This design comes from an exercise in tuning for small area, a short achievable clock period and few clock cycles on the open sky130 flow, not from production work.
At most, simulation tests tie the RTL to the original design; equivalence was not proved.
Some runs may be left out. An edit can pass the tests and still lose a function that they never use.
Only the layout flow was run in runs 2 to 6; the RTL was not checked for function there.

<file path="design/flow/run.sh">
#!/bin/bash
# synth_recipe.tcl (not shown) runs the flow's synth.tcl, then flattens the netlist and writes it again
# the make line also repeats each setting of config.mk as NAME=value (left out here)
make -C /OpenROAD-flow-scripts/flow DESIGN_CONFIG=/design/flow/config.mk WORK_HOME=/design/flow/orfs CLKGATE_MAP_FILE= SYNTH_SCRIPT=/design/flow/synth_recipe.tcl finish
</file>
<file path="design/flow/config.mk">
export PLATFORM = sky130hd
export DESIGN_NAME = DATAPATH
export DESIGN_NICKNAME = DATAPATH
export VERILOG_FILES = /design/flow/design.v
export SDC_FILE = /design/flow/constraint.sdc
export NUM_CORES = 4
export LEC_CHECK = 0
export CAP_MARGIN = 20
export CORE_MARGIN = 2
export CORE_UTILIZATION = 40
export SLEW_MARGIN = 20
</file>
<file path="design/flow/constraint.sdc">
create_clock -name core_clock -period 4.0 [get_ports {clk}]
set_input_delay 0.8000 -clock core_clock [delete_from_list [all_inputs] [get_ports {clk}]]
set_output_delay 0.8000 -clock core_clock [all_outputs]
set_load 0.01 [all_outputs]
</file>
<file path="design/flow/design.v">
`timescale 1ns / 1ps
module ADDER16BIT(data_out,
                  data0,
                  data1);
parameter n=16;    
output[n:0] data_out;
input[n-1:0] data0,
            data1;
assign data_out={1'b0,data0}+{1'b0,data1};                        
endmodule
`timescale 1ns / 1ps
module MUX17BIT2_1(data_out,
                   data0,
                   data1,
                   sel);
parameter n=16;   
output[n:0] data_out;
input[n:0] data0,        
            data1;
input sel;
assign  data_out=sel?data1:data0;                   
endmodule
`timescale 1ns / 1ps
module PIPO16BITS(data_out,
                  clk,
                  data_in,
                  load,
                  rst);
parameter n=16;          
output reg[n-1:0] data_out;
input[n-1:0] data_in;
input load,
      clk,
      rst;
always @(posedge clk)
 begin
  if(rst)
   data_out<=16'b0;
  else if(load)
   data_out<=data_in;
  else
   data_out<=data_out; 
 end                              
endmodule
`timescale 1ns / 1ps
module PISO16BITS(data_out,
                 clk,
                 data_in,
                 shift_in,
                 load,
                 shift,
                 rst);
parameter m=16;          
output reg[m-1:0] data_out;
input[m-1:0] data_in;
input load,
      shift,
      shift_in,
      clk,
      rst;
always @(posedge clk)
 begin
  if(rst)
   data_out<=16'b0;
  else if(load)
   data_out<=data_in;
  else if(shift)
   data_out<={shift_in,data_out[15:1]}; 
  else
   data_out<=data_out;
 end                              
endmodule
`timescale 1ns / 1ps
`timescale 1ns / 1ps
module RPIPO16BITS(data_out,
                   clk,
                   data_in,
                   Rrst,
                   load,
                   rst);
parameter n=16;          
output reg[n-1:0] data_out;
input[n-1:0] data_in;
input load,
      Rrst,
      clk,
      rst;
always @(posedge clk)
 begin
  if(rst)
   data_out<=16'b0;
  else if(Rrst)
   data_out<=16'b0;
  else if(load)
   data_out<=data_in;
  else
   data_out<=data_out;
 end                              
endmodule
`timescale 1ns / 1ps
module COUNTER16(count16done,  
                 count16set,   
                 count16reset,
                 rst,
                 clk);
output  count16done;  
input count16set,
      count16reset,
      rst,
      clk;
reg[4:0] count;
assign count16done=count[4];
always @(posedge clk)
begin
 if(rst)
  count<=5'b00001;
 else if(count16reset) 
  count<=5'b00001;
 else if(count16set)
  count<=count+1;
 else
  count<=count;
end               
endmodule
`timescale 1ns / 1ps
module CONTROLLER(load,
                  loadAC,
                  rstAC,
                  shift,
                  count16set,
                  count16reset,
                  clk,
                  start,
                  rst,
                  count16done);
output reg load,
           loadAC,
           rstAC,
           shift,
           count16set,
           count16reset;
input clk,
      rst,
      start,
      count16done;
parameter S0=2'b00,S1=2'b01,S2=2'b10,S3=2'b11;  
reg[1:0] ps,ns;
always @(posedge clk)
begin
 if(rst)
  ps<=S0;
 else
  ps<=ns;
end    
always @(*)
begin
case(ps)
S0: begin
     rstAC=1'b1;
     loadAC=1'b0;
     load=1'b0;
     shift=1'b0;
     count16set=1'b0;
     count16reset=1'b1;  
     if(start)
      ns=S1;
     else
      ns=S0;
    end
S1: begin
     rstAC=1'b1;
     loadAC=1'b0;
     load=1'b1;
     shift=1'b0;
     count16set=1'b0;
     count16reset=1'b1; 
     ns=S2;
    end 
S2: begin
     rstAC=1'b0;
     loadAC=1'b1;
     load=1'b0;
     shift=1'b1;
     count16set=1'b1;
     count16reset=1'b0; 
     if(count16done)
      ns=S3;
     else
      ns=S2; 
    end   
S3: begin
     rstAC=1'b0;
     loadAC=1'b0;
     load=1'b0;
     shift=1'b0;
     count16set=1'b0;
     count16reset=1'b1;
     if(start)
      ns=S1;
     else
      ns=S3;
    end 
default: begin
          rstAC=1'b1;
          loadAC=1'b0;
          load=1'b0;
          shift=1'b0;
          count16set=1'b0;
          count16reset=1'b1;
          ns=S0;
         end 
endcase                       
end                             
endmodule
`timescale 1ns / 1ps
module DATAPATH(Product,
                done,
                clk,
                multiplicand,
                multiplier,
                start,
                rst);
parameter n=16,     
          m=16 ;   
output[m+n-1:0] Product;
output reg done;
input[n:0] multiplicand;
input[m:0] multiplier;
input clk,
      start,
      rst;
wire cr_load,
     cr_loadAC,
     cr_rstAC,
     cr_shift,
     cr_count16set,
     cr_count16reset,
     cr_clk,
     cr_start,
     cr_rst,
     cr_count16done; 
wire ct_counter16done,
     ct_count16set,
     ct_count16reset,
     ct_rst,
     ct_clk;
wire[n-1:0] md_data_out,
            md_data_in;
wire md_clk,
     md_load,
     md_rst;   
wire[n:0] add_data_out;
wire[n-1:0] add_data0,
            add_data1;  
wire[n:0] mux_data_out,
          mux_data0,
          mux_data1;   
wire[n-1:0] ac_data_out,
          ac_data_in;  
wire ac_clk,
     ac_rstAC,
     ac_loadAC,
     ac_rst;    
wire[m-1:0] mr_data_out,
            mr_data_in;
wire mr_clk,
     mr_shift_in,
     mr_load,
     mr_shift,
     mr_rst;                          
CONTROLLER controller(.load(cr_load),
                  .loadAC(cr_loadAC),
                  .rstAC(cr_rstAC),
                  .shift(cr_shift),
                  .count16set(cr_count16set),
                  .count16reset(cr_count16reset),
                  .clk(cr_clk),
                  .start(cr_start),
                  .rst(cr_rst),
                  .count16done(cr_count16done)); 
assign cr_clk=clk;
assign cr_rst=rst;
assign cr_start=start;
assign cr_count16done=ct_count16done;
COUNTER16 ct(.count16done(ct_count16done),  
                 .count16set(ct_count16set),   
                 .count16reset(ct_count16reset),
                 .rst(ct_rst),
                 .clk(ct_clk));
assign ct_count16set=cr_count16set;
assign ct_count16reset=cr_count16reset;
assign ct_rst=rst;
assign ct_clk=clk;
PIPO16BITS md(.data_out(md_data_out),
                  .clk(md_clk),
                  .data_in(md_data_in),
                  .load(md_load),
                  .rst(md_rst));  
assign md_clk=clk;                    
assign md_data_in=multiplicand;
assign md_load=cr_load;
assign md_rst=rst;
ADDER16BIT adder(.data_out(add_data_out),
                  .data0(add_data0),
                  .data1(add_data1));
assign add_data0=md_data_out;
assign add_data1=ac_data_out;
MUX17BIT2_1 mux(.data_out(mux_data_out),
                   .data0(mux_data0),
                   .data1(mux_data1),
                   .sel(mux_sel));
assign mux_data0={1'b0,ac_data_out};
assign mux_data1=add_data_out;
assign mux_sel=mr_data_out[0]; 
RPIPO16BITS ac(.data_out(ac_data_out),
                   .clk(ac_clk),
                   .data_in(ac_data_in),
                   .Rrst(ac_rstAC),
                   .load(ac_loadAC),
                   .rst(ac_rst)); 
assign ac_clk=clk;
assign ac_data_in=mux_data_out[n:1];
assign ac_rstAC=cr_rstAC;
assign ac_loadAC=cr_loadAC;
assign ac_rst=rst;
PISO16BITS mr(.data_out(mr_data_out),
                 .clk(mr_clk),
                 .data_in(mr_data_in),
                 .shift_in(mr_shift_in),
                 .load(mr_load),
                 .shift(mr_shift),
                 .rst(mr_rst));  
assign mr_clk=clk;
assign mr_data_in=multiplier;
assign mr_shift_in=mux_data_out[0];
assign mr_load=cr_load;
assign mr_shift=cr_shift;
assign mr_rst=rst;   
assign Product={ac_data_out,mr_data_out};
always @(posedge clk)
if(rst)
 done<=1'b0;
else
 done<=ct_count16done & cr_count16set;  
endmodule
</file>
Run 1, port wiring:
Scale: 4 px per um.
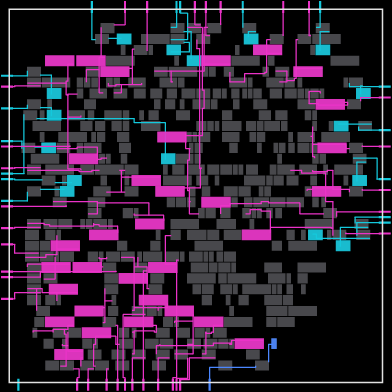
[magenta] Product | bits: 32 | direction: output | end cells: 32 | buffers: 32 | wire: 1,150 um
[cyan] multiplicand | bits: 17 | direction: input | end cells: 16 | buffers: 16 | wire: 268 um
[blue] start | bits: 1 | direction: input | end cells: 1 | buffers: 1 | wire: 20.6 um
PortBufs: 67
IO Pins: 70

Run 1, cell classes on the final placement:
Scale: 8 px per um.
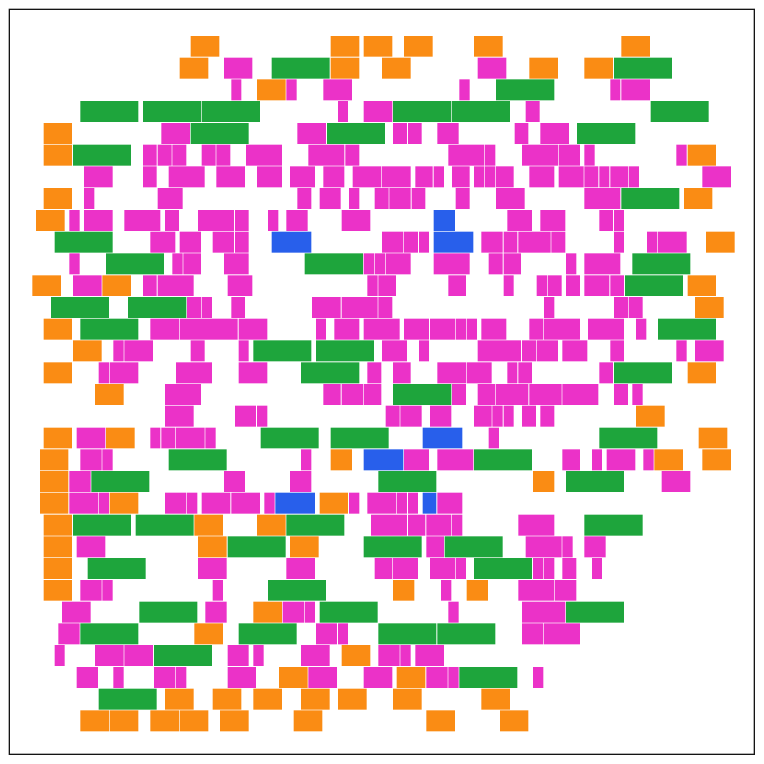
[orange] other buffers and delay cells | cells: 71 | share of their area: 18%
[blue] clock drivers and dummy loads | cells: 7 | share of their area: 2.1%
[magenta] all other logic | cells: 274 | share of their area: 50%
[green] flip-flops | cells: 56 | share of their area: 29%
num rows: 32
Layout Utilization: 51.56%

Run 1, clock routing:
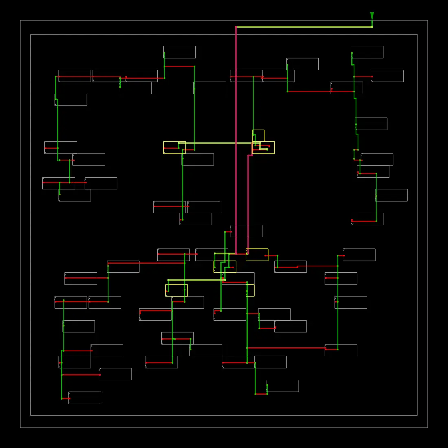
number of buffers created by CTS: 5
Clock Sinks: 56
Worst Skew: 0.007796 ns
clock latency (worst-skew pair): 0.31 ns

==> summary.txt, run 1 <==
status=finished clean; routed vias=2,628; global-route wire length before repair=about 12,000 um; Starting DRT DRC Count=98; M3 GR Usage=3.417%; Initial Util=around two fifths; Post-CTS Resized=0; Max Cap Violations=0; Final GP Congestion=0.8533; fill cell count=766; CTS tree=yes; register area share after synthesis=35.43%; vias in the first global route=2,488; H-tree levels=2; WP data arrival=between 2 and 3 ns; # diodes=0; CP Cell Sequence=ha_1, fa_1, a211oi_2, nor3_2, nor3_2, o221ai_2, a41oi_1, nor2_1; Final period util=between 50% and 60%; fin crit period=2.334 ns; Syn. warnings=8; number of remaining DRC errors=0; worst slew pin tran=between 1 and 1.5 ns; WL final=7146 um; postcts setup bufs=0; commonest cells in the netlist=56 x dfxtp_1, 53 x nor2_1, 42 x mux2i_1; CTS Hold Bufs=0; EDFF count, synth=0; Fmax=428.4 MHz; met2 layer usage reported by global route=between 20% and 30%; Worst Hold Slack=0.4818 ns; GRT busiest layer=met2; crit-path max cell delay=0.45 ns; antenna-violating nets left=0; most common cell after layout, fill and taps aside=clkdlybuf4s50_1; final setup vio count=0; Primary FF master, synth=dfxtp_1; GRT overflow=0; most common cell in the netlist=dfxtp_1; ys async rst share=0%; Avg Synthesized Cell Area=between 9 and 10 sq um; initial antenna violation count=0; All-Layer GR Usage=16.99%; clock-pin slew on the worst setup and hold paths=roughly 0.10 ns; cell area after synthesis=0.003164 sq mm; Worst path slowest cell=fa_1; fraction of layout cells with a size suffix above 1=6.127%; core area=between 0.007 and 0.008 sq mm; Req. time, crit path=around 4.2 ns; relative slew slack=~28%; Seq cells post-synth=56; Area growth syn-to-layout=25.27%; Detail Placement HPWL=5163 um; Final Hold Fails=0; critical path's most frequent cell=nor3_2; chip height=92.94 um; RSZ-0062 raised after global routing=no; crit start category=flip-flop; nets=around 470; drt pass-1 iters=5; CTS root buf=clkbuf_8; area leader, netlist=dfxtp_1; Die X=92.94 um; largest net degree at the start of global routing=35; Worst setup EP type=flip-flop; most frequent cells in the layout=67 x clkdlybuf4s50_1, 56 x dfxtp_1, 53 x nor2_1; Gate Count Post-Synth=350; worst hold path class=flip-flop to flip-flop; WL per Instance=14.01 um; top cell type's share of synthesized area=35.43%; max-slew violations=0; Synth area leaders=dfxtp_1 35%, mux2i_1 13%, ha_1 8.7%; routing usage on met1=23.36%; Die ar.=between 0.008 and 0.009 sq mm; R2R setup slack=between 1.5 and 2 ns; Clock Tree Buf Depth=2; WS Path Type=flip-flop to flip-flop; vias per std cell=around 5.2; setup TNS after final layout=0 ns; critical path peak fanout=4; post-synth cell types=48
Testbench counts for the RTL of run 1, summed over its fixed seeds: cycles 43,200.
## run 1: registers in the layout (all words and copies together) (netlist names)
register       flops
ac.data_out       16
md.data_out       16
mr.data_out       16
ct.count           5
controller.ps      2
done               1
## run 1: cell type report
cell class | instances | area (sq um) | share of cell area, %
multi-input combinational | 265 | 1899 | 47.92
sequential | 56 | 1121 | 28.28
timing repair buffer | 71 | 700.7 | 17.68
tap | 102 | 127.6 | 3.220
clock buffer | 5 | 68.82 | 1.736
inverter | 9 | 33.78 | 0.8523
clock inverter | 2 | 12.51 | 0.3157
## run 1: worst max-delay path, delay by kind of cell, from the launching register on
family                   cells  cell delay, ns
adder cells (fa/ha/maj)      2            0.68
AND/OR/NAND/NOR              3            0.46
flip-flops                   1            0.35
AO/OA/AOI/OAI                3            0.74
## run 1: logic make-up after synthesis
logic type,share of synthesized area (%)
AOI/OAI and AO/OA,18.86
and+or+nand+nor,13.68
adders and majority gates,9.332
buffers and inverters,4.626
muxes,13.64
DFF,35.43
xor gates and xnor gates,4.428
## run 1: path summary, 6_finish.rpt
path                   from              end  cells past startpoint
max reg2reg  ac.data_out[0]  ac.data_out[15]                      8
min             ct.count[4]             done                      2
min reg2reg     ct.count[4]             done                      2
max          ac.data_out[0]  ac.data_out[15]                      8
## run 1: metrics by stage
stage,cells,util (%),setup WS (ns),cell area (sq um)
6_report,510,51.56,1.666,3964
5_1_grt,510,51.56,1.500,3964
4_1_cts,510,51.56,1.647,3964
3_5_place_dp,503,50.50,1.404,3882
3_3_place_gp,503,50.50,1.410,3882
2_1_floorplan,350,-,1.880,3164
## run 1: metal layers
metal,vias to the layer above,wire (um)
li1,1371,-
met1,1207,3589
met2,44,3210
met3,6,238
met4,0,107
met5,-,0
Run 1, clock network drawn from the DEF:
Scale: 4 px per um.
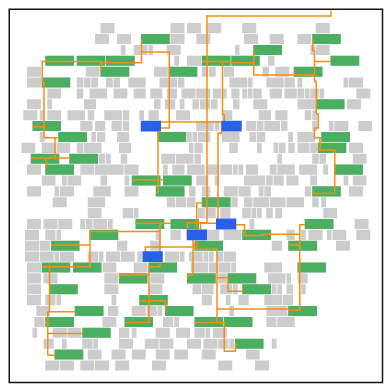

==> run 2, diff against run 1 <==
==> design/flow/design.v (replaced) <==
`timescale 1ns / 1ps
module DATAPATH(Product,
                done,
                clk,
                multiplicand,
                multiplier,
                start,
                rst);
output reg [31:0] Product;
output reg done;
input [16:0] multiplicand;
input [16:0] multiplier;
input clk,
      start,
      rst;
always @(posedge clk)
 if (start)
  Product <= multiplicand[15:0] * multiplier[15:0];
always @(posedge clk)
 if (rst)
  done <= 1'b0;
 else
  done <= start;
endmodule
Run 2, clock network drawn from the DEF:
Scale: 2 px per um.
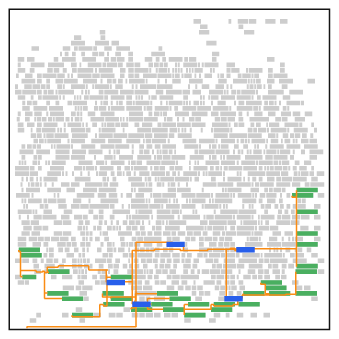
[blue] cells driving clock nets | count: 5
[orange] clock wires | length: 623 um
[green] flip-flops | count: 33
routed clock nets: 6

Run 2, port wiring:
Scale: 3 px per um.
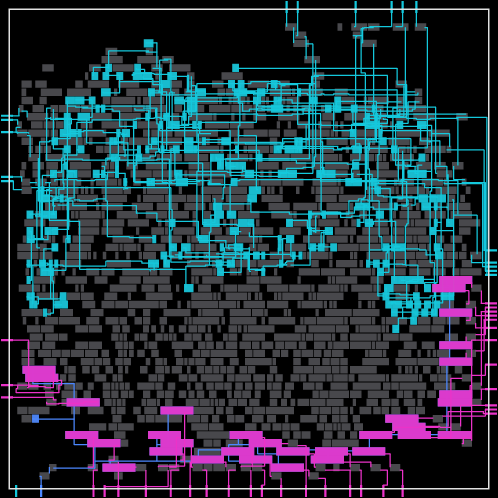
[magenta] Product | bits: 32 | direction: output | end cells: 32 | buffers: 32 | wire: 663 um
[cyan] multiplicand | bits: 17 | direction: input | end cells: 256 | buffers: 101 | wire: 5,570 um
[blue] start | bits: 1 | direction: input | end cells: 33 | buffers: 2 | wire: 346 um

==> run 2 against run 1 <==
  * The layout now fails its checks (setup timing)
  * Clock-buffer cell count stayed put
  * Area after synthesis increased to 3.1 times the previous value
  * Critical path depth up 12
  * Largest cell class unchanged
==> summary.txt, run 2 <==
status=finished with violations; layout check failures=setup timing; Initial Util=40.89% (-0.28 points); antenna-violating nets left=0 (unchanged); Post-Place Cells=1,555 (+210%); final setup vio count=26 (+26); Bufs and invs on worst path=5 (+5); WL per Instance=15.99 um (+14%); fraction of layout cells with a size suffix above 1=41.03% (+35 points); Max Cap Violations=0 (unchanged); global-route wire length before repair=43,290 um (+270%); Synth area leaders=fa_1 40%, ha_1 13%, edfxtp_1 10%; worst hold path class=input port to flip-flop; Clock Tree Buf Depth=2 (unchanged); Worst path slowest cell=fa_1; core area=0.02361 sq mm (+210%); commonest cells in the netlist=230 x inv_1, 194 x fa_1, 146 x nand2_1; crit path from=multiplicand[6]; crit start category=input port; Gate Count Post-Synth=1,037 (+200%); most common cell in the netlist=inv_1; vias in the first global route=8,872 (+260%); number of remaining DRC errors=0 (unchanged); Critical Path End=Product[30]; Req. time, crit path=4.03 ns (-0.17 ns); number of buffers created by CTS=5 (unchanged); relative slew slack=71.56% (+43 points); Area growth syn-to-layout=47.40%; crit-path max cell delay=0.58 ns (+0.13 ns); critical path peak fanout=6 (+2); number of flip-flops in the largest register=32; top cell type's share of synthesized area=40.23% (+4.8 points); Non-Filler Instances=1,662 (+230%); All-Layer GR Usage=21.28% (+4.3 points); WP data arrival=5.93 ns (+3.40 ns); CTS tree=yes; setup slack after layout=-1.900 ns (-3.565 ns); Worst setup EP type=flip-flop; Crit path max-delay family=adder cells; post-synth cell types=51 (+6.3%); Detail Placement HPWL=20,180 um (+290%); ys async rst share=0% (unchanged); fin crit period=5.900 ns (+3.565 ns); cell area after synthesis=0.009654 sq mm (+210%); WS Path Type=input port to flip-flop; nets=1,677 (+260%); max-slew violations=0 (unchanged); Final GP Congestion=0.8492 (-0.48%); largest net degree at the start of global routing=34 (-2.9%); GRT overflow=0 (unchanged); chip height=159.4 um (+71%); clock-pin slew on the worst setup and hold paths=0.06 ns (-0.04 ns); routed vias=8,067 (+210%); RSZ-0062 raised after global routing=yes; Final Hold Fails=0 (unchanged); PortBufs=67 (unchanged); num rows=56 (+75%); most frequent cells in the layout=184 x inv_1, 175 x buf_4, 168 x fa_1; CTS root buf=clkbuf_16; registers with the most flip-flops=Product x32, done x1; Top reg by flops=Product; Syn. warnings=1 (-7); Final period util=147.5% (+89 points); setup TNS after final layout=-39.73 ns (-39.73 ns); IO Pins=70 (unchanged); most common cell after layout, fill and taps aside=inv_1; Seq cells post-synth=33 (-41%); register area share after synthesis=10.16% (-25 points); Die X=159.4 um (+71%); Avg Synthesized Cell Area=9.310 sq um (+3.0%); area leader, netlist=fa_1; H-tree levels=2 (unchanged); vias per std cell=4.854 (-5.8%); Clock Sinks=33 (-41%); Primary FF master, synth=edfxtp_1; dpl ws=-2.770 ns (-4.173 ns); Fmax=169.5 MHz (-60%); drt pass-1 iters=5 (unchanged); # diodes=0 (unchanged); critical path's most frequent cell=fa_1; Starting DRT DRC Count=341 (+250%); Die ar.=0.02539 sq mm (+190%); worst slew pin tran=0.4267 ns (-0.6501 ns); Critical Path Stages=20 (+12); EDFF count, synth=32 (+32); WL final=26,570 um (+270%); initial antenna violation count=0 (unchanged); CP Cell Sequence=buf_8, buf_8, buf_6, and2_4, fa_1, fa_1, fa_1, fa_1, fa_1, inv_2, fa_1, inv_2, ha_4, a21o_1, a21oi_2, o21ai_2, o21ai_2, nand3_2, a311oi_2, xnor2_1
## run 2: layer usage
layer	track usage, %	up-vias	part of all wire [%]
met3	2.423	37	4.0
met2	38.50	167	53
li1	-	3767	-
met4	5.372	0	1.9
met5	0	-	0
met1	27.18	4096	41
## run 2: layout make-up
type,count,area (sq um)
timing repair buffer,336,3133
tap,319,399.1
multi-input combinational,736,8687
clock buffer,5,125.1
sequential,33,980.9
clock inverter,3,41.29
inverter,230,863.3
fill,2014,9383
## run 2: what timing repair did
item / in CTS / in global routing
hold buffers: 0 / 0
buffers inserted: 78 / 35
setup endpoints to repair: 27 / 27
gates resized for setup: 309 / 143
pin swaps: 129 / 132
cloned: 5 / 0
## run 2: cells by family after synthesis
group	count (synthesis)	synth area share, %
xor gates and xnor gates	26	2.359
DFF	33	10.16
and+or+nand+nor	319	16.51
adders and majority gates	298	53.71
buffers and inverters	268	10.47
AOI/OAI and AO/OA	92	6.688
muxes	1	0.1037
## run 2: how the worst min path moves through the flow
stage                     from    to  slack (ns)  cells after the start
after global routing       rst  done        1.04                      2
after detailed placement   rst  done        1.34                      2
after global placement     rst  done        1.32                      2
after floorplan            rst  done        0.87                      1
final                      rst  done        1.03                      2
after CTS                  rst  done        1.03                      2
## run 2: stage by stage
step	cell area [sq um]	hold slack [ns]	util (%)
after global placement	12230	1.323	51.80
after floorplan	10100	0.8716	-
after detailed placement	12230	1.342	51.80
after CTS	13650	1.034	57.82
final	14230	1.034	60.26
after global routing	14230	1.044	60.26
Run 2, clock routing:
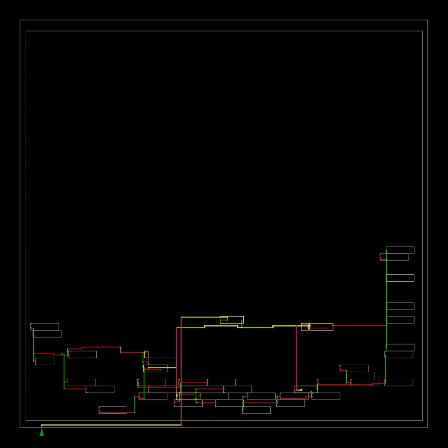

--- run 3 (changed files replaced; the others as in run 2) ---
==> design/flow/design.v <==
`timescale 1ns / 1ps
module DATAPATH(Product, done, clk, multiplicand, multiplier, start, rst);
output [31:0] Product;
output reg done;
input [16:0] multiplicand;
input [16:0] multiplier;
input clk, start, rst;
wire one1 = multiplier[0] ^ 1'b0;
wire two2 = (multiplier[1] & ~multiplier[0] & ~1'b0) | (~multiplier[1] & multiplier[0] & 1'b0);
wire pp3 = ((one1 & multiplicand[0])) ^ multiplier[1];
wire pp4 = ((one1 & multiplicand[1]) | (two2 & multiplicand[0])) ^ multiplier[1];
wire pp5 = ((one1 & multiplicand[2]) | (two2 & multiplicand[1])) ^ multiplier[1];
wire pp6 = ((one1 & multiplicand[3]) | (two2 & multiplicand[2])) ^ multiplier[1];
wire pp7 = ((one1 & multiplicand[4]) | (two2 & multiplicand[3])) ^ multiplier[1];
wire pp8 = ((one1 & multiplicand[5]) | (two2 & multiplicand[4])) ^ multiplier[1];
wire pp9 = ((one1 & multiplicand[6]) | (two2 & multiplicand[5])) ^ multiplier[1];
wire pp10 = ((one1 & multiplicand[7]) | (two2 & multiplicand[6])) ^ multiplier[1];
wire pp11 = ((one1 & multiplicand[8]) | (two2 & multiplicand[7])) ^ multiplier[1];
wire pp12 = ((one1 & multiplicand[9]) | (two2 & multiplicand[8])) ^ multiplier[1];
wire pp13 = ((one1 & multiplicand[10]) | (two2 & multiplicand[9])) ^ multiplier[1];
wire pp14 = ((one1 & multiplicand[11]) | (two2 & multiplicand[10])) ^ multiplier[1];
wire pp15 = ((one1 & multiplicand[12]) | (two2 & multiplicand[11])) ^ multiplier[1];
wire pp16 = ((one1 & multiplicand[13]) | (two2 & multiplicand[12])) ^ multiplier[1];
wire pp17 = ((one1 & multiplicand[14]) | (two2 & multiplicand[13])) ^ multiplier[1];
wire pp18 = ((one1 & multiplicand[15]) | (two2 & multiplicand[14])) ^ multiplier[1];
wire pp19 = ((two2 & multiplicand[15])) ^ multiplier[1];
wire sn20 = ~multiplier[1];
wire one21 = multiplier[2] ^ multiplier[1];
wire two22 = (multiplier[3] & ~multiplier[2] & ~multiplier[1]) | (~multiplier[3] & multiplier[2] & multiplier[1]);
wire pp23 = ((one21 & multiplicand[0])) ^ multiplier[3];
wire pp24 = ((one21 & multiplicand[1]) | (two22 & multiplicand[0])) ^ multiplier[3];
wire pp25 = ((one21 & multiplicand[2]) | (two22 & multiplicand[1])) ^ multiplier[3];
wire pp26 = ((one21 & multiplicand[3]) | (two22 & multiplicand[2])) ^ multiplier[3];
wire pp27 = ((one21 & multiplicand[4]) | (two22 & multiplicand[3])) ^ multiplier[3];
wire pp28 = ((one21 & multiplicand[5]) | (two22 & multiplicand[4])) ^ multiplier[3];
wire pp29 = ((one21 & multiplicand[6]) | (two22 & multiplicand[5])) ^ multiplier[3];
wire pp30 = ((one21 & multiplicand[7]) | (two22 & multiplicand[6])) ^ multiplier[3];
wire pp31 = ((one21 & multiplicand[8]) | (two22 & multiplicand[7])) ^ multiplier[3];
wire pp32 = ((one21 & multiplicand[9]) | (two22 & multiplicand[8])) ^ multiplier[3];
wire pp33 = ((one21 & multiplicand[10]) | (two22 & multiplicand[9])) ^ multiplier[3];
wire pp34 = ((one21 & multiplicand[11]) | (two22 & multiplicand[10])) ^ multiplier[3];
wire pp35 = ((one21 & multiplicand[12]) | (two22 & multiplicand[11])) ^ multiplier[3];
wire pp36 = ((one21 & multiplicand[13]) | (two22 & multiplicand[12])) ^ multiplier[3];
wire pp37 = ((one21 & multiplicand[14]) | (two22 & multiplicand[13])) ^ multiplier[3];
wire pp38 = ((one21 & multiplicand[15]) | (two22 & multiplicand[14])) ^ multiplier[3];
wire pp39 = ((two22 & multiplicand[15])) ^ multiplier[3];
wire sn40 = ~multiplier[3];
wire one41 = multiplier[4] ^ multiplier[3];
wire two42 = (multiplier[5] & ~multiplier[4] & ~multiplier[3]) | (~multiplier[5] & multiplier[4] & multiplier[3]);
wire pp43 = ((one41 & multiplicand[0])) ^ multiplier[5];
wire pp44 = ((one41 & multiplicand[1]) | (two42 & multiplicand[0])) ^ multiplier[5];
wire pp45 = ((one41 & multiplicand[2]) | (two42 & multiplicand[1])) ^ multiplier[5];
wire pp46 = ((one41 & multiplicand[3]) | (two42 & multiplicand[2])) ^ multiplier[5];
wire pp47 = ((one41 & multiplicand[4]) | (two42 & multiplicand[3])) ^ multiplier[5];
wire pp48 = ((one41 & multiplicand[5]) | (two42 & multiplicand[4])) ^ multiplier[5];
wire pp49 = ((one41 & multiplicand[6]) | (two42 & multiplicand[5])) ^ multiplier[5];
wire pp50 = ((one41 & multiplicand[7]) | (two42 & multiplicand[6])) ^ multiplier[5];
wire pp51 = ((one41 & multiplicand[8]) | (two42 & multiplicand[7])) ^ multiplier[5];
wire pp52 = ((one41 & multiplicand[9]) | (two42 & multiplicand[8])) ^ multiplier[5];
wire pp53 = ((one41 & multiplicand[10]) | (two42 & multiplicand[9])) ^ multiplier[5];
wire pp54 = ((one41 & multiplicand[11]) | (two42 & multiplicand[10])) ^ multiplier[5];
wire pp55 = ((one41 & multiplicand[12]) | (two42 & multiplicand[11])) ^ multiplier[5];
wire pp56 = ((one41 & multiplicand[13]) | (two42 & multiplicand[12])) ^ multiplier[5];
wire pp57 = ((one41 & multiplicand[14]) | (two42 & multiplicand[13])) ^ multiplier[5];
wire pp58 = ((one41 & multiplicand[15]) | (two42 & multiplicand[14])) ^ multiplier[5];
wire pp59 = ((two42 & multiplicand[15])) ^ multiplier[5];
wire sn60 = ~multiplier[5];
wire one61 = multiplier[6] ^ multiplier[5];
wire two62 = (multiplier[7] & ~multiplier[6] & ~multiplier[5]) | (~multiplier[7] & multiplier[6] & multiplier[5]);
wire pp63 = ((one61 & multiplicand[0])) ^ multiplier[7];
wire pp64 = ((one61 & multiplicand[1]) | (two62 & multiplicand[0])) ^ multiplier[7];
wire pp65 = ((one61 & multiplicand[2]) | (two62 & multiplicand[1])) ^ multiplier[7];
wire pp66 = ((one61 & multiplicand[3]) | (two62 & multiplicand[2])) ^ multiplier[7];
wire pp67 = ((one61 & multiplicand[4]) | (two62 & multiplicand[3])) ^ multiplier[7];
wire pp68 = ((one61 & multiplicand[5]) | (two62 & multiplicand[4])) ^ multiplier[7];
wire pp69 = ((one61 & multiplicand[6]) | (two62 & multiplicand[5])) ^ multiplier[7];
wire pp70 = ((one61 & multiplicand[7]) | (two62 & multiplicand[6])) ^ multiplier[7];
wire pp71 = ((one61 & multiplicand[8]) | (two62 & multiplicand[7])) ^ multiplier[7];
wire pp72 = ((one61 & multiplicand[9]) | (two62 & multiplicand[8])) ^ multiplier[7];
wire pp73 = ((one61 & multiplicand[10]) | (two62 & multiplicand[9])) ^ multiplier[7];
wire pp74 = ((one61 & multiplicand[11]) | (two62 & multiplicand[10])) ^ multiplier[7];
wire pp75 = ((one61 & multiplicand[12]) | (two62 & multiplicand[11])) ^ multiplier[7];
wire pp76 = ((one61 & multiplicand[13]) | (two62 & multiplicand[12])) ^ multiplier[7];
wire pp77 = ((one61 & multiplicand[14]) | (two62 & multiplicand[13])) ^ multiplier[7];
wire pp78 = ((one61 & multiplicand[15]) | (two62 & multiplicand[14])) ^ multiplier[7];
wire pp79 = ((two62 & multiplicand[15])) ^ multiplier[7];
wire sn80 = ~multiplier[7];
wire one81 = multiplier[8] ^ multiplier[7];
wire two82 = (multiplier[9] & ~multiplier[8] & ~multiplier[7]) | (~multiplier[9] & multiplier[8] & multiplier[7]);
wire pp83 = ((one81 & multiplicand[0])) ^ multiplier[9];
wire pp84 = ((one81 & multiplicand[1]) | (two82 & multiplicand[0])) ^ multiplier[9];
wire pp85 = ((one81 & multiplicand[2]) | (two82 & multiplicand[1])) ^ multiplier[9];
wire pp86 = ((one81 & multiplicand[3]) | (two82 & multiplicand[2])) ^ multiplier[9];
wire pp87 = ((one81 & multiplicand[4]) | (two82 & multiplicand[3])) ^ multiplier[9];
wire pp88 = ((one81 & multiplicand[5]) | (two82 & multiplicand[4])) ^ multiplier[9];
wire pp89 = ((one81 & multiplicand[6]) | (two82 & multiplicand[5])) ^ multiplier[9];
wire pp90 = ((one81 & multiplicand[7]) | (two82 & multiplicand[6])) ^ multiplier[9];
wire pp91 = ((one81 & multiplicand[8]) | (two82 & multiplicand[7])) ^ multiplier[9];
wire pp92 = ((one81 & multiplicand[9]) | (two82 & multiplicand[8])) ^ multiplier[9];
wire pp93 = ((one81 & multiplicand[10]) | (two82 & multiplicand[9])) ^ multiplier[9];
wire pp94 = ((one81 & multiplicand[11]) | (two82 & multiplicand[10])) ^ multiplier[9];
wire pp95 = ((one81 & multiplicand[12]) | (two82 & multiplicand[11])) ^ multiplier[9];
wire pp96 = ((one81 & multiplicand[13]) | (two82 & multiplicand[12])) ^ multiplier[9];
wire pp97 = ((one81 & multiplicand[14]) | (two82 & multiplicand[13])) ^ multiplier[9];
wire pp98 = ((one81 & multiplicand[15]) | (two82 & multiplicand[14])) ^ multiplier[9];
wire pp99 = ((two82 & multiplicand[15])) ^ multiplier[9];
wire sn100 = ~multiplier[9];
wire one101 = multiplier[10] ^ multiplier[9];
wire two102 = (multiplier[11] & ~multiplier[10] & ~multiplier[9]) | (~multiplier[11] & multiplier[10] & multiplier[9]);
wire pp103 = ((one101 & multiplicand[0])) ^ multiplier[11];
wire pp104 = ((one101 & multiplicand[1]) | (two102 & multiplicand[0])) ^ multiplier[11];
wire pp105 = ((one101 & multiplicand[2]) | (two102 & multiplicand[1])) ^ multiplier[11];
wire pp106 = ((one101 & multiplicand[3]) | (two102 & multiplicand[2])) ^ multiplier[11];
wire pp107 = ((one101 & multiplicand[4]) | (two102 & multiplicand[3])) ^ multiplier[11];
wire pp108 = ((one101 & multiplicand[5]) | (two102 & multiplicand[4])) ^ multiplier[11];
wire pp109 = ((one101 & multiplicand[6]) | (two102 & multiplicand[5])) ^ multiplier[11];
wire pp110 = ((one101 & multiplicand[7]) | (two102 & multiplicand[6])) ^ multiplier[11];
wire pp111 = ((one101 & multiplicand[8]) | (two102 & multiplicand[7])) ^ multiplier[11];
wire pp112 = ((one101 & multiplicand[9]) | (two102 & multiplicand[8])) ^ multiplier[11];
wire pp113 = ((one101 & multiplicand[10]) | (two102 & multiplicand[9])) ^ multiplier[11];
wire pp114 = ((one101 & multiplicand[11]) | (two102 & multiplicand[10])) ^ multiplier[11];
wire pp115 = ((one101 & multiplicand[12]) | (two102 & multiplicand[11])) ^ multiplier[11];
wire pp116 = ((one101 & multiplicand[13]) | (two102 & multiplicand[12])) ^ multiplier[11];
wire pp117 = ((one101 & multiplicand[14]) | (two102 & multiplicand[13])) ^ multiplier[11];
wire pp118 = ((one101 & multiplicand[15]) | (two102 & multiplicand[14])) ^ multiplier[11];
wire pp119 = ((two102 & multiplicand[15])) ^ multiplier[11];
wire sn120 = ~multiplier[11];
wire one121 = multiplier[12] ^ multiplier[11];
wire two122 = (multiplier[13] & ~multiplier[12] & ~multiplier[11]) | (~multiplier[13] & multiplier[12] & multiplier[11]);
wire pp123 = ((one121 & multiplicand[0])) ^ multiplier[13];
wire pp124 = ((one121 & multiplicand[1]) | (two122 & multiplicand[0])) ^ multiplier[13];
wire pp125 = ((one121 & multiplicand[2]) | (two122 & multiplicand[1])) ^ multiplier[13];
wire pp126 = ((one121 & multiplicand[3]) | (two122 & multiplicand[2])) ^ multiplier[13];
wire pp127 = ((one121 & multiplicand[4]) | (two122 & multiplicand[3])) ^ multiplier[13];
wire pp128 = ((one121 & multiplicand[5]) | (two122 & multiplicand[4])) ^ multiplier[13];
wire pp129 = ((one121 & multiplicand[6]) | (two122 & multiplicand[5])) ^ multiplier[13];
wire pp130 = ((one121 & multiplicand[7]) | (two122 & multiplicand[6])) ^ multiplier[13];
wire pp131 = ((one121 & multiplicand[8]) | (two122 & multiplicand[7])) ^ multiplier[13];
wire pp132 = ((one121 & multiplicand[9]) | (two122 & multiplicand[8])) ^ multiplier[13];
wire pp133 = ((one121 & multiplicand[10]) | (two122 & multiplicand[9])) ^ multiplier[13];
wire pp134 = ((one121 & multiplicand[11]) | (two122 & multiplicand[10])) ^ multiplier[13];
wire pp135 = ((one121 & multiplicand[12]) | (two122 & multiplicand[11])) ^ multiplier[13];
wire pp136 = ((one121 & multiplicand[13]) | (two122 & multiplicand[12])) ^ multiplier[13];
wire pp137 = ((one121 & multiplicand[14]) | (two122 & multiplicand[13])) ^ multiplier[13];
wire pp138 = ((one121 & multiplicand[15]) | (two122 & multiplicand[14])) ^ multiplier[13];
wire pp139 = ((two122 & multiplicand[15])) ^ multiplier[13];
wire sn140 = ~multiplier[13];
wire one141 = multiplier[14] ^ multiplier[13];
wire two142 = (multiplier[15] & ~multiplier[14] & ~multiplier[13]) | (~multiplier[15] & multiplier[14] & multiplier[13]);
wire pp143 = ((one141 & multiplicand[0])) ^ multiplier[15];
wire pp144 = ((one141 & multiplicand[1]) | (two142 & multiplicand[0])) ^ multiplier[15];
wire pp145 = ((one141 & multiplicand[2]) | (two142 & multiplicand[1])) ^ multiplier[15];
wire pp146 = ((one141 & multiplicand[3]) | (two142 & multiplicand[2])) ^ multiplier[15];
wire pp147 = ((one141 & multiplicand[4]) | (two142 & multiplicand[3])) ^ multiplier[15];
wire pp148 = ((one141 & multiplicand[5]) | (two142 & multiplicand[4])) ^ multiplier[15];
wire pp149 = ((one141 & multiplicand[6]) | (two142 & multiplicand[5])) ^ multiplier[15];
wire pp150 = ((one141 & multiplicand[7]) | (two142 & multiplicand[6])) ^ multiplier[15];
wire pp151 = ((one141 & multiplicand[8]) | (two142 & multiplicand[7])) ^ multiplier[15];
wire pp152 = ((one141 & multiplicand[9]) | (two142 & multiplicand[8])) ^ multiplier[15];
wire pp153 = ((one141 & multiplicand[10]) | (two142 & multiplicand[9])) ^ multiplier[15];
wire pp154 = ((one141 & multiplicand[11]) | (two142 & multiplicand[10])) ^ multiplier[15];
wire pp155 = ((one141 & multiplicand[12]) | (two142 & multiplicand[11])) ^ multiplier[15];
wire pp156 = ((one141 & multiplicand[13]) | (two142 & multiplicand[12])) ^ multiplier[15];
wire pp157 = ((one141 & multiplicand[14]) | (two142 & multiplicand[13])) ^ multiplier[15];
wire pp158 = ((one141 & multiplicand[15]) | (two142 & multiplicand[14])) ^ multiplier[15];
wire pp159 = ((two142 & multiplicand[15])) ^ multiplier[15];
wire sn160 = ~multiplier[15];
wire pp161 = multiplicand[0] & multiplier[15];
wire pp162 = multiplicand[1] & multiplier[15];
wire pp163 = multiplicand[2] & multiplier[15];
wire pp164 = multiplicand[3] & multiplier[15];
wire pp165 = multiplicand[4] & multiplier[15];
wire pp166 = multiplicand[5] & multiplier[15];
wire pp167 = multiplicand[6] & multiplier[15];
wire pp168 = multiplicand[7] & multiplier[15];
wire pp169 = multiplicand[8] & multiplier[15];
wire pp170 = multiplicand[9] & multiplier[15];
wire pp171 = multiplicand[10] & multiplier[15];
wire pp172 = multiplicand[11] & multiplier[15];
wire pp173 = multiplicand[12] & multiplier[15];
wire pp174 = multiplicand[13] & multiplier[15];
wire pp175 = multiplicand[14] & multiplier[15];
wire pp176 = multiplicand[15] & multiplier[15];
wire s177 = multiplier[3] ^ pp5 ^ pp23;
wire c178 = (multiplier[3] & pp5) | (multiplier[3] & pp23) | (pp5 & pp23);
wire s179 = pp6 ^ pp24;
wire c180 = pp6 & pp24;
wire s181 = multiplier[5] ^ pp7 ^ pp25;
wire c182 = (multiplier[5] & pp7) | (multiplier[5] & pp25) | (pp7 & pp25);
wire s183 = pp43 ^ c180;
wire c184 = pp43 & c180;
wire s185 = pp8 ^ pp26 ^ pp44;
wire c186 = (pp8 & pp26) | (pp8 & pp44) | (pp26 & pp44);
wire s187 = c182 ^ c184;
wire c188 = c182 & c184;
wire s189 = multiplier[7] ^ pp9 ^ pp27;
wire c190 = (multiplier[7] & pp9) | (multiplier[7] & pp27) | (pp9 & pp27);
wire s191 = pp45 ^ pp63 ^ c186;
wire c192 = (pp45 & pp63) | (pp45 & c186) | (pp63 & c186);
wire s193 = s189 ^ c188;
wire c194 = s189 & c188;
wire s195 = pp10 ^ pp28 ^ pp46;
wire c196 = (pp10 & pp28) | (pp10 & pp46) | (pp28 & pp46);
wire s197 = pp64 ^ c190 ^ s195;
wire c198 = (pp64 & c190) | (pp64 & s195) | (c190 & s195);
wire s199 = c192 ^ c194;
wire c200 = c192 & c194;
wire s201 = multiplier[9] ^ pp11 ^ pp29;
wire c202 = (multiplier[9] & pp11) | (multiplier[9] & pp29) | (pp11 & pp29);
wire s203 = pp47 ^ pp65 ^ pp83;
wire c204 = (pp47 & pp65) | (pp47 & pp83) | (pp65 & pp83);
wire s205 = c196 ^ s201 ^ s203;
wire c206 = (c196 & s201) | (c196 & s203) | (s201 & s203);
wire s207 = c198 ^ s205;
wire c208 = c198 & s205;
wire s209 = pp12 ^ pp30 ^ pp48;
wire c210 = (pp12 & pp30) | (pp12 & pp48) | (pp30 & pp48);
wire s211 = pp66 ^ pp84 ^ c202;
wire c212 = (pp66 & pp84) | (pp66 & c202) | (pp84 & c202);
wire s213 = c204 ^ s209 ^ c206;
wire c214 = (c204 & s209) | (c204 & c206) | (s209 & c206);
wire s215 = s211 ^ c208;
wire c216 = s211 & c208;
wire s217 = multiplier[11] ^ pp13 ^ pp31;
wire c218 = (multiplier[11] & pp13) | (multiplier[11] & pp31) | (pp13 & pp31);
wire s219 = pp49 ^ pp67 ^ pp85;
wire c220 = (pp49 & pp67) | (pp49 & pp85) | (pp67 & pp85);
wire s221 = pp103 ^ c210 ^ s217;
wire c222 = (pp103 & c210) | (pp103 & s217) | (c210 & s217);
wire s223 = s219 ^ c212 ^ s221;
wire c224 = (s219 & c212) | (s219 & s221) | (c212 & s221);
wire s225 = c214 ^ c216;
wire c226 = c214 & c216;
wire s227 = pp14 ^ pp32 ^ pp50;
wire c228 = (pp14 & pp32) | (pp14 & pp50) | (pp32 & pp50);
wire s229 = pp68 ^ pp86 ^ pp104;
wire c230 = (pp68 & pp86) | (pp68 & pp104) | (pp86 & pp104);
wire s231 = c218 ^ c220 ^ s227;
wire c232 = (c218 & c220) | (c218 & s227) | (c220 & s227);
wire s233 = s229 ^ c222 ^ s231;
wire c234 = (s229 & c222) | (s229 & s231) | (c222 & s231);
wire s235 = c224 ^ s233;
wire c236 = c224 & s233;
wire s237 = multiplier[13] ^ pp15 ^ pp33;
wire c238 = (multiplier[13] & pp15) | (multiplier[13] & pp33) | (pp15 & pp33);
wire s239 = pp51 ^ pp69 ^ pp87;
wire c240 = (pp51 & pp69) | (pp51 & pp87) | (pp69 & pp87);
wire s241 = pp105 ^ pp123 ^ c228;
wire c242 = (pp105 & pp123) | (pp105 & c228) | (pp123 & c228);
wire s243 = c230 ^ s237 ^ s239;
wire c244 = (c230 & s237) | (c230 & s239) | (s237 & s239);
wire s245 = c232 ^ s241 ^ s243;
wire c246 = (c232 & s241) | (c232 & s243) | (s241 & s243);
wire s247 = c234 ^ s245;
wire c248 = c234 & s245;
wire s249 = pp16 ^ pp34 ^ pp52;
wire c250 = (pp16 & pp34) | (pp16 & pp52) | (pp34 & pp52);
wire s251 = pp70 ^ pp88 ^ pp106;
wire c252 = (pp70 & pp88) | (pp70 & pp106) | (pp88 & pp106);
wire s253 = pp124 ^ c238 ^ c240;
wire c254 = (pp124 & c238) | (pp124 & c240) | (c238 & c240);
wire s255 = s249 ^ s251 ^ c242;
wire c256 = (s249 & s251) | (s249 & c242) | (s251 & c242);
wire s257 = c244 ^ s253 ^ s255;
wire c258 = (c244 & s253) | (c244 & s255) | (s253 & s255);
wire s259 = c246 ^ c248;
wire c260 = c246 & c248;
wire s261 = multiplier[15] ^ pp17 ^ pp35;
wire c262 = (multiplier[15] & pp17) | (multiplier[15] & pp35) | (pp17 & pp35);
wire s263 = pp53 ^ pp71 ^ pp89;
wire c264 = (pp53 & pp71) | (pp53 & pp89) | (pp71 & pp89);
wire s265 = pp107 ^ pp125 ^ pp143;
wire c266 = (pp107 & pp125) | (pp107 & pp143) | (pp125 & pp143);
wire s267 = c250 ^ c252 ^ s261;
wire c268 = (c250 & c252) | (c250 & s261) | (c252 & s261);
wire s269 = s263 ^ s265 ^ c254;
wire c270 = (s263 & s265) | (s263 & c254) | (s265 & c254);
wire s271 = s267 ^ c256 ^ s269;
wire c272 = (s267 & c256) | (s267 & s269) | (c256 & s269);
wire s273 = c258 ^ s271;
wire c274 = c258 & s271;
wire s275 = pp18 ^ pp36 ^ pp54;
wire c276 = (pp18 & pp36) | (pp18 & pp54) | (pp36 & pp54);
wire s277 = pp72 ^ pp90 ^ pp108;
wire c278 = (pp72 & pp90) | (pp72 & pp108) | (pp90 & pp108);
wire s279 = pp126 ^ pp144 ^ c262;
wire c280 = (pp126 & pp144) | (pp126 & c262) | (pp144 & c262);
wire s281 = c264 ^ c266 ^ s275;
wire c282 = (c264 & c266) | (c264 & s275) | (c266 & s275);
wire s283 = s277 ^ c268 ^ s279;
wire c284 = (s277 & c268) | (s277 & s279) | (c268 & s279);
wire s285 = s281 ^ c270 ^ s283;
wire c286 = (s281 & c270) | (s281 & s283) | (c270 & s283);
wire s287 = c272 ^ s285;
wire c288 = c272 & s285;
wire s289 = pp161 ^ pp19 ^ pp37;
wire c290 = (pp161 & pp19) | (pp161 & pp37) | (pp19 & pp37);
wire s291 = pp55 ^ pp73 ^ pp91;
wire c292 = (pp55 & pp73) | (pp55 & pp91) | (pp73 & pp91);
wire s293 = pp109 ^ pp127 ^ pp145;
wire c294 = (pp109 & pp127) | (pp109 & pp145) | (pp127 & pp145);
wire s295 = c276 ^ c278 ^ s289;
wire c296 = (c276 & c278) | (c276 & s289) | (c278 & s289);
wire s297 = s291 ^ s293 ^ c280;
wire c298 = (s291 & s293) | (s291 & c280) | (s293 & c280);
wire s299 = c282 ^ s295 ^ s297;
wire c300 = (c282 & s295) | (c282 & s297) | (s295 & s297);
wire s301 = c284 ^ s299 ^ c286;
wire c302 = (c284 & s299) | (c284 & c286) | (s299 & c286);
wire s303 = 1'b1 ^ sn20 ^ pp162;
wire c304 = (1'b1 & sn20) | (1'b1 & pp162) | (sn20 & pp162);
wire s305 = pp38 ^ pp56 ^ pp74;
wire c306 = (pp38 & pp56) | (pp38 & pp74) | (pp56 & pp74);
wire s307 = pp92 ^ pp110 ^ pp128;
wire c308 = (pp92 & pp110) | (pp92 & pp128) | (pp110 & pp128);
wire s309 = pp146 ^ s303 ^ c290;
wire c310 = (pp146 & s303) | (pp146 & c290) | (s303 & c290);
wire s311 = c292 ^ c294 ^ s305;
wire c312 = (c292 & c294) | (c292 & s305) | (c294 & s305);
wire s313 = s307 ^ c296 ^ s309;
wire c314 = (s307 & c296) | (s307 & s309) | (c296 & s309);
wire s315 = s311 ^ c298 ^ s313;
wire c316 = (s311 & c298) | (s311 & s313) | (c298 & s313);
wire s317 = c300 ^ s315;
wire c318 = c300 & s315;
wire s319 = 1'b1 ^ pp163 ^ pp39;
wire c320 = (1'b1 & pp163) | (1'b1 & pp39) | (pp163 & pp39);
wire s321 = pp57 ^ pp75 ^ pp93;
wire c322 = (pp57 & pp75) | (pp57 & pp93) | (pp75 & pp93);
wire s323 = pp111 ^ pp129 ^ pp147;
wire c324 = (pp111 & pp129) | (pp111 & pp147) | (pp129 & pp147);
wire s325 = c304 ^ c306 ^ c308;
wire c326 = (c304 & c306) | (c304 & c308) | (c306 & c308);
wire s327 = s319 ^ s321 ^ s323;
wire c328 = (s319 & s321) | (s319 & s323) | (s321 & s323);
wire s329 = c310 ^ c312 ^ s325;
wire c330 = (c310 & c312) | (c310 & s325) | (c312 & s325);
wire s331 = s327 ^ c314 ^ s329;
wire c332 = (s327 & c314) | (s327 & s329) | (c314 & s329);
wire s333 = c316 ^ s331;
wire c334 = c316 & s331;
wire s335 = sn40 ^ pp164 ^ pp58;
wire c336 = (sn40 & pp164) | (sn40 & pp58) | (pp164 & pp58);
wire s337 = pp76 ^ pp94 ^ pp112;
wire c338 = (pp76 & pp94) | (pp76 & pp112) | (pp94 & pp112);
wire s339 = pp130 ^ pp148 ^ c320;
wire c340 = (pp130 & pp148) | (pp130 & c320) | (pp148 & c320);
wire s341 = c322 ^ c324 ^ s335;
wire c342 = (c322 & c324) | (c322 & s335) | (c324 & s335);
wire s343 = s337 ^ c326 ^ c328;
wire c344 = (s337 & c326) | (s337 & c328) | (c326 & c328);
wire s345 = s339 ^ s341 ^ c330;
wire c346 = (s339 & s341) | (s339 & c330) | (s341 & c330);
wire s347 = s343 ^ c332 ^ s345;
wire c348 = (s343 & c332) | (s343 & s345) | (c332 & s345);
wire s349 = 1'b1 ^ pp165 ^ pp59;
wire c350 = (1'b1 & pp165) | (1'b1 & pp59) | (pp165 & pp59);
wire s351 = pp77 ^ pp95 ^ pp113;
wire c352 = (pp77 & pp95) | (pp77 & pp113) | (pp95 & pp113);
wire s353 = pp131 ^ pp149 ^ c336;
wire c354 = (pp131 & pp149) | (pp131 & c336) | (pp149 & c336);
wire s355 = c338 ^ s349 ^ s351;
wire c356 = (c338 & s349) | (c338 & s351) | (s349 & s351);
wire s357 = c340 ^ c342 ^ s353;
wire c358 = (c340 & c342) | (c340 & s353) | (c342 & s353);
wire s359 = s355 ^ c344 ^ s357;
wire c360 = (s355 & c344) | (s355 & s357) | (c344 & s357);
wire s361 = c346 ^ s359;
wire c362 = c346 & s359;
wire s363 = sn60 ^ pp166 ^ pp78;
wire c364 = (sn60 & pp166) | (sn60 & pp78) | (pp166 & pp78);
wire s365 = pp96 ^ pp114 ^ pp132;
wire c366 = (pp96 & pp114) | (pp96 & pp132) | (pp114 & pp132);
wire s367 = pp150 ^ c350 ^ c352;
wire c368 = (pp150 & c350) | (pp150 & c352) | (c350 & c352);
wire s369 = s363 ^ s365 ^ c354;
wire c370 = (s363 & s365) | (s363 & c354) | (s365 & c354);
wire s371 = c356 ^ s367 ^ s369;
wire c372 = (c356 & s367) | (c356 & s369) | (s367 & s369);
wire s373 = c358 ^ s371 ^ c360;
wire c374 = (c358 & s371) | (c358 & c360) | (s371 & c360);
wire s375 = 1'b1 ^ pp167 ^ pp79;
wire c376 = (1'b1 & pp167) | (1'b1 & pp79) | (pp167 & pp79);
wire s377 = pp97 ^ pp115 ^ pp133;
wire c378 = (pp97 & pp115) | (pp97 & pp133) | (pp115 & pp133);
wire s379 = pp151 ^ c364 ^ c366;
wire c380 = (pp151 & c364) | (pp151 & c366) | (c364 & c366);
wire s381 = s375 ^ s377 ^ c368;
wire c382 = (s375 & s377) | (s375 & c368) | (s377 & c368);
wire s383 = s379 ^ c370 ^ s381;
wire c384 = (s379 & c370) | (s379 & s381) | (c370 & s381);
wire s385 = c372 ^ s383;
wire c386 = c372 & s383;
wire s387 = sn80 ^ pp168 ^ pp98;
wire c388 = (sn80 & pp168) | (sn80 & pp98) | (pp168 & pp98);
wire s389 = pp116 ^ pp134 ^ pp152;
wire c390 = (pp116 & pp134) | (pp116 & pp152) | (pp134 & pp152);
wire s391 = c376 ^ c378 ^ s387;
wire c392 = (c376 & c378) | (c376 & s387) | (c378 & s387);
wire s393 = s389 ^ c380 ^ s391;
wire c394 = (s389 & c380) | (s389 & s391) | (c380 & s391);
wire s395 = c382 ^ s393 ^ c384;
wire c396 = (c382 & s393) | (c382 & c384) | (s393 & c384);
wire s397 = 1'b1 ^ pp169 ^ pp99;
wire c398 = (1'b1 & pp169) | (1'b1 & pp99) | (pp169 & pp99);
wire s399 = pp117 ^ pp135 ^ pp153;
wire c400 = (pp117 & pp135) | (pp117 & pp153) | (pp135 & pp153);
wire s401 = c388 ^ c390 ^ s397;
wire c402 = (c388 & c390) | (c388 & s397) | (c390 & s397);
wire s403 = s399 ^ c392 ^ s401;
wire c404 = (s399 & c392) | (s399 & s401) | (c392 & s401);
wire s405 = c394 ^ s403;
wire c406 = c394 & s403;
wire s407 = sn100 ^ pp170 ^ pp118;
wire c408 = (sn100 & pp170) | (sn100 & pp118) | (pp170 & pp118);
wire s409 = pp136 ^ pp154 ^ c398;
wire c410 = (pp136 & pp154) | (pp136 & c398) | (pp154 & c398);
wire s411 = c400 ^ s407 ^ c402;
wire c412 = (c400 & s407) | (c400 & c402) | (s407 & c402);
wire s413 = s409 ^ c404 ^ s411;
wire c414 = (s409 & c404) | (s409 & s411) | (c404 & s411);
wire s415 = 1'b1 ^ pp171 ^ pp119;
wire c416 = (1'b1 & pp171) | (1'b1 & pp119) | (pp171 & pp119);
wire s417 = pp137 ^ pp155 ^ c408;
wire c418 = (pp137 & pp155) | (pp137 & c408) | (pp155 & c408);
wire s419 = s415 ^ c410 ^ s417;
wire c420 = (s415 & c410) | (s415 & s417) | (c410 & s417);
wire s421 = c412 ^ s419;
wire c422 = c412 & s419;
wire s423 = sn120 ^ pp172 ^ pp138;
wire c424 = (sn120 & pp172) | (sn120 & pp138) | (pp172 & pp138);
wire s425 = pp156 ^ c416 ^ s423;
wire c426 = (pp156 & c416) | (pp156 & s423) | (c416 & s423);
wire s427 = c418 ^ s425 ^ c420;
wire c428 = (c418 & s425) | (c418 & c420) | (s425 & c420);
wire s429 = 1'b1 ^ pp173 ^ pp139;
wire c430 = (1'b1 & pp173) | (1'b1 & pp139) | (pp173 & pp139);
wire s431 = pp157 ^ c424 ^ s429;
wire c432 = (pp157 & c424) | (pp157 & s429) | (c424 & s429);
wire s433 = c426 ^ s431;
wire c434 = c426 & s431;
wire s435 = sn140 ^ pp174 ^ pp158;
wire c436 = (sn140 & pp174) | (sn140 & pp158) | (pp174 & pp158);
wire s437 = c430 ^ s435 ^ c432;
wire c438 = (c430 & s435) | (c430 & c432) | (s435 & c432);
wire s439 = 1'b1 ^ pp175 ^ pp159;
wire c440 = (1'b1 & pp175) | (1'b1 & pp159) | (pp175 & pp159);
wire s441 = c436 ^ s439;
wire c442 = c436 & s439;
wire s443 = sn160 ^ pp176 ^ c440;
wire [31:0] row_s = {c442, s441, c434, s433, c422, s421, c406, s405, c386, s385, c362, s361, c334, c318, s317, c288, c274, c260, s257, c236, c226, s223, s213, c200, s197, s191, s185, s181, s179, s177, pp4, multiplier[1]};
wire [31:0] row_c = {s443, c438, s437, c428, s427, c414, s413, c396, s395, c374, s373, c348, s347, s333, c302, s301, s287, s273, s259, s247, s235, s225, s215, s207, s199, s193, s187, s183, c178, 1'b0, 1'b0, pp3};
reg [31:0] acc_s, acc_c;
always @(posedge clk)
 if (start) begin
  acc_s <= row_s;
  acc_c <= row_c;
 end
assign Product = acc_s + acc_c;
always @(posedge clk)
 if (rst)
  done <= 1'b0;
 else
  done <= start;
endmodule
Run 3, clock routing:
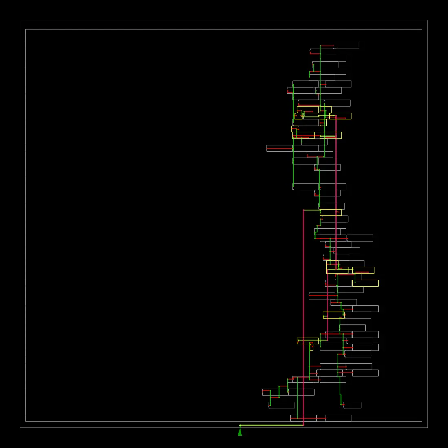
clkbuf count: 12
number of buffers created by CTS: 9
Seq cells: 63
Clock Sinks: 63

Run 3, cell classes on the final placement:
Scale: 4 px per um.
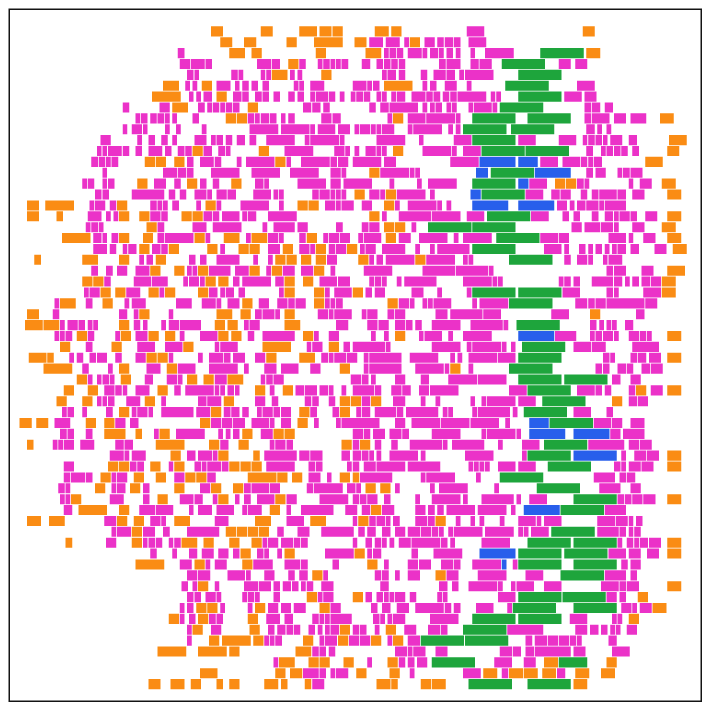
[blue] clock drivers and dummy loads | cells: 16 | share of their area: 2.1%
[green] flip-flops | cells: 63 | share of their area: 13%
[magenta] all other logic | cells: 1,253 | share of their area: 65%
[orange] other buffers and delay cells | cells: 337 | share of their area: 20%
core area: 0.02786 sq mm
Layout Utilization: 53.54%
sequential portion of the cell area: 12.62%
Finished Cell Area: 0.01492 sq mm
num rows: 61

==> run 3 against run 2 <==
  * The run now finishes clean
  * Sequential share of layout area grew 5.7 points
  * Critical path depth shrank 6
  * Core utilization shrank 6.7 points
  * Final cell count grew 23%
  * Clock-buffer cell count grew 7
  * Area after synthesis grew 18%
  * Critical path type unchanged
==> summary.txt, run 3 <==
Top reg by flops=acc_s; fin crit period=3.929 ns (-1.970 ns); min-delay src=rst; FF/Latch Area=0.001882 sq mm (+92%); All-Layer GR Usage=22.81% (+1.5 points); critical path peak fanout=5 (-1); number of remaining DRC errors=0 (unchanged); fill cell count=2,616 (+30%); largest net degree at the start of global routing=64 (+88%); CTS tree=yes; Non-Filler Instances=2,047 (+23%); WL final=35,420 um (+33%); Die ar.=0.02980 sq mm (+17%); ys async rst share=0% (unchanged); Post-Place Cells=2,015 (+30%); WL per Instance=17.30 um (+8.2%); Final GP Congestion=0.9331 (+9.9%); Seq cells post-synth=63 (+91%); Gate Count Post-Synth=1,470 (+42%); vias in the first global route=10,595 (+19%); registers with the most flip-flops=acc_s x32, acc_c x30, done x1; Avg Synthesized Cell Area=7.736 sq um (-17%); Req. time, crit path=4.07 ns (+0.04 ns); top cell type's share of synthesized area=18.13% (-22 points); crit path from=multiplicand[13]; relative slew slack=49.23% (-22 points); number of flip-flops in the largest register=32 (unchanged); # diodes=0 (unchanged); Max Cap Violations=0 (unchanged); area leader, netlist=fa_1; H-tree levels=3 (+1); crit-path max cell delay=0.49 ns (-0.09 ns); commonest cells in the netlist=151 x a21oi_1, 134 x nand2_1, 133 x nor2_1; PortBufs=67 (unchanged); Detail Placement HPWL=27,900 um (+38%); clock-pin slew on the worst setup and hold paths=0.05 ns (about the same); EDFF count, synth=62 (+94%); final setup vio count=0 (-100%); vias per std cell=5.646 (+16%); global-route wire length before repair=55,860 um (+29%); critical path's most frequent cell=fa_1; fraction of layout cells with a size suffix above 1=24.81% (-16 points); worst slew pin tran=0.7616 ns (+0.3349 ns); Fmax=254.5 MHz (+50%); chip height=172.6 um (+8.3%); CTS Hold Bufs=0 (unchanged); Hold Path Depth=2 (unchanged); worst hold path class=input port to flip-flop; register area share after synthesis=16.55% (+6.4 points); CP Cell Sequence=dlygate4sd2_1, buf_4, buf_4, o22ai_1, nor2_1, nor2_1, a221oi_2, fa_2, fa_1, inv_1, fa_1, fa_1, inv_1, ha_1; crit start category=input port; Die X=172.6 um (+8.3%); antenna-violating nets left=0 (unchanged); most common cell after layout, fill and taps aside=buf_4; max-slew violations=0 (unchanged); cell area after synthesis=0.01137 sq mm (+18%); initial antenna violation count=0 (unchanged); drt pass-1 iters=6 (+1); routed vias=11,557 (+43%); Synth area leaders=fa_1 18%, edfxtp_1 16%, a21oi_1 6.6%; Area growth syn-to-layout=31.16%; WP data arrival=4.00 ns (-1.93 ns); GRT overflow=0 (unchanged); Worst path slowest cell=fa_1; Worst setup EP type=flip-flop; Primary FF master, synth=edfxtp_1; nets=1,863 (+11%); status=finished clean; Initial Util=40.82% (-0.064 points); post-synth cell types=64 (+25%); IO Pins=70 (unchanged); most common cell in the netlist=a21oi_1; CTS root buf=clkbuf_16; Area after DPL=0.01400 sq mm (+14%); Syn. warnings=1 (unchanged); Final period util=98.24% (-49 points); Starting DRT DRC Count=1,232 (+260%); Final Hold Fails=0 (unchanged); most frequent cells in the layout=231 x buf_4, 148 x a21oi_1, 132 x nand2_1; WS Path Type=input port to flip-flop; Clock Tree Buf Depth=2 (unchanged)
## run 3: cell count changes after synthesis, moves of 30 or more
cell and change:
a211oi_1 +47, a21oi_1 +129, a22oi_1 +40, and2_1 -108, clkbuf_1 +91, edfxtp_1 +30
fa_1 -91, ha_1 -45, inv_1 -108, nor2_1 +120, o21ai_0 +96, o22ai_1 +44
## run 3: logic make-up after synthesis
kind of cell / count (synthesis) / synth area share, %
AO/OA/AOI/OAI: 501 / 27.96
XOR/XNOR: 60 / 4.621
adder cells (fa/ha/maj): 191 / 27.18
buffers and inverters: 283 / 9.407
flip-flops: 63 / 16.55
multiplexers: 1 / 0.08802
AND/OR/NAND/NOR: 371 / 14.20
## run 3: critical path: cells and delay by family
kind	cells	cell delay, ns
buf+inv	5	0.76
fa+ha+maj	5	2.02
compound gates	2	0.22
simple gates	2	0.19
## run 3: path summary, 6_finish.rpt
path | to | slack, ns
worst max-delay path | acc_s[17] | 0.07
worst min-delay path | done | 1.00
## run 3: repair_timing
action                                  in CTS  in global routing
resized for setup                           99                 88
endpoints found under the setup margin      33                 29
setup buffers                                8                  4
endpoints found under the hold margin        0                  0
pin swaps                                   33                 29
cloned                                       2                  2
## run 3: per-stage QoR
step | TNS (ns) | setup WS [ns] | hold slack (ns)
detailed placement | -16.65 | -0.6337 | 1.331
global route | -0.02972 | -0.01609 | 1.035
floorplan | -0.5126 | -0.1452 | 0.8716
global placement | -15.48 | -0.6255 | 1.323
CTS | -0.002109 | -0.002109 | 0.9942
finish | 0 | 0.07053 | 1.002
## run 3: area by class of cell
class	count	share of cell area (%)
Multi-Input combinational cell	1124	59.38
Timing Repair Buffer	337	19.44
Sequential cell	63	12.62
Inverter	128	3.255
Tap cell	378	3.171
Clock buffer	12	1.720
Clock inverter	4	0.3607
Timing Repair inverter	1	0.05033
## run 3: layer usage
| layer | vias up | wire length [um] | track usage (%) |
|---|---|---|---|
| li1 | 5557 | - | - |
| met2 | 429 | 15590 | 36.33 |
| met5 | - | 0 | 0 |
| met1 | 5504 | 16650 | 33.69 |
| met4 | 0 | 954 | 6.197 |
| met3 | 67 | 2224 | 1.319 |
Run 3, clock network drawn from the DEF:
Scale: 2 px per um.
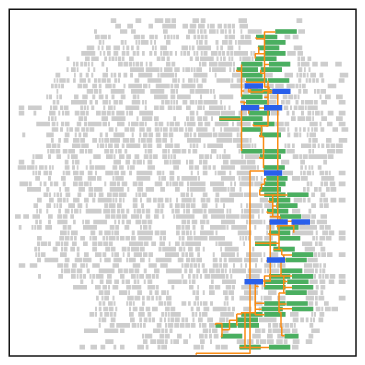

==> run 4, diff against run 3 <==
--- a/design/flow/config.mk
+++ b/design/flow/config.mk
@@ -7,5 +7,6 @@
 export LEC_CHECK = 0
 export CAP_MARGIN = 20
 export CORE_MARGIN = 2
-export CORE_UTILIZATION = 40
+export CORE_UTILIZATION = 60
+export GPL_TIMING_DRIVEN = 0
 export SLEW_MARGIN = 20
Run 4, clock network drawn from the DEF:
Scale: 3 px per um.
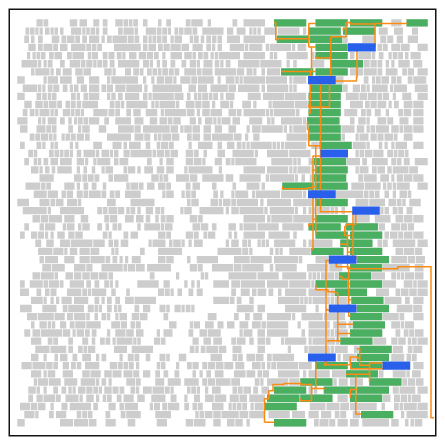
[green] flip-flops | count: 63
[blue] cells driving clock nets | count: 9
[orange] clock wires | length: 754 um
flops lie: a vertical strip on the right

Run 4, port wiring:
Scale: 3 px per um.
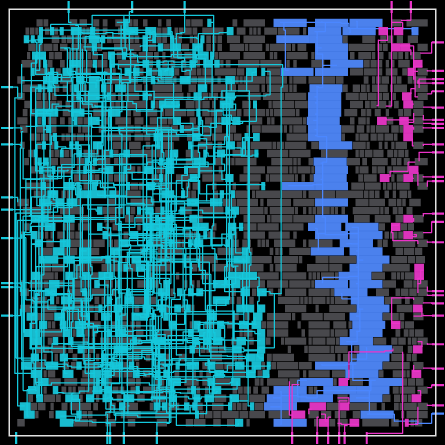
[blue] start | bits: 1 | direction: input | end cells: 63 | buffers: 1 | wire: 426 um
[magenta] Product | bits: 32 | direction: output | end cells: 32 | buffers: 32 | wire: 475 um
[cyan] multiplicand | bits: 17 | direction: input | end cells: 372 | buffers: 57 | wire: 9,980 um
PortBufs: 59

==> run 4 against run 3 <==
  * Core utilization rose by 21 points
  * Critical path type unchanged
  * Flip-flop and latch count unchanged
  * Final cell count decreased by 12%
  * The layout now fails its checks (setup timing)
  * Critical path depth shrank 2
  * Die area is 33% lower
  * Critical endpoint is now acc_c[19]
  * First-iteration DRC count is 52% higher
  * Largest cell class unchanged
  * Clock-buffer cell count fell by 3
  * Setup slack got worse by 0.13 ns
  * Global-route usage rose by 21 points
==> summary.txt, run 4 <==
WS Path Type=input port to flip-flop; fin crit period=4.057 ns (+0.1276 ns); status=finished with violations; CTS root buf=clkbuf_16; worst slew pin tran=0.7366 ns (-0.02504 ns); number of flip-flops in the largest register=32 (unchanged); vias per std cell=6.828 (+21%); CTS Hold Bufs=0 (unchanged); Syn. warnings=1 (unchanged); number of buffers created by CTS=9 (unchanged); crit start category=input port; most common cell in the netlist=a21oi_1; registers with the most flip-flops=acc_s x32, acc_c x30, done x1; routed vias=12,304 (+6.5%); H-tree levels=3 (unchanged); Primary FF master, synth=edfxtp_1; Clock Sinks=63 (unchanged); Layout Utilization=75.02% (+21 points); All-Layer GR Usage=44.14% (+21 points); WL final=44,640 um (+26%); WP data arrival=4.12 ns (+0.12 ns); drt pass-1 iters=8 (+2); dpl ws=-1.772 ns (-1.139 ns); # diodes=0 (unchanged); final setup vio count=2 (+2); top cell type's share of synthesized area=18.13% (unchanged); nets=1,763 (-5.4%); most frequent cells in the layout=146 x a21oi_1, 131 x nand2_1, 127 x nor2_1; relative slew slack=50.90% (+1.7 points); register area share after synthesis=16.55% (unchanged); Die X=141.7 um (-18%); clock-pin slew on the worst setup and hold paths=0.05 ns (about the same); Max Cap Violations=0 (unchanged); Clock Tree Buf Depth=2 (unchanged); Worst Hold Slack=0.7732 ns (-0.2288 ns); Area growth syn-to-layout=22.98%; largest net degree at the start of global routing=64 (unchanged); Gate Count Post-Synth=1,470 (unchanged); Final Hold Fails=0 (unchanged); area leader, netlist=fa_1; Seq cells post-synth=63 (unchanged); ys async rst share=0% (unchanged); Bufs and invs on worst path=4 (-1); Worst path slowest cell=fa_1; Area after DPL=0.01240 sq mm (-11%); WL per Instance=24.77 um (+43%); global-route wire length before repair=67,210 um (+20%); Worst setup EP type=flip-flop; Die ar.=0.02007 sq mm (-33%); Initial Util=61.00% (+20 points); Crit path max-delay family=adder cells; CTS tree=yes; critical path peak fanout=10 (+5); number of remaining DRC errors=0 (unchanged); commonest cells in the netlist=151 x a21oi_1, 134 x nand2_1, 133 x nor2_1; post-synth cell types=64 (unchanged); GRT overflow=0 (unchanged); max-slew violations=0 (unchanged); Finished Cell Area=0.01399 sq mm (-6.2%); layout check failures=setup timing; num rows=50 (-18%); Starting DRT DRC Count=1,877 (+52%); chip height=141.7 um (-18%); Final GP Congestion=1.096 (+17%); most common cell after layout, fill and taps aside=a21oi_1; worst hold path class=input port to flip-flop; cell area after synthesis=0.01137 sq mm (unchanged); Fmax=246.5 MHz (-3.1%); critical path's most frequent cell=fa_1; vias in the first global route=11,521 (+8.7%); initial antenna violation count=0 (unchanged); core area=0.01864 sq mm (-33%); crit-path max cell delay=0.49 ns (about the same); CP Cell Sequence=buf_4, clkbuf_4, buf_4, o211ai_1, o21ai_0, o21ai_2, fa_2, fa_1, fa_2, fa_1, inv_1, fa_1; antenna-violating nets left=0 (unchanged); Req. time, crit path=4.06 ns (about the same); Synth area leaders=fa_1 18%, edfxtp_1 16%, a21oi_1 6.6%; setup slack after layout=-0.05711 ns (-0.1276 ns); Detail Placement HPWL=32,060 um (+15%); Final period util=101.4% (+3.2 points); EDFF count, synth=62 (unchanged); fraction of layout cells with a size suffix above 1=20.41% (-4.4 points)
## run 4: cell counts after synthesis
Identical to the previous run, type by type.
## run 4: cells by family after synthesis
family | synth area share (%)
simple gates | 14.20
flops | 16.55
buf+inv | 9.407
compound gates | 27.96
mux | 0.08802
xor+xnor | 4.621
fa+ha+maj | 27.18
## run 4: area by class of cell
type / count / area, sq um
Clock buffer: 9 / 225.2
Inverter: 128 / 500.5
Sequential cell: 63 / 1882
Clock inverter: 6 / 38.79
Fill cell: 1408 / 4657
Timing Repair Buffer: 87 / 755.7
Tap cell: 234 / 292.8
Multi-Input combinational cell: 1125 / 8930
Buffer: 150 / 1361
## run 4: layer usage
layer	share of wire, %	track usage [%]
met1	36	58.02
met2	43	69.47
met3	13	9.146
met4	7.4	22.53
met5	0	0
## run 4: final timing paths
check | startpoint | endpoint | slack [ns] | cells after the start
worst min-delay path | multiplier[1] | acc_s[0] | 0.77 | 2
worst max-delay path | multiplier[7] | acc_c[19] | -0.06 | 12
## run 4: what timing repair did
action / CTS / global route
resized for setup: 338 / 175
pin swaps: 21 / 27
buffers inserted: 21 / 6
endpoints found under the setup margin: 48 / 34
gates cloned: 1 / 1
## run 4: metrics by stage
stage,instances,setup TNS [ns]
after floorplan,1470,-0.5126
after global placement,1763,-49.92
after detailed placement,1763,-51.12
after CTS,1796,-0.08361
after global routing,1802,-0.1347
final,1802,-0.06683
Run 4, routed metal per tile:
Scale: 3 px per um. The die is cut into 28 by 28 equal tiles; white is low, dark blue is high, scaled to the fullest tile. Values are wire area over tile area, all layers added.
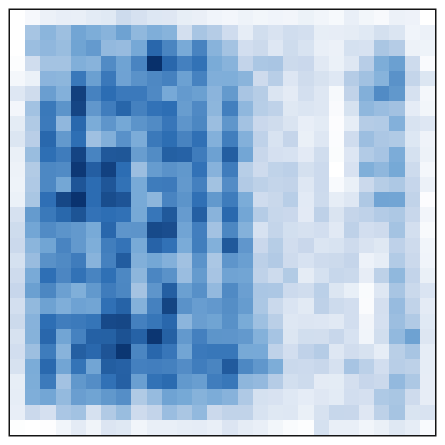

## Run 5: large edit since run 4, in outline
design/flow/design.v: 465 -> 478 lines; modules unchanged: 0
  DATAPATH: edited, 464 -> 465 lines
  FA3: new, 6 lines
  HA2: new, 6 lines
==> module FA3 as of run 5 <==
module FA3(a, b, c, s, co);
input a, b, c;
output s, co;
assign s = a ^ b ^ c;
assign co = (a & b) | (a & c) | (b & c);
endmodule
==> module HA2 as of run 5 <==
module HA2(a, b, s, co);
input a, b;
output s, co;
assign s = a ^ b;
assign co = a & b;
endmodule
--- a/design/flow/config.mk
+++ b/design/flow/config.mk
@@ -6,7 +6,9 @@
 export NUM_CORES = 4
 export LEC_CHECK = 0
+export ABC_AREA = 1
 export CAP_MARGIN = 20
 export CORE_MARGIN = 2
 export CORE_UTILIZATION = 60
-export GPL_TIMING_DRIVEN = 0
 export SLEW_MARGIN = 20
+export SYNTH_HIERARCHICAL = 1
+export SYNTH_MINIMUM_KEEP_SIZE = 0
Run 5, routed metal per tile:
Scale: 3 px per um. The die is cut into 26 by 26 equal tiles; white is low, dark blue is high, scaled to the fullest tile. Values are wire area over tile area, all layers added.
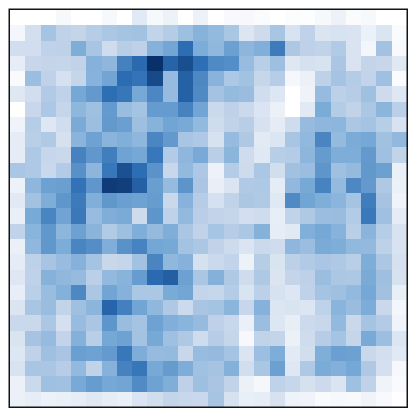
fullest tile: 0.66
mean over tiles: 0.23
tiles over half the peak: 19%
nearly empty tiles: 2.5%
densest ninth of the die: middle left
routed vias: 7,961
All-Layer GR Usage: 29.01%
WL per Instance: 16.99 um
WL final: 25,010 um

==> run 5 against run 4 <==
  * Now clean on timing, DRC and antenna
  * Final cell count down 18%
  * Core utilization increased by 0.17 points
  * Wire length shrank 44%
  * Area after synthesis shrank 13%
  * Global-route usage is 15 points lower
  * First-iteration DRC count shrank 72%
  * Via count shrank 35%
  * Worst hold slack gained 0.22 ns
  * Die area decreased by 13%
  * Critical path depth down 3
  * Fmax is 3.1% higher
==> summary.txt, run 5 <==
vias per std cell=5.408 (-21%); top cell type's share of synthesized area=21.32% (+3.2 points); clock-pin slew on the worst setup and hold paths=0.05 ns (about the same); Top reg by flops=acc_s; EDFF count, synth=62 (unchanged); Fmax=254.1 MHz (+3.1%); num rows=46 (-8.0%); Max Cap Violations=0 (unchanged); vias in the first global route=7,785 (-32%); register area share after synthesis=19.09% (+2.5 points); Starting DRT DRC Count=530 (-72%); final setup vio count=0 (-2); post-synth cell types=33 (-48%); Final period util=98.40% (-3.0 points); initial antenna violation count=0 (unchanged); Critical Path End=acc_c[19]; WP data arrival=4.00 ns (-0.12 ns); Avg Synthesized Cell Area=8.939 sq um; largest net degree at the start of global routing=44 (-31%); antenna-violating nets left=0 (unchanged); fin crit period=3.936 ns (-0.1212 ns); H-tree levels=3 (unchanged); area leader, netlist=fa_1; setup slack after layout=0.06406 ns (+0.1212 ns); global-route wire length before repair=39,830 um (-41%); cell area after synthesis=0.009859 sq mm (-13%); multi-input logic area=0.007295 sq mm (-18%); min-delay src=multiplier[0]; Clock Tree Buf Depth=2 (unchanged); WS Path Type=input port to flip-flop; status=finished clean; Initial Util=61.62% (+0.62 points); relative slew slack=40.74% (-10 points); worst slew pin tran=0.8890 ns (+0.1524 ns); FF/Latch Area=0.001882 sq mm (unchanged); Die X=132.2 um (-6.7%); CTS root buf=clkbuf_16; GRT overflow=0 (unchanged); critical path peak fanout=7 (-3); Finished Cell Area=0.01203 sq mm (-14%); nets=1,452 (-18%); Area after DPL=0.01133 sq mm (-8.6%); core area=0.01600 sq mm (-14%); dpl ws=-0.7176 ns (+1.055 ns); Hold Path Depth=3 (+1); Primary FF master, synth=edfxtp_1; Area growth syn-to-layout=22.02%; number of flip-flops in the largest register=32 (unchanged); Synth area leaders=fa_1 21%, edfxtp_1 19%, xor2_1 13%; Die ar.=0.01747 sq mm (-13%); Final Hold Fails=0 (unchanged); max-slew violations=0 (unchanged); fill cell count=1,283 (-8.9%); PortBufs=67 (+14%); Clock Sinks=63 (unchanged); crit start category=input port; Req. time, crit path=4.07 ns (about the same); IO Pins=70; most frequent cells in the layout=247 x nand2_1, 146 x inv_1, 137 x xor2_1; chip height=132.2 um (-6.7%); Seq cells post-synth=63 (unchanged); Worst setup EP type=flip-flop; fraction of layout cells with a size suffix above 1=24.60% (+4.2 points); CTS tree=yes; Detail Placement HPWL=20,430 um (-36%); most common cell after layout, fill and taps aside=nand2_1; registers with the most flip-flops=acc_s x32, acc_c x30, done x1; crit path from=multiplicand[10]; commonest cells in the netlist=251 x nand2_1, 156 x inv_1, 144 x xor2_1; ys async rst share=0% (unchanged); Non-Filler Instances=1,472 (-18%); Post-Place Cells=1,440 (-18%); Syn. warnings=7 (+6); number of remaining DRC errors=0 (unchanged); RSZ-0062 raised after global routing=yes; Gate Count Post-Synth=1,103 (-25%); Final GP Congestion=0.9297 (-15%); most common cell in the netlist=nand2_1; worst hold path class=input port to flip-flop; drt pass-1 iters=5 (-3); number of buffers created by CTS=9 (unchanged); # diodes=0 (unchanged); CTS Hold Bufs=0 (unchanged)
Run 5, clock routing:
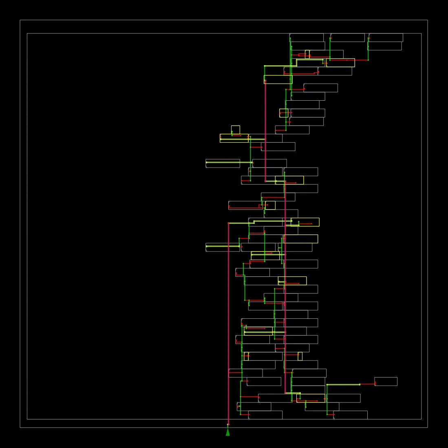
clkbuf count: 10

## run 5: cell count changes in the layout (fill, tap and decap cells not counted), sizes merged, moves of 47 or more
cell    previous run  this run
nand2            134       260
a211oi            47         0
xor2              23       144
a21oi            152        28
o21ai            108        10
clkbuf           108        16
o22ai             44       120
nor2             133        63
## run 5: worst min path at each step
stage	end	slack (ns)
finish	acc_c[0]	0.99
global route	acc_c[0]	1.00
CTS	done	1.00
detailed placement	done	1.35
global placement	done	1.32
floorplan	done	0.87
## run 5: stage by stage
step,hold WS (ns),util [%],TNS [ns]
after floorplan,0.8712,-,0
after global placement,1.319,70.83,-15.32
after detailed placement,1.347,70.83,-16.82
after CTS,1.000,73.58,-0.05969
after global routing,1.001,75.19,-0.05043
final,0.9942,75.19,0
## run 5: logic make-up (layout without fill, tap and decap cells)
kind of cell | after synthesis | after routing | synth area share [%]
compound gates | 161 | 161 | 14.94
xor+xnor | 145 | 145 | 12.88
fa+ha+maj | 164 | 164 | 28.81
buf+inv | 214 | 367 | 9.581
flops | 63 | 63 | 19.09
simple gates | 356 | 356 | 14.71
## run 5: what timing repair did
action / 4_1_cts / 5_1_grt
resized for setup: 46 / 70
setup endpoints to repair: 26 / 17
pin swaps: 17 / 21
buffers inserted: 8 / 8
## run 5: area by class of cell
| cell class | instances | share of cell area, % |
|---|---|---|
| clock buffers | 10 | 1.903 |
| clock inverters | 6 | 0.5096 |
| well taps | 216 | 2.246 |
| flip-flops and latches | 63 | 15.64 |
| multi-input cells | 826 | 60.63 |
| inverters | 163 | 5.211 |
| repair buffers | 188 | 13.85 |
## run 5: Yosys stat by module (local to each module, per instance)
module	cells inside	flip-flops and latches	times used	area, sq um
DATAPATH	977	63	1	7495
FA3	1	0	105	20.02
HA2	1	0	21	12.51
## run 5: routing by layer
layer	vias to the layer above	wire length, um	GRT usage [%]
met5	-	0	0
met4	0	431	8.841
met3	31	1460	3.191
met2	263	11720	46.82
met1	3814	11400	41.49
li1	3853	-	-
## run 5: critical path, cell delays in order
cell and delay, ns:
clkdlybuf4s50_1 0.48, inv_2 0.21, o22ai_2 0.13, xor2_2 0.16, fa_2 0.38, fa_1 0.55
fa_2 0.46, fa_2 0.40, fa_1 0.44
Run 5, port wiring:
Scale: 4 px per um.
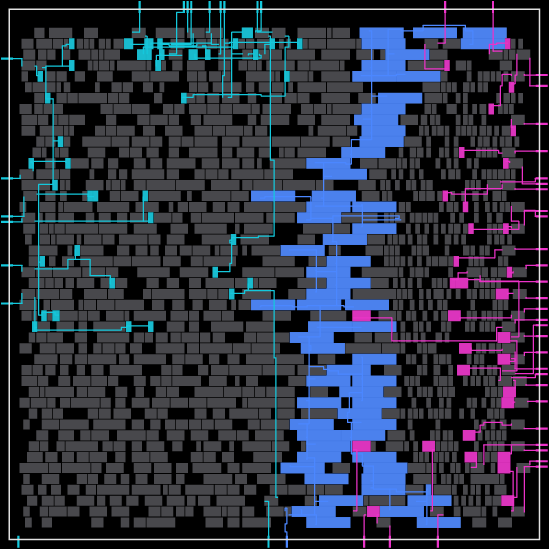

==> run 6, diff against run 5 <==
==> design/flow/flow/run.sh (new file) <==
#!/bin/bash
# Standard layout, with plain buffers (instead of delay buffers) on the ports.
set -euo pipefail
export BUFFER_PORTS_ARGS="-buffer_cell sky130_fd_sc_hd__buf_2"
bash standard.sh > standard.log 2>&1
==> design/flow/standard.sh (new file) <==
#!/bin/bash
# synth_recipe.tcl (not shown) runs the flow's synth.tcl, then flattens the netlist and writes it again
# the make line also repeats each setting of config.mk as NAME=value (left out here)
make -C /OpenROAD-flow-scripts/flow DESIGN_CONFIG=/design/flow/config.mk WORK_HOME=/design/flow/orfs CLKGATE_MAP_FILE= SYNTH_SCRIPT=/design/flow/synth_recipe.tcl "${@:-finish}"
removed: design/flow/run.sh
Run 6, port wiring:
Scale: 4 px per um.
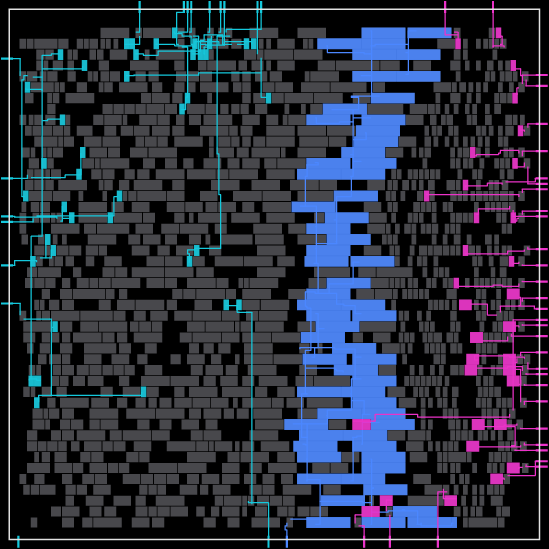
[cyan] multiplicand | bits: 17 | direction: input | end cells: 40 | buffers: 19 | wire: 674 um
[blue] start | bits: 1 | direction: input | end cells: 63 | buffers: 2 | wire: 476 um
[magenta] Product | bits: 32 | direction: output | end cells: 32 | buffers: 32 | wire: 472 um
PortBufs: 67

Run 6, cell classes on the final placement:
Scale: 6 px per um.
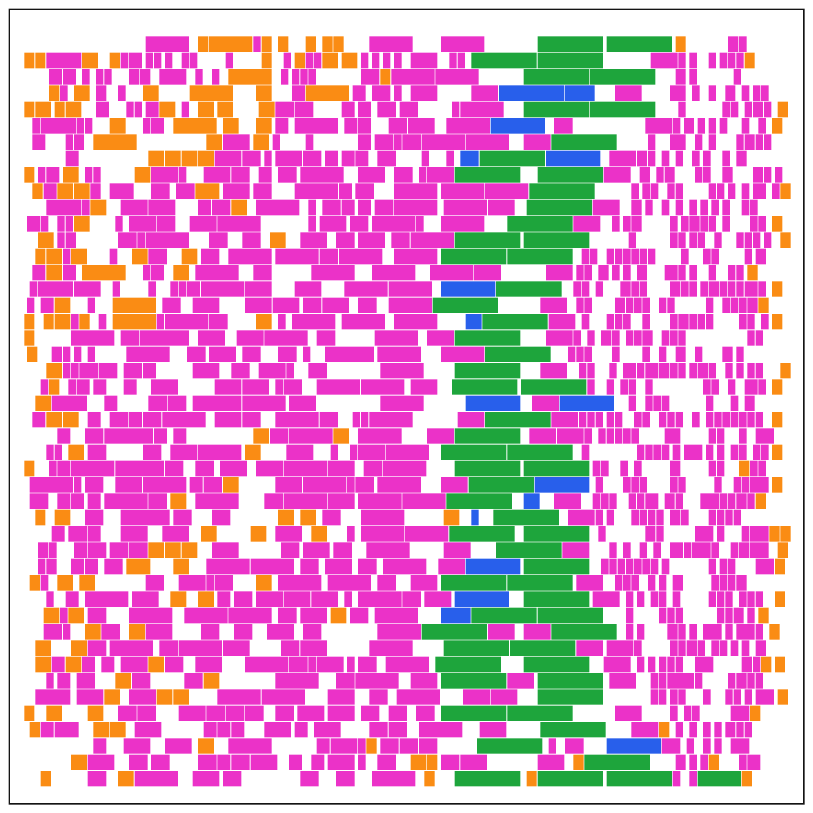
[magenta] all other logic | cells: 989 | share of their area: 69%
[orange] other buffers and delay cells | cells: 166 | share of their area: 11%
[blue] clock drivers and dummy loads | cells: 16 | share of their area: 2.8%
[green] flip-flops | cells: 63 | share of their area: 17%
Finished Cell Area: 0.01133 sq mm
Layout Utilization: 70.82%
sequential portion of the cell area: 16.61%

==> run 6 against run 5 <==
  * Die area unchanged
  * Sequential share of layout area increased by 0.96 points
  * Critical path depth increased by 2
  * Area after synthesis unchanged
  * Setup slack improved by 0.021 ns
  * Highest routed layer unchanged
  * Still clean on timing, DRC and antenna
  * Fmax increased by 0.54%
  * Largest cell class unchanged
  * Critical endpoint unchanged
==> summary.txt, run 6 <==
CTS tree=yes; nets=1,430 (-1.5%); RSZ-0062 raised after global routing=yes; Compound-Gate Fraction of Synth Area=14.94% (unchanged); Post-Place Cells=1,434 (-0.42%); most frequent cells in the layout=251 x nand2_1, 156 x inv_1, 144 x xor2_1; Die ar.=0.01747 sq mm (unchanged); global-route wire length before repair=39,120 um (-1.8%); most common cell after layout, fill and taps aside=nand2_1; final setup vio count=0 (unchanged); Avg Synthesized Cell Area=8.939 sq um (unchanged); Synth Area in Adders=28.81% (unchanged); ys async rst share=0% (unchanged); CTS Hold Bufs=0 (unchanged); Post-CTS Resized=0 (-100%); crit start category=input port; routing usage on met1=41.04% (-0.44 points); multi-input logic area=0.007059 sq mm (-3.2%); most common cell in the netlist=nand2_1; Fmax=255.4 MHz (+0.54%); Gate Count Post-Synth=1,103 (unchanged); IO Pins=70 (unchanged); Detail Placement HPWL=19,860 um (-2.8%); Synth area leaders=fa_1 21%, edfxtp_1 19%, xor2_1 13%; GRT overflow=0 (unchanged); M3 GR Usage=3.537% (+0.35 points); Final Hold Fails=0 (unchanged); met2 layer usage reported by global route=45.14% (-1.7 points); WP data arrival=3.97 ns (-0.03 ns); Worst Hold Slack=0.6237 ns (-0.3704 ns); initial antenna violation count=0 (unchanged); Worst setup EP type=flip-flop; crit-path max cell delay=0.52 ns (-0.03 ns); dpl ws=-0.2758 ns (+0.4418 ns); registers with the most flip-flops=acc_s x32, acc_c x30, done x1; FF/Latch Area=0.001882 sq mm (unchanged); Seq cells post-synth=63 (unchanged); EDFF count, synth=62 (unchanged); top cell type's share of synthesized area=21.32% (unchanged); Final period util=97.87% (-0.52 points); Clock Sinks=63 (unchanged); Initial Util=61.62% (unchanged); Area growth syn-to-layout=14.94%; Synth Area in XOR/XNOR=12.88% (unchanged); Syn. warnings=7 (unchanged); num rows=46 (unchanged); worst hold path class=input port to flip-flop; core area=0.01600 sq mm (unchanged); area leader, netlist=fa_1; Worst path slowest cell=fa_1; largest net degree at the start of global routing=37 (-16%); fraction of layout cells with a size suffix above 1=23.82% (-0.78 points); CP Cell Sequence=buf_2, buf_4, nor2_2, a21oi_4, o22ai_1, xor2_1, fa_2, fa_2, fa_1, fa_1, fa_1; Critical Path Stages=11 (+2); critical path's most frequent cell=fa_1; Die X=132.2 um (unchanged); WS Path Type=input port to flip-flop; Critical Path End=acc_c[19]; CTS root buf=clkbuf_16; chip height=132.2 um (unchanged); clock-pin slew on the worst setup and hold paths=0.05 ns (about the same); Bufs and invs on worst path=2 (unchanged); status=finished clean; critical path peak fanout=6 (-1); number of buffers created by CTS=9 (unchanged); commonest cells in the netlist=251 x nand2_1, 156 x inv_1, 144 x xor2_1; setup slack after layout=0.08503 ns (+0.02097 ns); crit path from=multiplier[3]; All-Layer GR Usage=28.22% (-0.78 points); Clock Tree Buf Depth=2 (unchanged); Max Cap Violations=0 (unchanged); drt pass-1 iters=5 (unchanged); Primary FF master, synth=edfxtp_1; worst slew pin tran=0.5827 ns (-0.3063 ns); H-tree levels=3 (unchanged); Crit path max-delay family=adder cells; GRT busiest layer=met2; vias in the first global route=7,569 (-2.8%); Starting DRT DRC Count=581 (+9.6%); Req. time, crit path=4.06 ns (about the same); post-synth cell types=33 (unchanged); fin crit period=3.915 ns (-0.02097 ns); number of flip-flops in the largest register=32 (unchanged); postcts setup bufs=0 (-8); WL final=23,820 um (-4.8%); Non-Filler Instances=1,450 (-1.5%); antenna-violating nets left=0 (unchanged); Top reg by flops=acc_s; # diodes=0 (unchanged); largest family of logic cells by synthesized area=adder cells; post-synthesis mux area share=0% (unchanged); simple-gate portion of the synthesized area=14.71% (unchanged); min-delay src=rst; WL per Instance=16.43 um (-3.3%); routed vias=7,809 (-1.9%); fill cell count=1,353 (+5.5%); register area share after synthesis=19.09% (unchanged); relative slew slack=61.16% (+20 points); vias per std cell=5.386 (-0.42%); Final GP Congestion=0.9469 (+1.9%); max-slew violations=0 (unchanged); cell area after synthesis=0.009859 sq mm (unchanged); Area after DPL=0.01099 sq mm (-3.0%); number of remaining DRC errors=0 (unchanged)
run 6: cell counts after synthesis:
No cell type changed its count.
run 6: modules after synthesis, one instance, submodules excluded:
module | times used | cell area (sq um) | flip-flops and latches | cells inside
DATAPATH | 1 | 7495 | 63 | 977
FA3 | 105 | 20.02 | 0 | 1
HA2 | 21 | 12.51 | 0 | 1
run 6: worst min-delay path by stage:
stage / end / slack [ns] / cells past startpoint
after floorplan: done / 0.87 / 1
after global placement: done / 0.96 / 2
after detailed placement: done / 0.96 / 2
after CTS: done / 0.61 / 2
after global routing: done / 0.62 / 2
final: done / 0.62 / 2
run 6: metal layers:
| metal | share of wire [%] | vias up |
|---|---|---|
| met2 | 46 | 264 |
| met1 | 47 | 3698 |
| li1 | - | 3818 |
| met3 | 5.8 | 29 |
| met5 | 0 | - |
| met4 | 1.8 | 0 |
run 6: final cells by class:
cell class | count | share of cell area (%)
inverters | 163 | 5.399
flip-flops and latches | 63 | 16.61
well taps | 216 | 2.385
clock inverters | 4 | 0.4748
clock buffers | 12 | 2.263
repair buffers | 166 | 10.58
multi-input cells | 826 | 62.29
run 6: kinds of logic (layout without fill, tap and decap cells):
family          after synthesis  count (layout)
fa+ha+maj                   164             164
flops                        63              63
compound gates              161             161
xor+xnor                    145             145
buf+inv                     214             345
simple gates                356             356
run 6: stage by stage:
| stage | setup TNS [ns] |
|---|---|
| 6_report | 0 |
| 2_1_floorplan | 0 |
| 5_1_grt | -0.02111 |
| 4_1_cts | 0 |
| 3_3_place_gp | -2.660 |
| 3_5_place_dp | -2.970 |
Run 6, clock routing:
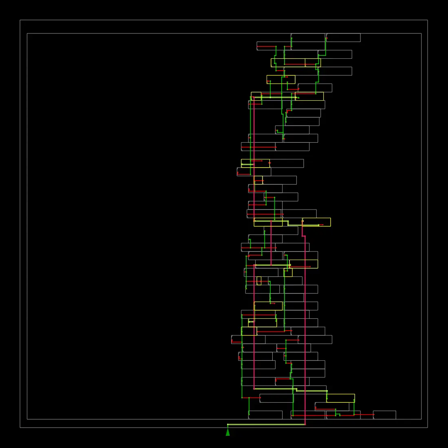

==> run 7: too many edits to list; what changed since run 6 <==
design/flow/design.v: 478 -> 490 lines; modules unchanged: 2
  DATAPATH: edited, 465 -> 477 lines
==> design/flow/run.sh (new file) <==
#!/bin/bash
# synth_recipe.tcl (not shown) runs the flow's synth.tcl, then flattens the netlist and writes it again
# the make line also repeats each setting of config.mk as NAME=value (left out here)
make -C /OpenROAD-flow-scripts/flow DESIGN_CONFIG=/design/flow/config.mk WORK_HOME=/design/flow/orfs CLKGATE_MAP_FILE= SYNTH_SCRIPT=/design/flow/synth_recipe.tcl finish
removed: design/flow/flow/run.sh
removed: design/flow/standard.sh
Run 7, clock routing:
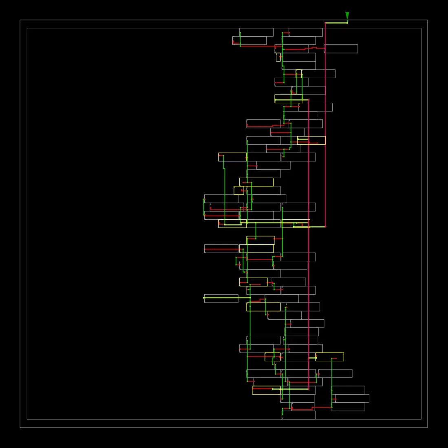
Clock Sinks: 64
clkbuf count: 11
Seq cells: 64

==> run 7 against run 6 <==
  * Design area up 9.2%
  * Highest routed layer unchanged
  * Still clean on timing, DRC and antenna
  * First-iteration DRC count fell by 19%
  * Flip-flop and latch count grew 1
  * Wire length up 11%
  * Die area up 1.5%
==> summary.txt, run 7 <==
drt pass-1 iters=5 (unchanged); setup TNS after final layout=0 ns (unchanged); Detail Placement HPWL=20,830 um (+4.9%); GRT overflow=0 (unchanged); Clock Tree Buf Depth=2 (unchanged); fraction of layout cells with a size suffix above 1=21.66% (-2.2 points); WS Path Type=input port to flip-flop; Seq cells post-synth=64 (+1.6%); initial antenna violation count=0 (unchanged); CTS tree=yes; top cell type's share of synthesized area=21.59% (+0.27 points); # diodes=0 (unchanged); Layout Utilization=75.13% (+4.3 points); most common cell in the netlist=nand2_1; PortBufs=67 (unchanged); Top reg by flops=acc_s; WL final=26,350 um (+11%); Hold Crit Endpoint=done; register area share after synthesis=19.09% (about the same); antenna-violating nets left=0 (unchanged); max-slew violations=0 (unchanged); GRT busiest layer=met2; nets=1,496 (+4.6%); worst hold path class=input port to flip-flop; Syn. warnings=7 (unchanged); vias per std cell=5.463 (+1.4%); registers with the most flip-flops=acc_s x32, acc_c x31, done x1; relative slew slack=60.18% (-0.98 points); critical path peak fanout=6 (unchanged); worst slew pin tran=0.5974 ns (+0.01468 ns); H-tree levels=3 (unchanged); Final Hold Fails=0 (unchanged); post-synth cell types=32 (-3.0%); dpl ws=-0.4256 ns (-0.1498 ns); core area=0.01647 sq mm (+2.9%); setup slack after layout=0.05255 ns (-0.03248 ns); Final period util=98.69% (+0.81 points); number of remaining DRC errors=0 (unchanged); Req. time, crit path=4.04 ns (-0.02 ns); Primary FF master, synth=edfxtp_1; status=finished clean; Worst setup EP type=flip-flop; final setup vio count=0 (unchanged); Post-Place Cells=1,480 (+3.2%); All-Layer GR Usage=30.28% (+2.1 points); num rows=47 (+2.2%); Hold Path Depth=2 (unchanged); WP data arrival=3.99 ns (+0.02 ns); chip height=133.2 um (+0.76%); min-delay src=rst; Avg Synthesized Cell Area=8.918 sq um (-0.24%); Synth area leaders=fa_1 22%, edfxtp_1 19%, xor2_1 13%; met2 layer usage reported by global route=50.58% (+5.4 points); Final GP Congestion=0.9328 (-1.5%); ys async rst share=0% (unchanged); cell area after synthesis=0.01001 sq mm (+1.6%); routing usage on met1=40.10% (-0.94 points); most common cell after layout, fill and taps aside=nand2_1; fin crit period=3.947 ns (+0.03248 ns); Fmax=253.3 MHz (-0.82%); global-route wire length before repair=41,780 um (+6.8%); Die X=133.2 um (+0.76%); Initial Util=60.82% (-0.80 points); area leader, netlist=fa_1; Starting DRT DRC Count=472 (-19%); vias in the first global route=8,266 (+9.2%); CTS root buf=clkbuf_16; CTS Hold Bufs=0 (unchanged); Worst Hold Slack=1.010 ns (+0.3865 ns); Area growth syn-to-layout=23.53%; Non-Filler Instances=1,513 (+4.3%); Die ar.=0.01774 sq mm (+1.5%); M3 GR Usage=4.072% (+0.53 points); fill cell count=1,264 (-6.6%); most frequent cells in the layout=259 x nand2_1, 151 x inv_1, 136 x xor2_1; WL per Instance=17.42 um (+6.0%); Gate Count Post-Synth=1,123 (+1.8%); IO Pins=70 (unchanged); number of buffers created by CTS=9 (unchanged); routed vias=8,266 (+5.9%); crit start category=input port; commonest cells in the netlist=264 x nand2_1, 155 x inv_1, 143 x xor2_1; Max Cap Violations=0 (unchanged); Finished Cell Area=0.01237 sq mm (+9.2%); largest net degree at the start of global routing=30 (-19%); number of flip-flops in the largest register=32 (unchanged); EDFF count, synth=63 (+1.6%); RSZ-0062 raised after global routing=yes; Area after DPL=0.01163 sq mm (+5.8%); clock-pin slew on the worst setup and hold paths=0.05 ns (about the same)
Testbench counts for the RTL of run 7, summed over its fixed seeds: cycles 2,400.
Run 7, clock network drawn from the DEF:
Scale: 3 px per um.
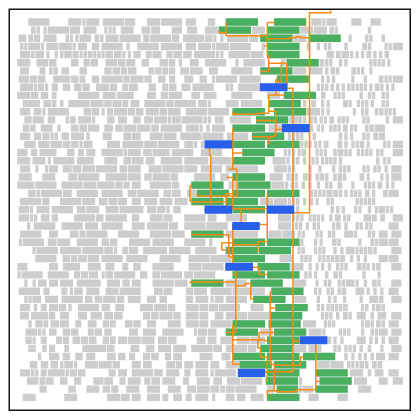
[green] flip-flops | count: 64
[orange] clock wires | length: 801 um
[blue] cells driving clock nets | count: 9
routed clock nets: 10

==> run 7: layout make-up <==
type,instances,area (sq um),share of cell area (%)
Clock buffer,11,242.7,1.962
Multi-Input combinational cell,848,7361,59.50
Tap cell,220,275.3,2.225
Sequential cell,64,1912,15.45
Clock inverter,5,103.9,0.8395
Inverter,162,623.1,5.037
Timing Repair Buffer,203,1853,14.98
==> run 7: worst max path at each step <==
stage | start | end | slack [ns] | depth (start not counted)
global placement | multiplier[11] | acc_c[18] | -0.40 | 11
finish | multiplier[2] | acc_c[18] | 0.05 | 10
global route | multiplier[11] | acc_c[21] | -0.03 | 12
floorplan | multiplier[11] | acc_c[16] | 0.26 | 9
CTS | multiplier[13] | acc_c[17] | 0.01 | 11
detailed placement | multiplier[11] | acc_c[18] | -0.43 | 11
==> run 7: per-module statistics from Yosys, one instance, submodules excluded <==
module / flops+latches / times used
HA2: 0 / 29
FA3: 0 / 108
DATAPATH: 64 / 1
==> run 7: logic make-up (layout without fill, tap and decap cells) <==
| family | after synthesis | count (layout) | share of synthesized area [%] |
|---|---|---|---|
| AND/OR/NAND/NOR | 372 | 372 | 15.04 |
| XOR/XNOR | 144 | 144 | 12.59 |
| adder cells (fa/ha/maj) | 171 | 171 | 29.46 |
| other | 1 | 3 | 0.03745 |
| buffers and inverters | 213 | 381 | 9.333 |
| AO/OA/AOI/OAI | 158 | 158 | 14.44 |
| flip-flops | 64 | 64 | 19.09 |
==> run 7: what timing repair did <==
action	in CTS	in global routing
setup endpoints to repair	10	24
pin swaps	1	22
setup buffers	0	17
endpoints found under the hold margin	0	0
gates resized for setup	4	57
==> run 7: worst max-delay path, stage by stage <==
cell,delay (ns)
clkdlybuf4s50_1,0.52
nand2_1,0.11
nor2_2,0.17
a21oi_4,0.07
o22ai_1,0.15
xor2_1,0.23
fa_1,0.47
fa_1,0.42
fa_1,0.58
fa_1,0.47
==> run 7: layer usage <==
layer	part of all wire, %	up-vias
met1	43	3983
met2	49	277
li1	-	3947
met4	3.3	0
met3	5.2	59
met5	0	-
Run 7, port wiring:
Scale: 4 px per um.
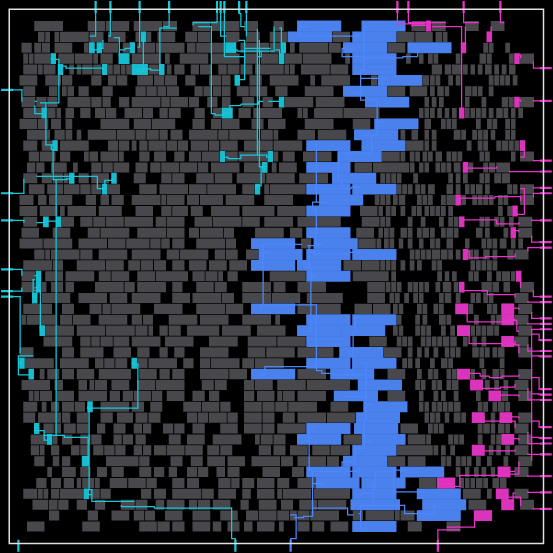

==> run 8, diff against run 7 <==
==> design/flow/flow/run.sh (new file) <==
#!/bin/bash
# Standard layout, with plain buffers (instead of delay buffers) on the ports.
set -euo pipefail
export BUFFER_PORTS_ARGS="-buffer_cell sky130_fd_sc_hd__buf_2"
bash standard.sh > standard.log 2>&1
==> design/flow/standard.sh (new file) <==
#!/bin/bash
# synth_recipe.tcl (not shown) runs the flow's synth.tcl, then flattens the netlist and writes it again
# the make line also repeats each setting of config.mk as NAME=value (left out here)
make -C /OpenROAD-flow-scripts/flow DESIGN_CONFIG=/design/flow/config.mk WORK_HOME=/design/flow/orfs CLKGATE_MAP_FILE= SYNTH_SCRIPT=/design/flow/synth_recipe.tcl "${@:-finish}"
removed: design/flow/run.sh
Run 8, port wiring:
Scale: 4 px per um.
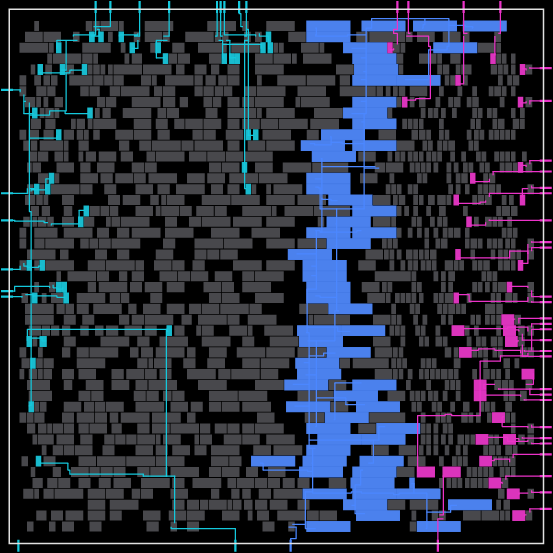
[magenta] Product | bits: 32 | direction: output | end cells: 32 | buffers: 32 | wire: 472 um
[cyan] multiplicand | bits: 17 | direction: input | end cells: 40 | buffers: 17 | wire: 563 um
[blue] start | bits: 1 | direction: input | end cells: 64 | buffers: 2 | wire: 564 um

==> run 8 against run 7 <==
  * Critical path type unchanged
  * Still clean
  * Non-clock buffer count is 70 lower
  * Critical path depth is 1 higher
  * Largest cell class unchanged
  * Setup slack better by 0.15 ns
  * Final cell count fell by 4.6%
  * Sequential share of layout area is 1.6 points higher
  * Area after synthesis unchanged
==> summary.txt, run 8 <==
status=finished clean; fill cell count=1,370 (+8.4%); Fmax=263.4 MHz (+4.0%); Seq cells post-synth=64 (unchanged); area leader, netlist=fa_1; worst hold path class=input port to flip-flop; Primary FF master, synth=edfxtp_1; Detail Placement HPWL=19,950 um (-4.2%); Max Cap Violations=0 (unchanged); crit start category=input port; postcts setup bufs=0 (unchanged); Gate Count Post-Synth=1,123 (unchanged); core area=0.01647 sq mm (unchanged); most common cell in the netlist=nand2_1; GRT overflow=0 (unchanged); vias in the first global route=7,588 (-8.2%); initial antenna violation count=0 (unchanged); relative slew slack=50.08% (-10 points); Die ar.=0.01774 sq mm (unchanged); Final period util=94.90% (-3.8 points); clock-pin slew on the worst setup and hold paths=0.05 ns (about the same); most frequent cells in the layout=264 x nand2_1, 155 x inv_1, 143 x xor2_1; number of flip-flops in the largest register=32 (unchanged); PortBufs=67 (unchanged); Initial Util=60.82% (unchanged); chip height=133.2 um (unchanged); CTS Hold Bufs=0 (unchanged); max-slew violations=0 (unchanged); EDFF count, synth=63 (unchanged); ys async rst share=0% (unchanged); # diodes=0 (unchanged); nets=1,426 (-4.7%); Clock Tree Buf Depth=2 (unchanged); register area share after synthesis=19.09% (unchanged); drt pass-1 iters=5 (unchanged); CTS root buf=clkbuf_16; vias per std cell=5.460 (about the same); num rows=47 (unchanged); fraction of layout cells with a size suffix above 1=20.44% (-1.2 points); global-route wire length before repair=40,370 um (-3.4%); H-tree levels=3 (unchanged); FF/Latch Area=0.001912 sq mm (unchanged); top cell type's share of synthesized area=21.59% (unchanged); Top reg by flops=acc_s; Clock Sinks=64 (unchanged); number of buffers created by CTS=9 (unchanged); Post-CTS Resized=0 (-4); IO Pins=70 (unchanged); Worst setup EP type=flip-flop; number of remaining DRC errors=0 (unchanged); Syn. warnings=7 (unchanged); Synth area leaders=fa_1 22%, edfxtp_1 19%, xor2_1 13%; final setup vio count=0 (unchanged); multi-input logic area=0.007183 sq mm (-2.4%); WS Path Type=input port to flip-flop; registers with the most flip-flops=acc_s x32, acc_c x31, done x1; fin crit period=3.796 ns (-0.1515 ns); WP data arrival=3.85 ns (-0.14 ns); cell area after synthesis=0.01001 sq mm (unchanged); Final GP Congestion=0.8817 (-5.5%); setup TNS after final layout=0 ns (unchanged); post-synth cell types=32 (unchanged); most common cell after layout, fill and taps aside=nand2_1; largest net degree at the start of global routing=36 (+20%); CTS tree=yes; Req. time, crit path=4.06 ns (+0.02 ns); RSZ-0062 raised after global routing=no; Avg Synthesized Cell Area=8.918 sq um (unchanged); Area growth syn-to-layout=12.07%; Die X=133.2 um (unchanged); antenna-violating nets left=0 (unchanged); worst slew pin tran=0.7487 ns (+0.1514 ns); commonest cells in the netlist=264 x nand2_1, 155 x inv_1, 143 x xor2_1; Final Hold Fails=0 (unchanged); critical path peak fanout=17 (+11); Starting DRT DRC Count=520 (+10%)
Run 8, routed metal per tile:
Scale: 3 px per um. The die is cut into 27 by 27 equal tiles; white is low, dark blue is high, scaled to the fullest tile. Values are wire area over tile area, all layers added.
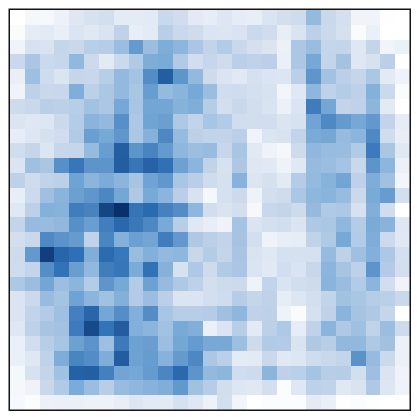
nearly empty tiles: 2.3%
mean over tiles: 0.22
densest ninth of the die: middle left
tiles over half the peak: 18%
WL per Instance: 17.16 um
WL final: 24,760 um
routed vias: 7,879
All-Layer GR Usage: 28.99%

[run 8: cell counts after synthesis]
No cell type changed its count.
[run 8: cells by family (layout without fill, tap and decap cells)]
group / Yosys count / in the layout / share of synthesized area [%]
and+or+nand+nor: 372 / 372 / 15.04
buffers and inverters: 213 / 311 / 9.333
adders and majority gates: 171 / 171 / 29.46
AOI/OAI and AO/OA: 158 / 158 / 14.44
xor gates and xnor gates: 144 / 144 / 12.59
DFF: 64 / 64 / 19.09
other: 1 / 3 / 0.03745
[run 8: cell type report]
class	count	share of cell area [%]
tap	220	2.453
inverter	162	5.418
sequential	64	17.03
clock inverter	5	0.3010
multi-input combinational	848	64.00
clock buffer	11	2.163
timing repair buffer	133	8.629
[run 8: stage by stage]
stage | instances | cell area, sq um | hold slack [ns] | utilization [%] | setup slack, ns
after CTS | 1443 | 11220 | 0.6161 | 68.12 | 0.07935
final | 1443 | 11220 | 0.6239 | 68.16 | 0.2041
after floorplan | 1125 | 10020 | 0.8712 | - | 0.2578
after detailed placement | 1427 | 10940 | 0.9603 | 66.44 | -0.2458
after global routing | 1443 | 11220 | 0.6267 | 68.16 | 0.1169
after global placement | 1427 | 10940 | 0.9553 | 66.44 | -0.1872
[run 8: final timing paths]
check | start | to | cells past startpoint
worst min-delay path | rst | done | 2
worst max-delay path | multiplier[11] | acc_c[16] | 11
[run 8: Yosys stat by module (local to each module, per instance)]
module,cells inside,flops+latches
DATAPATH,986,64
FA3,1,0
HA2,1,0
[run 8: critical path: stages]
cell     delay, ns
buf_2         0.12
buf_4         0.30
nor2_2        0.11
a21oi_4       0.15
buf_12        0.17
o22ai_2       0.07
xor2_1        0.16
fa_1          0.57
fa_1          0.44
fa_1          0.52
fa_1          0.43
[run 8: layer usage]
metal | share of wire (%) | track usage, % | vias up
li1 | - | - | 3814
met3 | 6.1 | 4.033 | 26
met1 | 48 | 43.00 | 3788
met5 | 0 | 0 | -
met2 | 45 | 46.03 | 251
met4 | 1.3 | 5.792 | 0
Run 8, cell classes on the final placement:
Scale: 6 px per um.
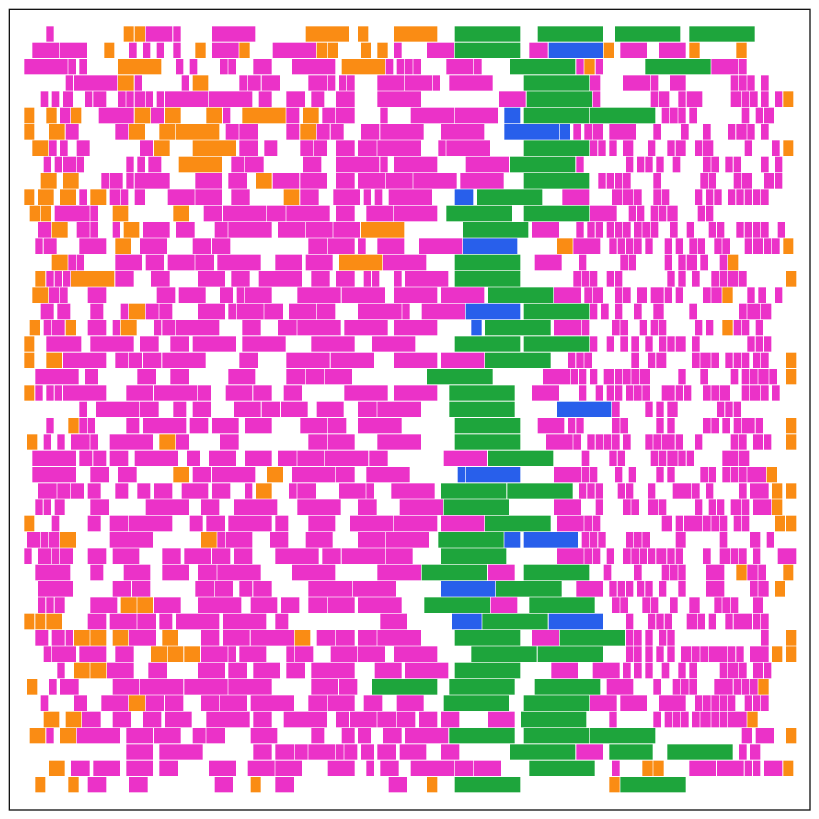

==> run 9: too many edits to list; what changed since run 8 <==
design/flow/design.v: 490 -> 707 lines; modules unchanged: 2
  DATAPATH: edited, 477 -> 684 lines
  BSEL: new, 5 lines
  AO21: new, 5 lines
==> module BSEL as of run 9 <==
module BSEL(one, two, neg, a0, a1, pp);
input one, two, neg, a0, a1;
output pp;
assign pp = ((one & a0) | (two & a1)) ^ neg;
endmodule
==> module AO21 as of run 9 <==
module AO21(a, b, c, y);
input a, b, c;
output y;
assign y = (a & b) | c;
endmodule
--- a/design/flow/config.mk
+++ b/design/flow/config.mk
@@ -9,5 +9,5 @@
 export CAP_MARGIN = 20
 export CORE_MARGIN = 2
-export CORE_UTILIZATION = 60
+export CORE_UTILIZATION = 70
 export SLEW_MARGIN = 20
 export SYNTH_HIERARCHICAL = 1
Run 9, cell classes on the final placement:
Scale: 6 px per um.
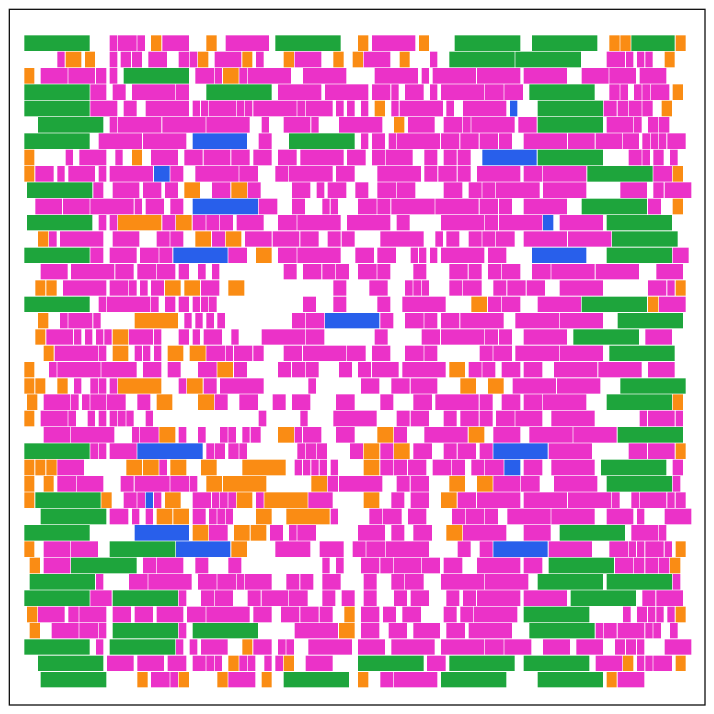
[green] flip-flops | cells: 64 | share of their area: 20%
[magenta] all other logic | cells: 693 | share of their area: 67%
[blue] clock drivers and dummy loads | cells: 16 | share of their area: 3.3%
[orange] other buffers and delay cells | cells: 125 | share of their area: 9.2%
Layout Utilization: 79.09%
Finished Cell Area: 0.009579 sq mm
core area: 0.01211 sq mm

==> run 9 against run 8 <==
  * Highest routed layer unchanged
  * Die area is 25% lower
  * Fmax is 0.34% lower
==> summary.txt, run 9 <==
fin crit period=3.809 ns (+0.01298 ns); postcts setup bufs=0 (unchanged); Worst setup EP type=flip-flop; CTS Hold Bufs=0 (unchanged); GRT overflow=0 (unchanged); max-slew violations=0 (unchanged); most common cell after layout, fill and taps aside=xor2_1; number of remaining DRC errors=0 (unchanged); WL per Instance=20.13 um (+17%); Detail Placement HPWL=16,700 um (-16%); Clock Tree Buf Depth=2 (unchanged); Non-Filler Instances=1,066 (-26%); area leader, netlist=fa_1; final setup vio count=0 (unchanged); nets=1,117 (-22%); Max Cap Violations=0 (unchanged); setup slack after layout=0.1911 ns (-0.01298 ns); RSZ-0062 raised after global routing=no; # diodes=0 (unchanged); top cell type's share of synthesized area=24.76% (+3.2 points); Synth area leaders=fa_1 25%, edfxtp_1 22%, xor2_1 13%; EDFF count, synth=63 (unchanged); fraction of layout cells with a size suffix above 1=19.38% (-1.1 points); relative slew slack=52.44% (+2.4 points); Top reg by flops=acc_s; Area after DPL=0.009266 sq mm (-15%); drt pass-1 iters=5 (unchanged); largest net degree at the start of global routing=34 (-5.6%); setup TNS after final layout=0 ns (unchanged); dpl ws=-0.07583 ns (+0.1700 ns); Fmax=262.5 MHz (-0.34%); CTS root buf=clkbuf_16; CTS tree=yes; antenna-violating nets left=0 (unchanged); Compound-Gate Fraction of Synth Area=11.59% (-2.9 points); H-tree levels=3 (unchanged); ys async rst share=0% (unchanged); Seq cells post-synth=64 (unchanged); clock-pin slew on the worst setup and hold paths=0.05 ns (about the same); IO Pins=70 (unchanged); crit-path max cell delay=0.54 ns (-0.03 ns); register area share after synthesis=21.89% (+2.8 points); number of flip-flops in the largest register=32 (unchanged); Crit path max-delay family=adder cells; largest family of logic cells by synthesized area=adder cells; registers with the most flip-flops=acc_s x32, acc_c x31, done x1; Area growth syn-to-layout=9.685%; Worst Hold Slack=0.6088 ns (-0.01510 ns); critical path's most frequent cell=fa_1; num rows=40 (-15%); global-route wire length before repair=33,950 um (-16%); critical path peak fanout=13 (-4); status=finished clean; Post-CTS Resized=0 (unchanged); Gate Count Post-Synth=838 (-25%); Bufs and invs on worst path=3 (unchanged); Primary FF master, synth=edfxtp_1; WS Path Type=input port to flip-flop; chip height=115.7 um (-13%); fill cell count=832 (-39%); commonest cells in the netlist=129 x xor2_1, 116 x o22ai_1, 108 x fa_1; Worst path slowest cell=fa_1; Clock Sinks=64 (unchanged); worst slew pin tran=0.7134 ns (-0.03538 ns); Req. time, crit path=4.08 ns (+0.02 ns); vias in the first global route=6,648 (-12%); initial antenna violation count=0 (unchanged); most frequent cells in the layout=129 x xor2_1, 116 x o22ai_1, 108 x fa_1; worst hold path class=input port to flip-flop; post-synthesis mux area share=0% (unchanged); number of buffers created by CTS=9 (unchanged); most common cell in the netlist=xor2_1; Synth Area in XOR/XNOR=14.34% (+1.7 points); Final GP Congestion=0.9692 (+9.9%); crit start category=input port; post-synth cell types=36 (+13%); Starting DRT DRC Count=570 (+9.6%); CP Cell Sequence=buf_2, nor2_1, nand2_1, o21ai_1, inv_1, buf_4, o22ai_1, xor2_1, fa_1, fa_1, fa_1, fa_1; Die ar.=0.01339 sq mm (-25%); vias per std cell=5.948 (+8.9%); cell area after synthesis=0.008733 sq mm (-13%); PortBufs=67 (unchanged); Post-Place Cells=1,050 (-26%); WP data arrival=3.89 ns (+0.04 ns); Initial Util=72.11% (+11 points); Syn. warnings=7 (unchanged); simple-gate portion of the synthesized area=6.619% (-8.4 points); Final period util=95.22% (+0.32 points); Synth Area in Adders=36.07% (+6.6 points); Final Hold Fails=0 (unchanged); Die X=115.7 um (-13%); Avg Synthesized Cell Area=10.42 sq um (+17%)
Testbench counts for the RTL of run 9, summed over its fixed seeds: cycles 2,400.
Run 9, routed metal per tile:
Scale: 3 px per um. The die is cut into 23 by 23 equal tiles; white is low, dark blue is high, scaled to the fullest tile. Values are wire area over tile area, all layers added.
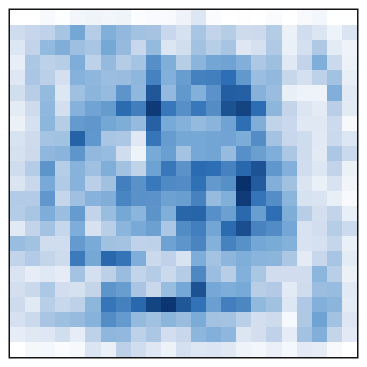
densest ninth of the die: center
emptiest ninth of the die: upper right
fullest tile: 0.71
tiles over half the peak: 25%
WL final: 21,460 um
All-Layer GR Usage: 33.74%
routed vias: 6,341

## run 9: changes by cell type in the layout (fill, tap and decap cells not counted), moves of 10 or more
| cell | before | now |
|---|---|---|
| a21oi_1 | 21 | 11 |
| o22ai_2 | 70 | 4 |
| nand2_1 | 264 | 70 |
| o22ai_1 | 50 | 116 |
| nand3_1 | 28 | 9 |
| ha_1 | 63 | 79 |
| xnor2_1 | 1 | 14 |
| inv_1 | 155 | 69 |
| xor2_1 | 143 | 129 |
| nor2_1 | 50 | 31 |
## run 9: final timing paths
| kind | endpoint | cells after the start | start |
|---|---|---|---|
| worst max-delay path | acc_c[14] | 12 | multiplier[9] |
| worst min-delay path | done | 2 | rst |
## run 9: cells by family after synthesis
kind of cell | Yosys count
other | 1
adder cells (fa/ha/maj) | 187
XOR/XNOR | 143
buffers and inverters | 158
AO/OA/AOI/OAI | 154
flip-flops | 64
AND/OR/NAND/NOR | 131
## run 9: final cells by class
class,count,area [sq um],area share [%]
clock inverters,6,83.83,0.8751
repair buffers,125,858.3,8.960
inverters,75,281.5,2.939
well taps,168,210.2,2.194
multi-input cells,618,6005,62.68
clock buffers,10,229.0,2.390
flip-flops and latches,64,1912,19.96
## run 9: Yosys stat by module, one instance, submodules excluded
module / copies in the design / cells / cell area (sq um)
DATAPATH: 1 / 670 / 5821
FA3: 108 / 1 / 20.02
HA2: 60 / 1 / 12.51
## run 9: routing by layer
metal / routed length [um] / global-route usage, %
met1: 8775 / 43.84
met2: 10690 / 57.78
met3: 1482 / 5.544
met4: 516 / 11.98
met5: 0 / 0

## Gallery

Routed metal per tile.
picture 1
Scale: 4 px per um. The die is cut into 19 by 19 equal tiles; white is low, dark blue is high, scaled to the fullest tile. Values are wire area over tile area, all layers added.
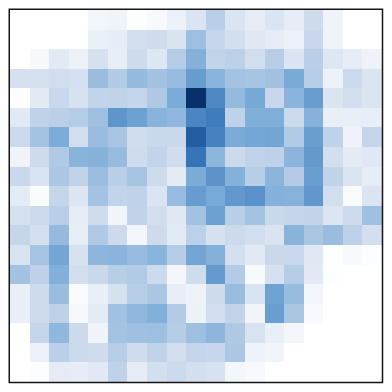
picture 2
Scale: 2 px per um. The die is cut into 32 by 32 equal tiles; white is low, dark blue is high, scaled to the fullest tile. Values are wire area over tile area, all layers added.
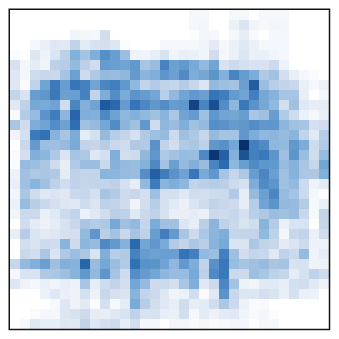
picture 3
Scale: 3 px per um. The die is cut into 27 by 27 equal tiles; white is low, dark blue is high, scaled to the fullest tile. Values are wire area over tile area, all layers added.
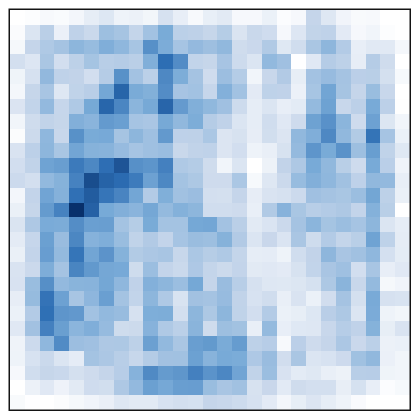
picture 4
Scale: 2 px per um. The die is cut into 35 by 35 equal tiles; white is low, dark blue is high, scaled to the fullest tile. Values are wire area over tile area, all layers added.
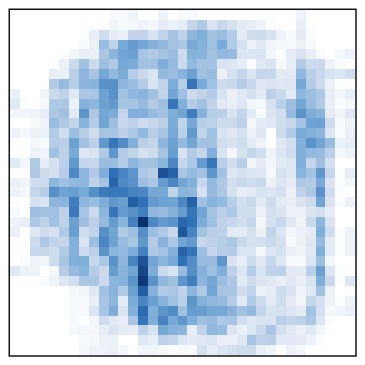
picture 5
Scale: 3 px per um. The die is cut into 26 by 26 equal tiles; white is low, dark blue is high, scaled to the fullest tile. Values are wire area over tile area, all layers added.
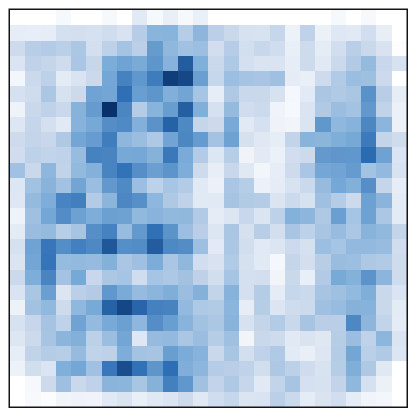
- run 1 = picture 1
- run 7 = picture 3
- run 6 = picture 5
- run 3 = picture 4
- run 2 = picture 2
Of these, smallest die: picture 1
Of these, largest die: picture 4


==> screenshots <==
Cell classes on the final placement.
Plate I
Scale: 6 px per um.
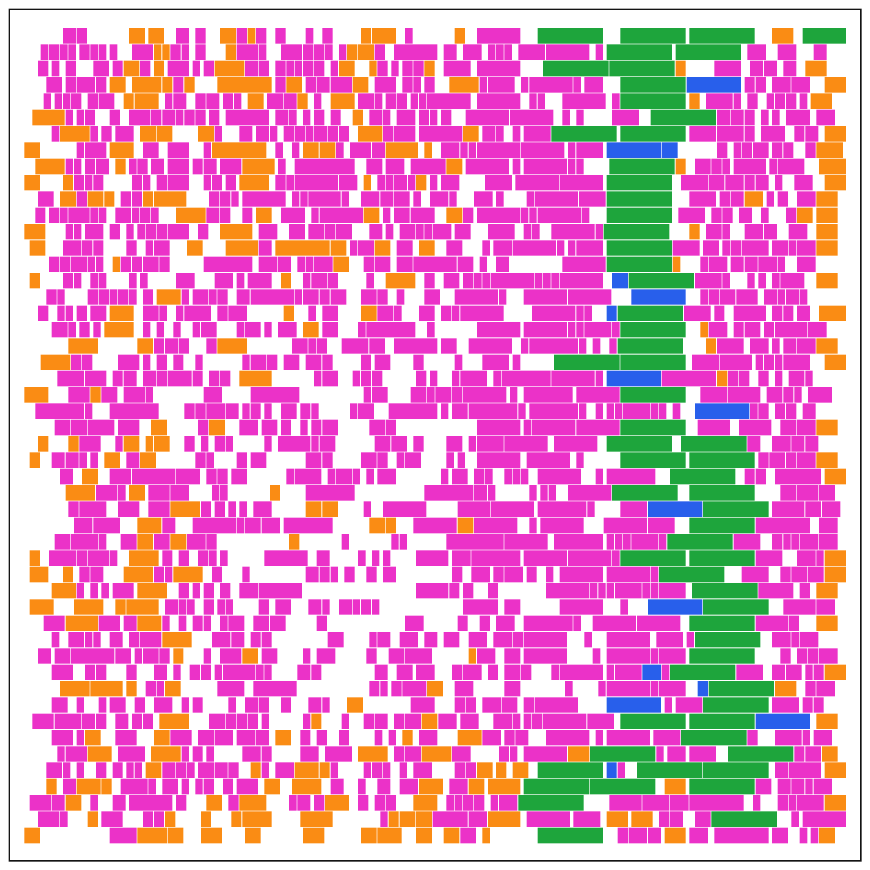
Plate II
Scale: 4 px per um.
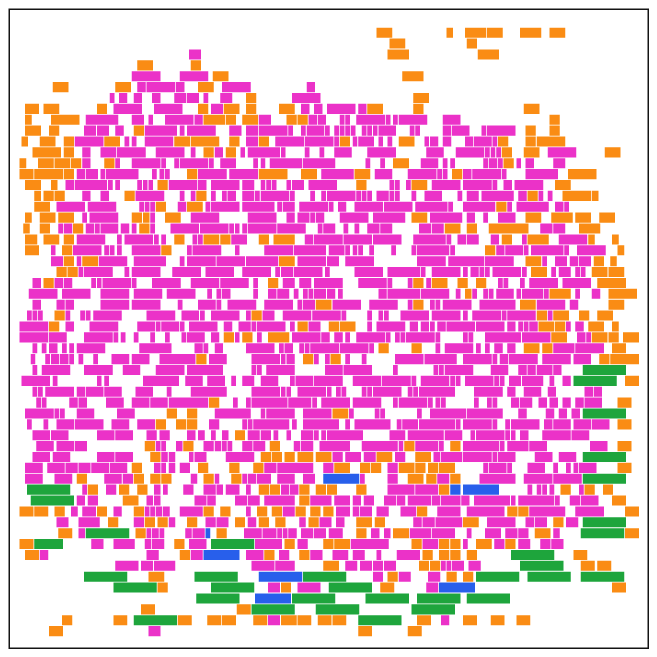
Plate I is run 4.
Plate II is run 2.
Of these, highest utilization: Plate I
Of these, most sequential cells: Plate I

Key to Plate I:
[orange] other buffers and delay cells | cells: 237 | share of their area: 15%
[magenta] all other logic | cells: 1,253 | share of their area: 69%
[blue] clock drivers and dummy loads | cells: 15 | share of their area: 1.9%
[green] flip-flops | cells: 63 | share of their area: 14%

-- re-timing with driven ports --
In the flow no input, the clock included, has a driving cell. The finished layouts below were timed again as built, in two steps. Step 1 sets driving cells, clkbuf_16 on the clock port and buf_2 on the other inputs (assumed; they add their load-dependent delay and slew). Step 2 adds t to the input delays and takes it off the output delays; t is the mean of the earliest and latest rising clock arrival at the registers after step 1. Input paths then give back, and output paths get back, about the clock's delay inside the block. Slacks: no drivers / after step 1 / after step 2; pairs: no drivers / after step 1.
run	t (ns)	setup WS [ns]	latest minus earliest clock arrival (ns)	worst slew at a driven data input, ns	pins driven straight from the clock port
run 1	0.335	1.666 / 1.666 / 1.452	0.008 / 0.008	0.04	1
run 2	0.327	-1.900 / -1.897 / -2.224	0.010 / 0.011	0.06	1
run 3	0.358	0.071 / 0.091 / -0.267	0.010 / 0.010	0.04	1
run 4	0.360	-0.057 / -0.050 / -0.410	0.006 / 0.006	0.05	1
run 5	0.362	0.064 / 0.078 / -0.284	0.006 / 0.006	0.05	1
run 6	0.358	0.085 / 0.103 / -0.256	0.007 / 0.007	0.03	1
run 7	0.363	0.053 / 0.052 / -0.311	0.008 / 0.008	0.07	1
run 8	0.358	0.204 / 0.217 / -0.142	0.005 / 0.005	0.07	1
run 9	0.381	0.191 / 0.210 / -0.171	0.008 / 0.008	0.04	1
With both steps, setup timing fails in 6 of these runs, where it was met with ideal ports. The setup slack of run 7, which loses most, moves by -0.001 ns with the drivers and by -0.364 ns with both steps.
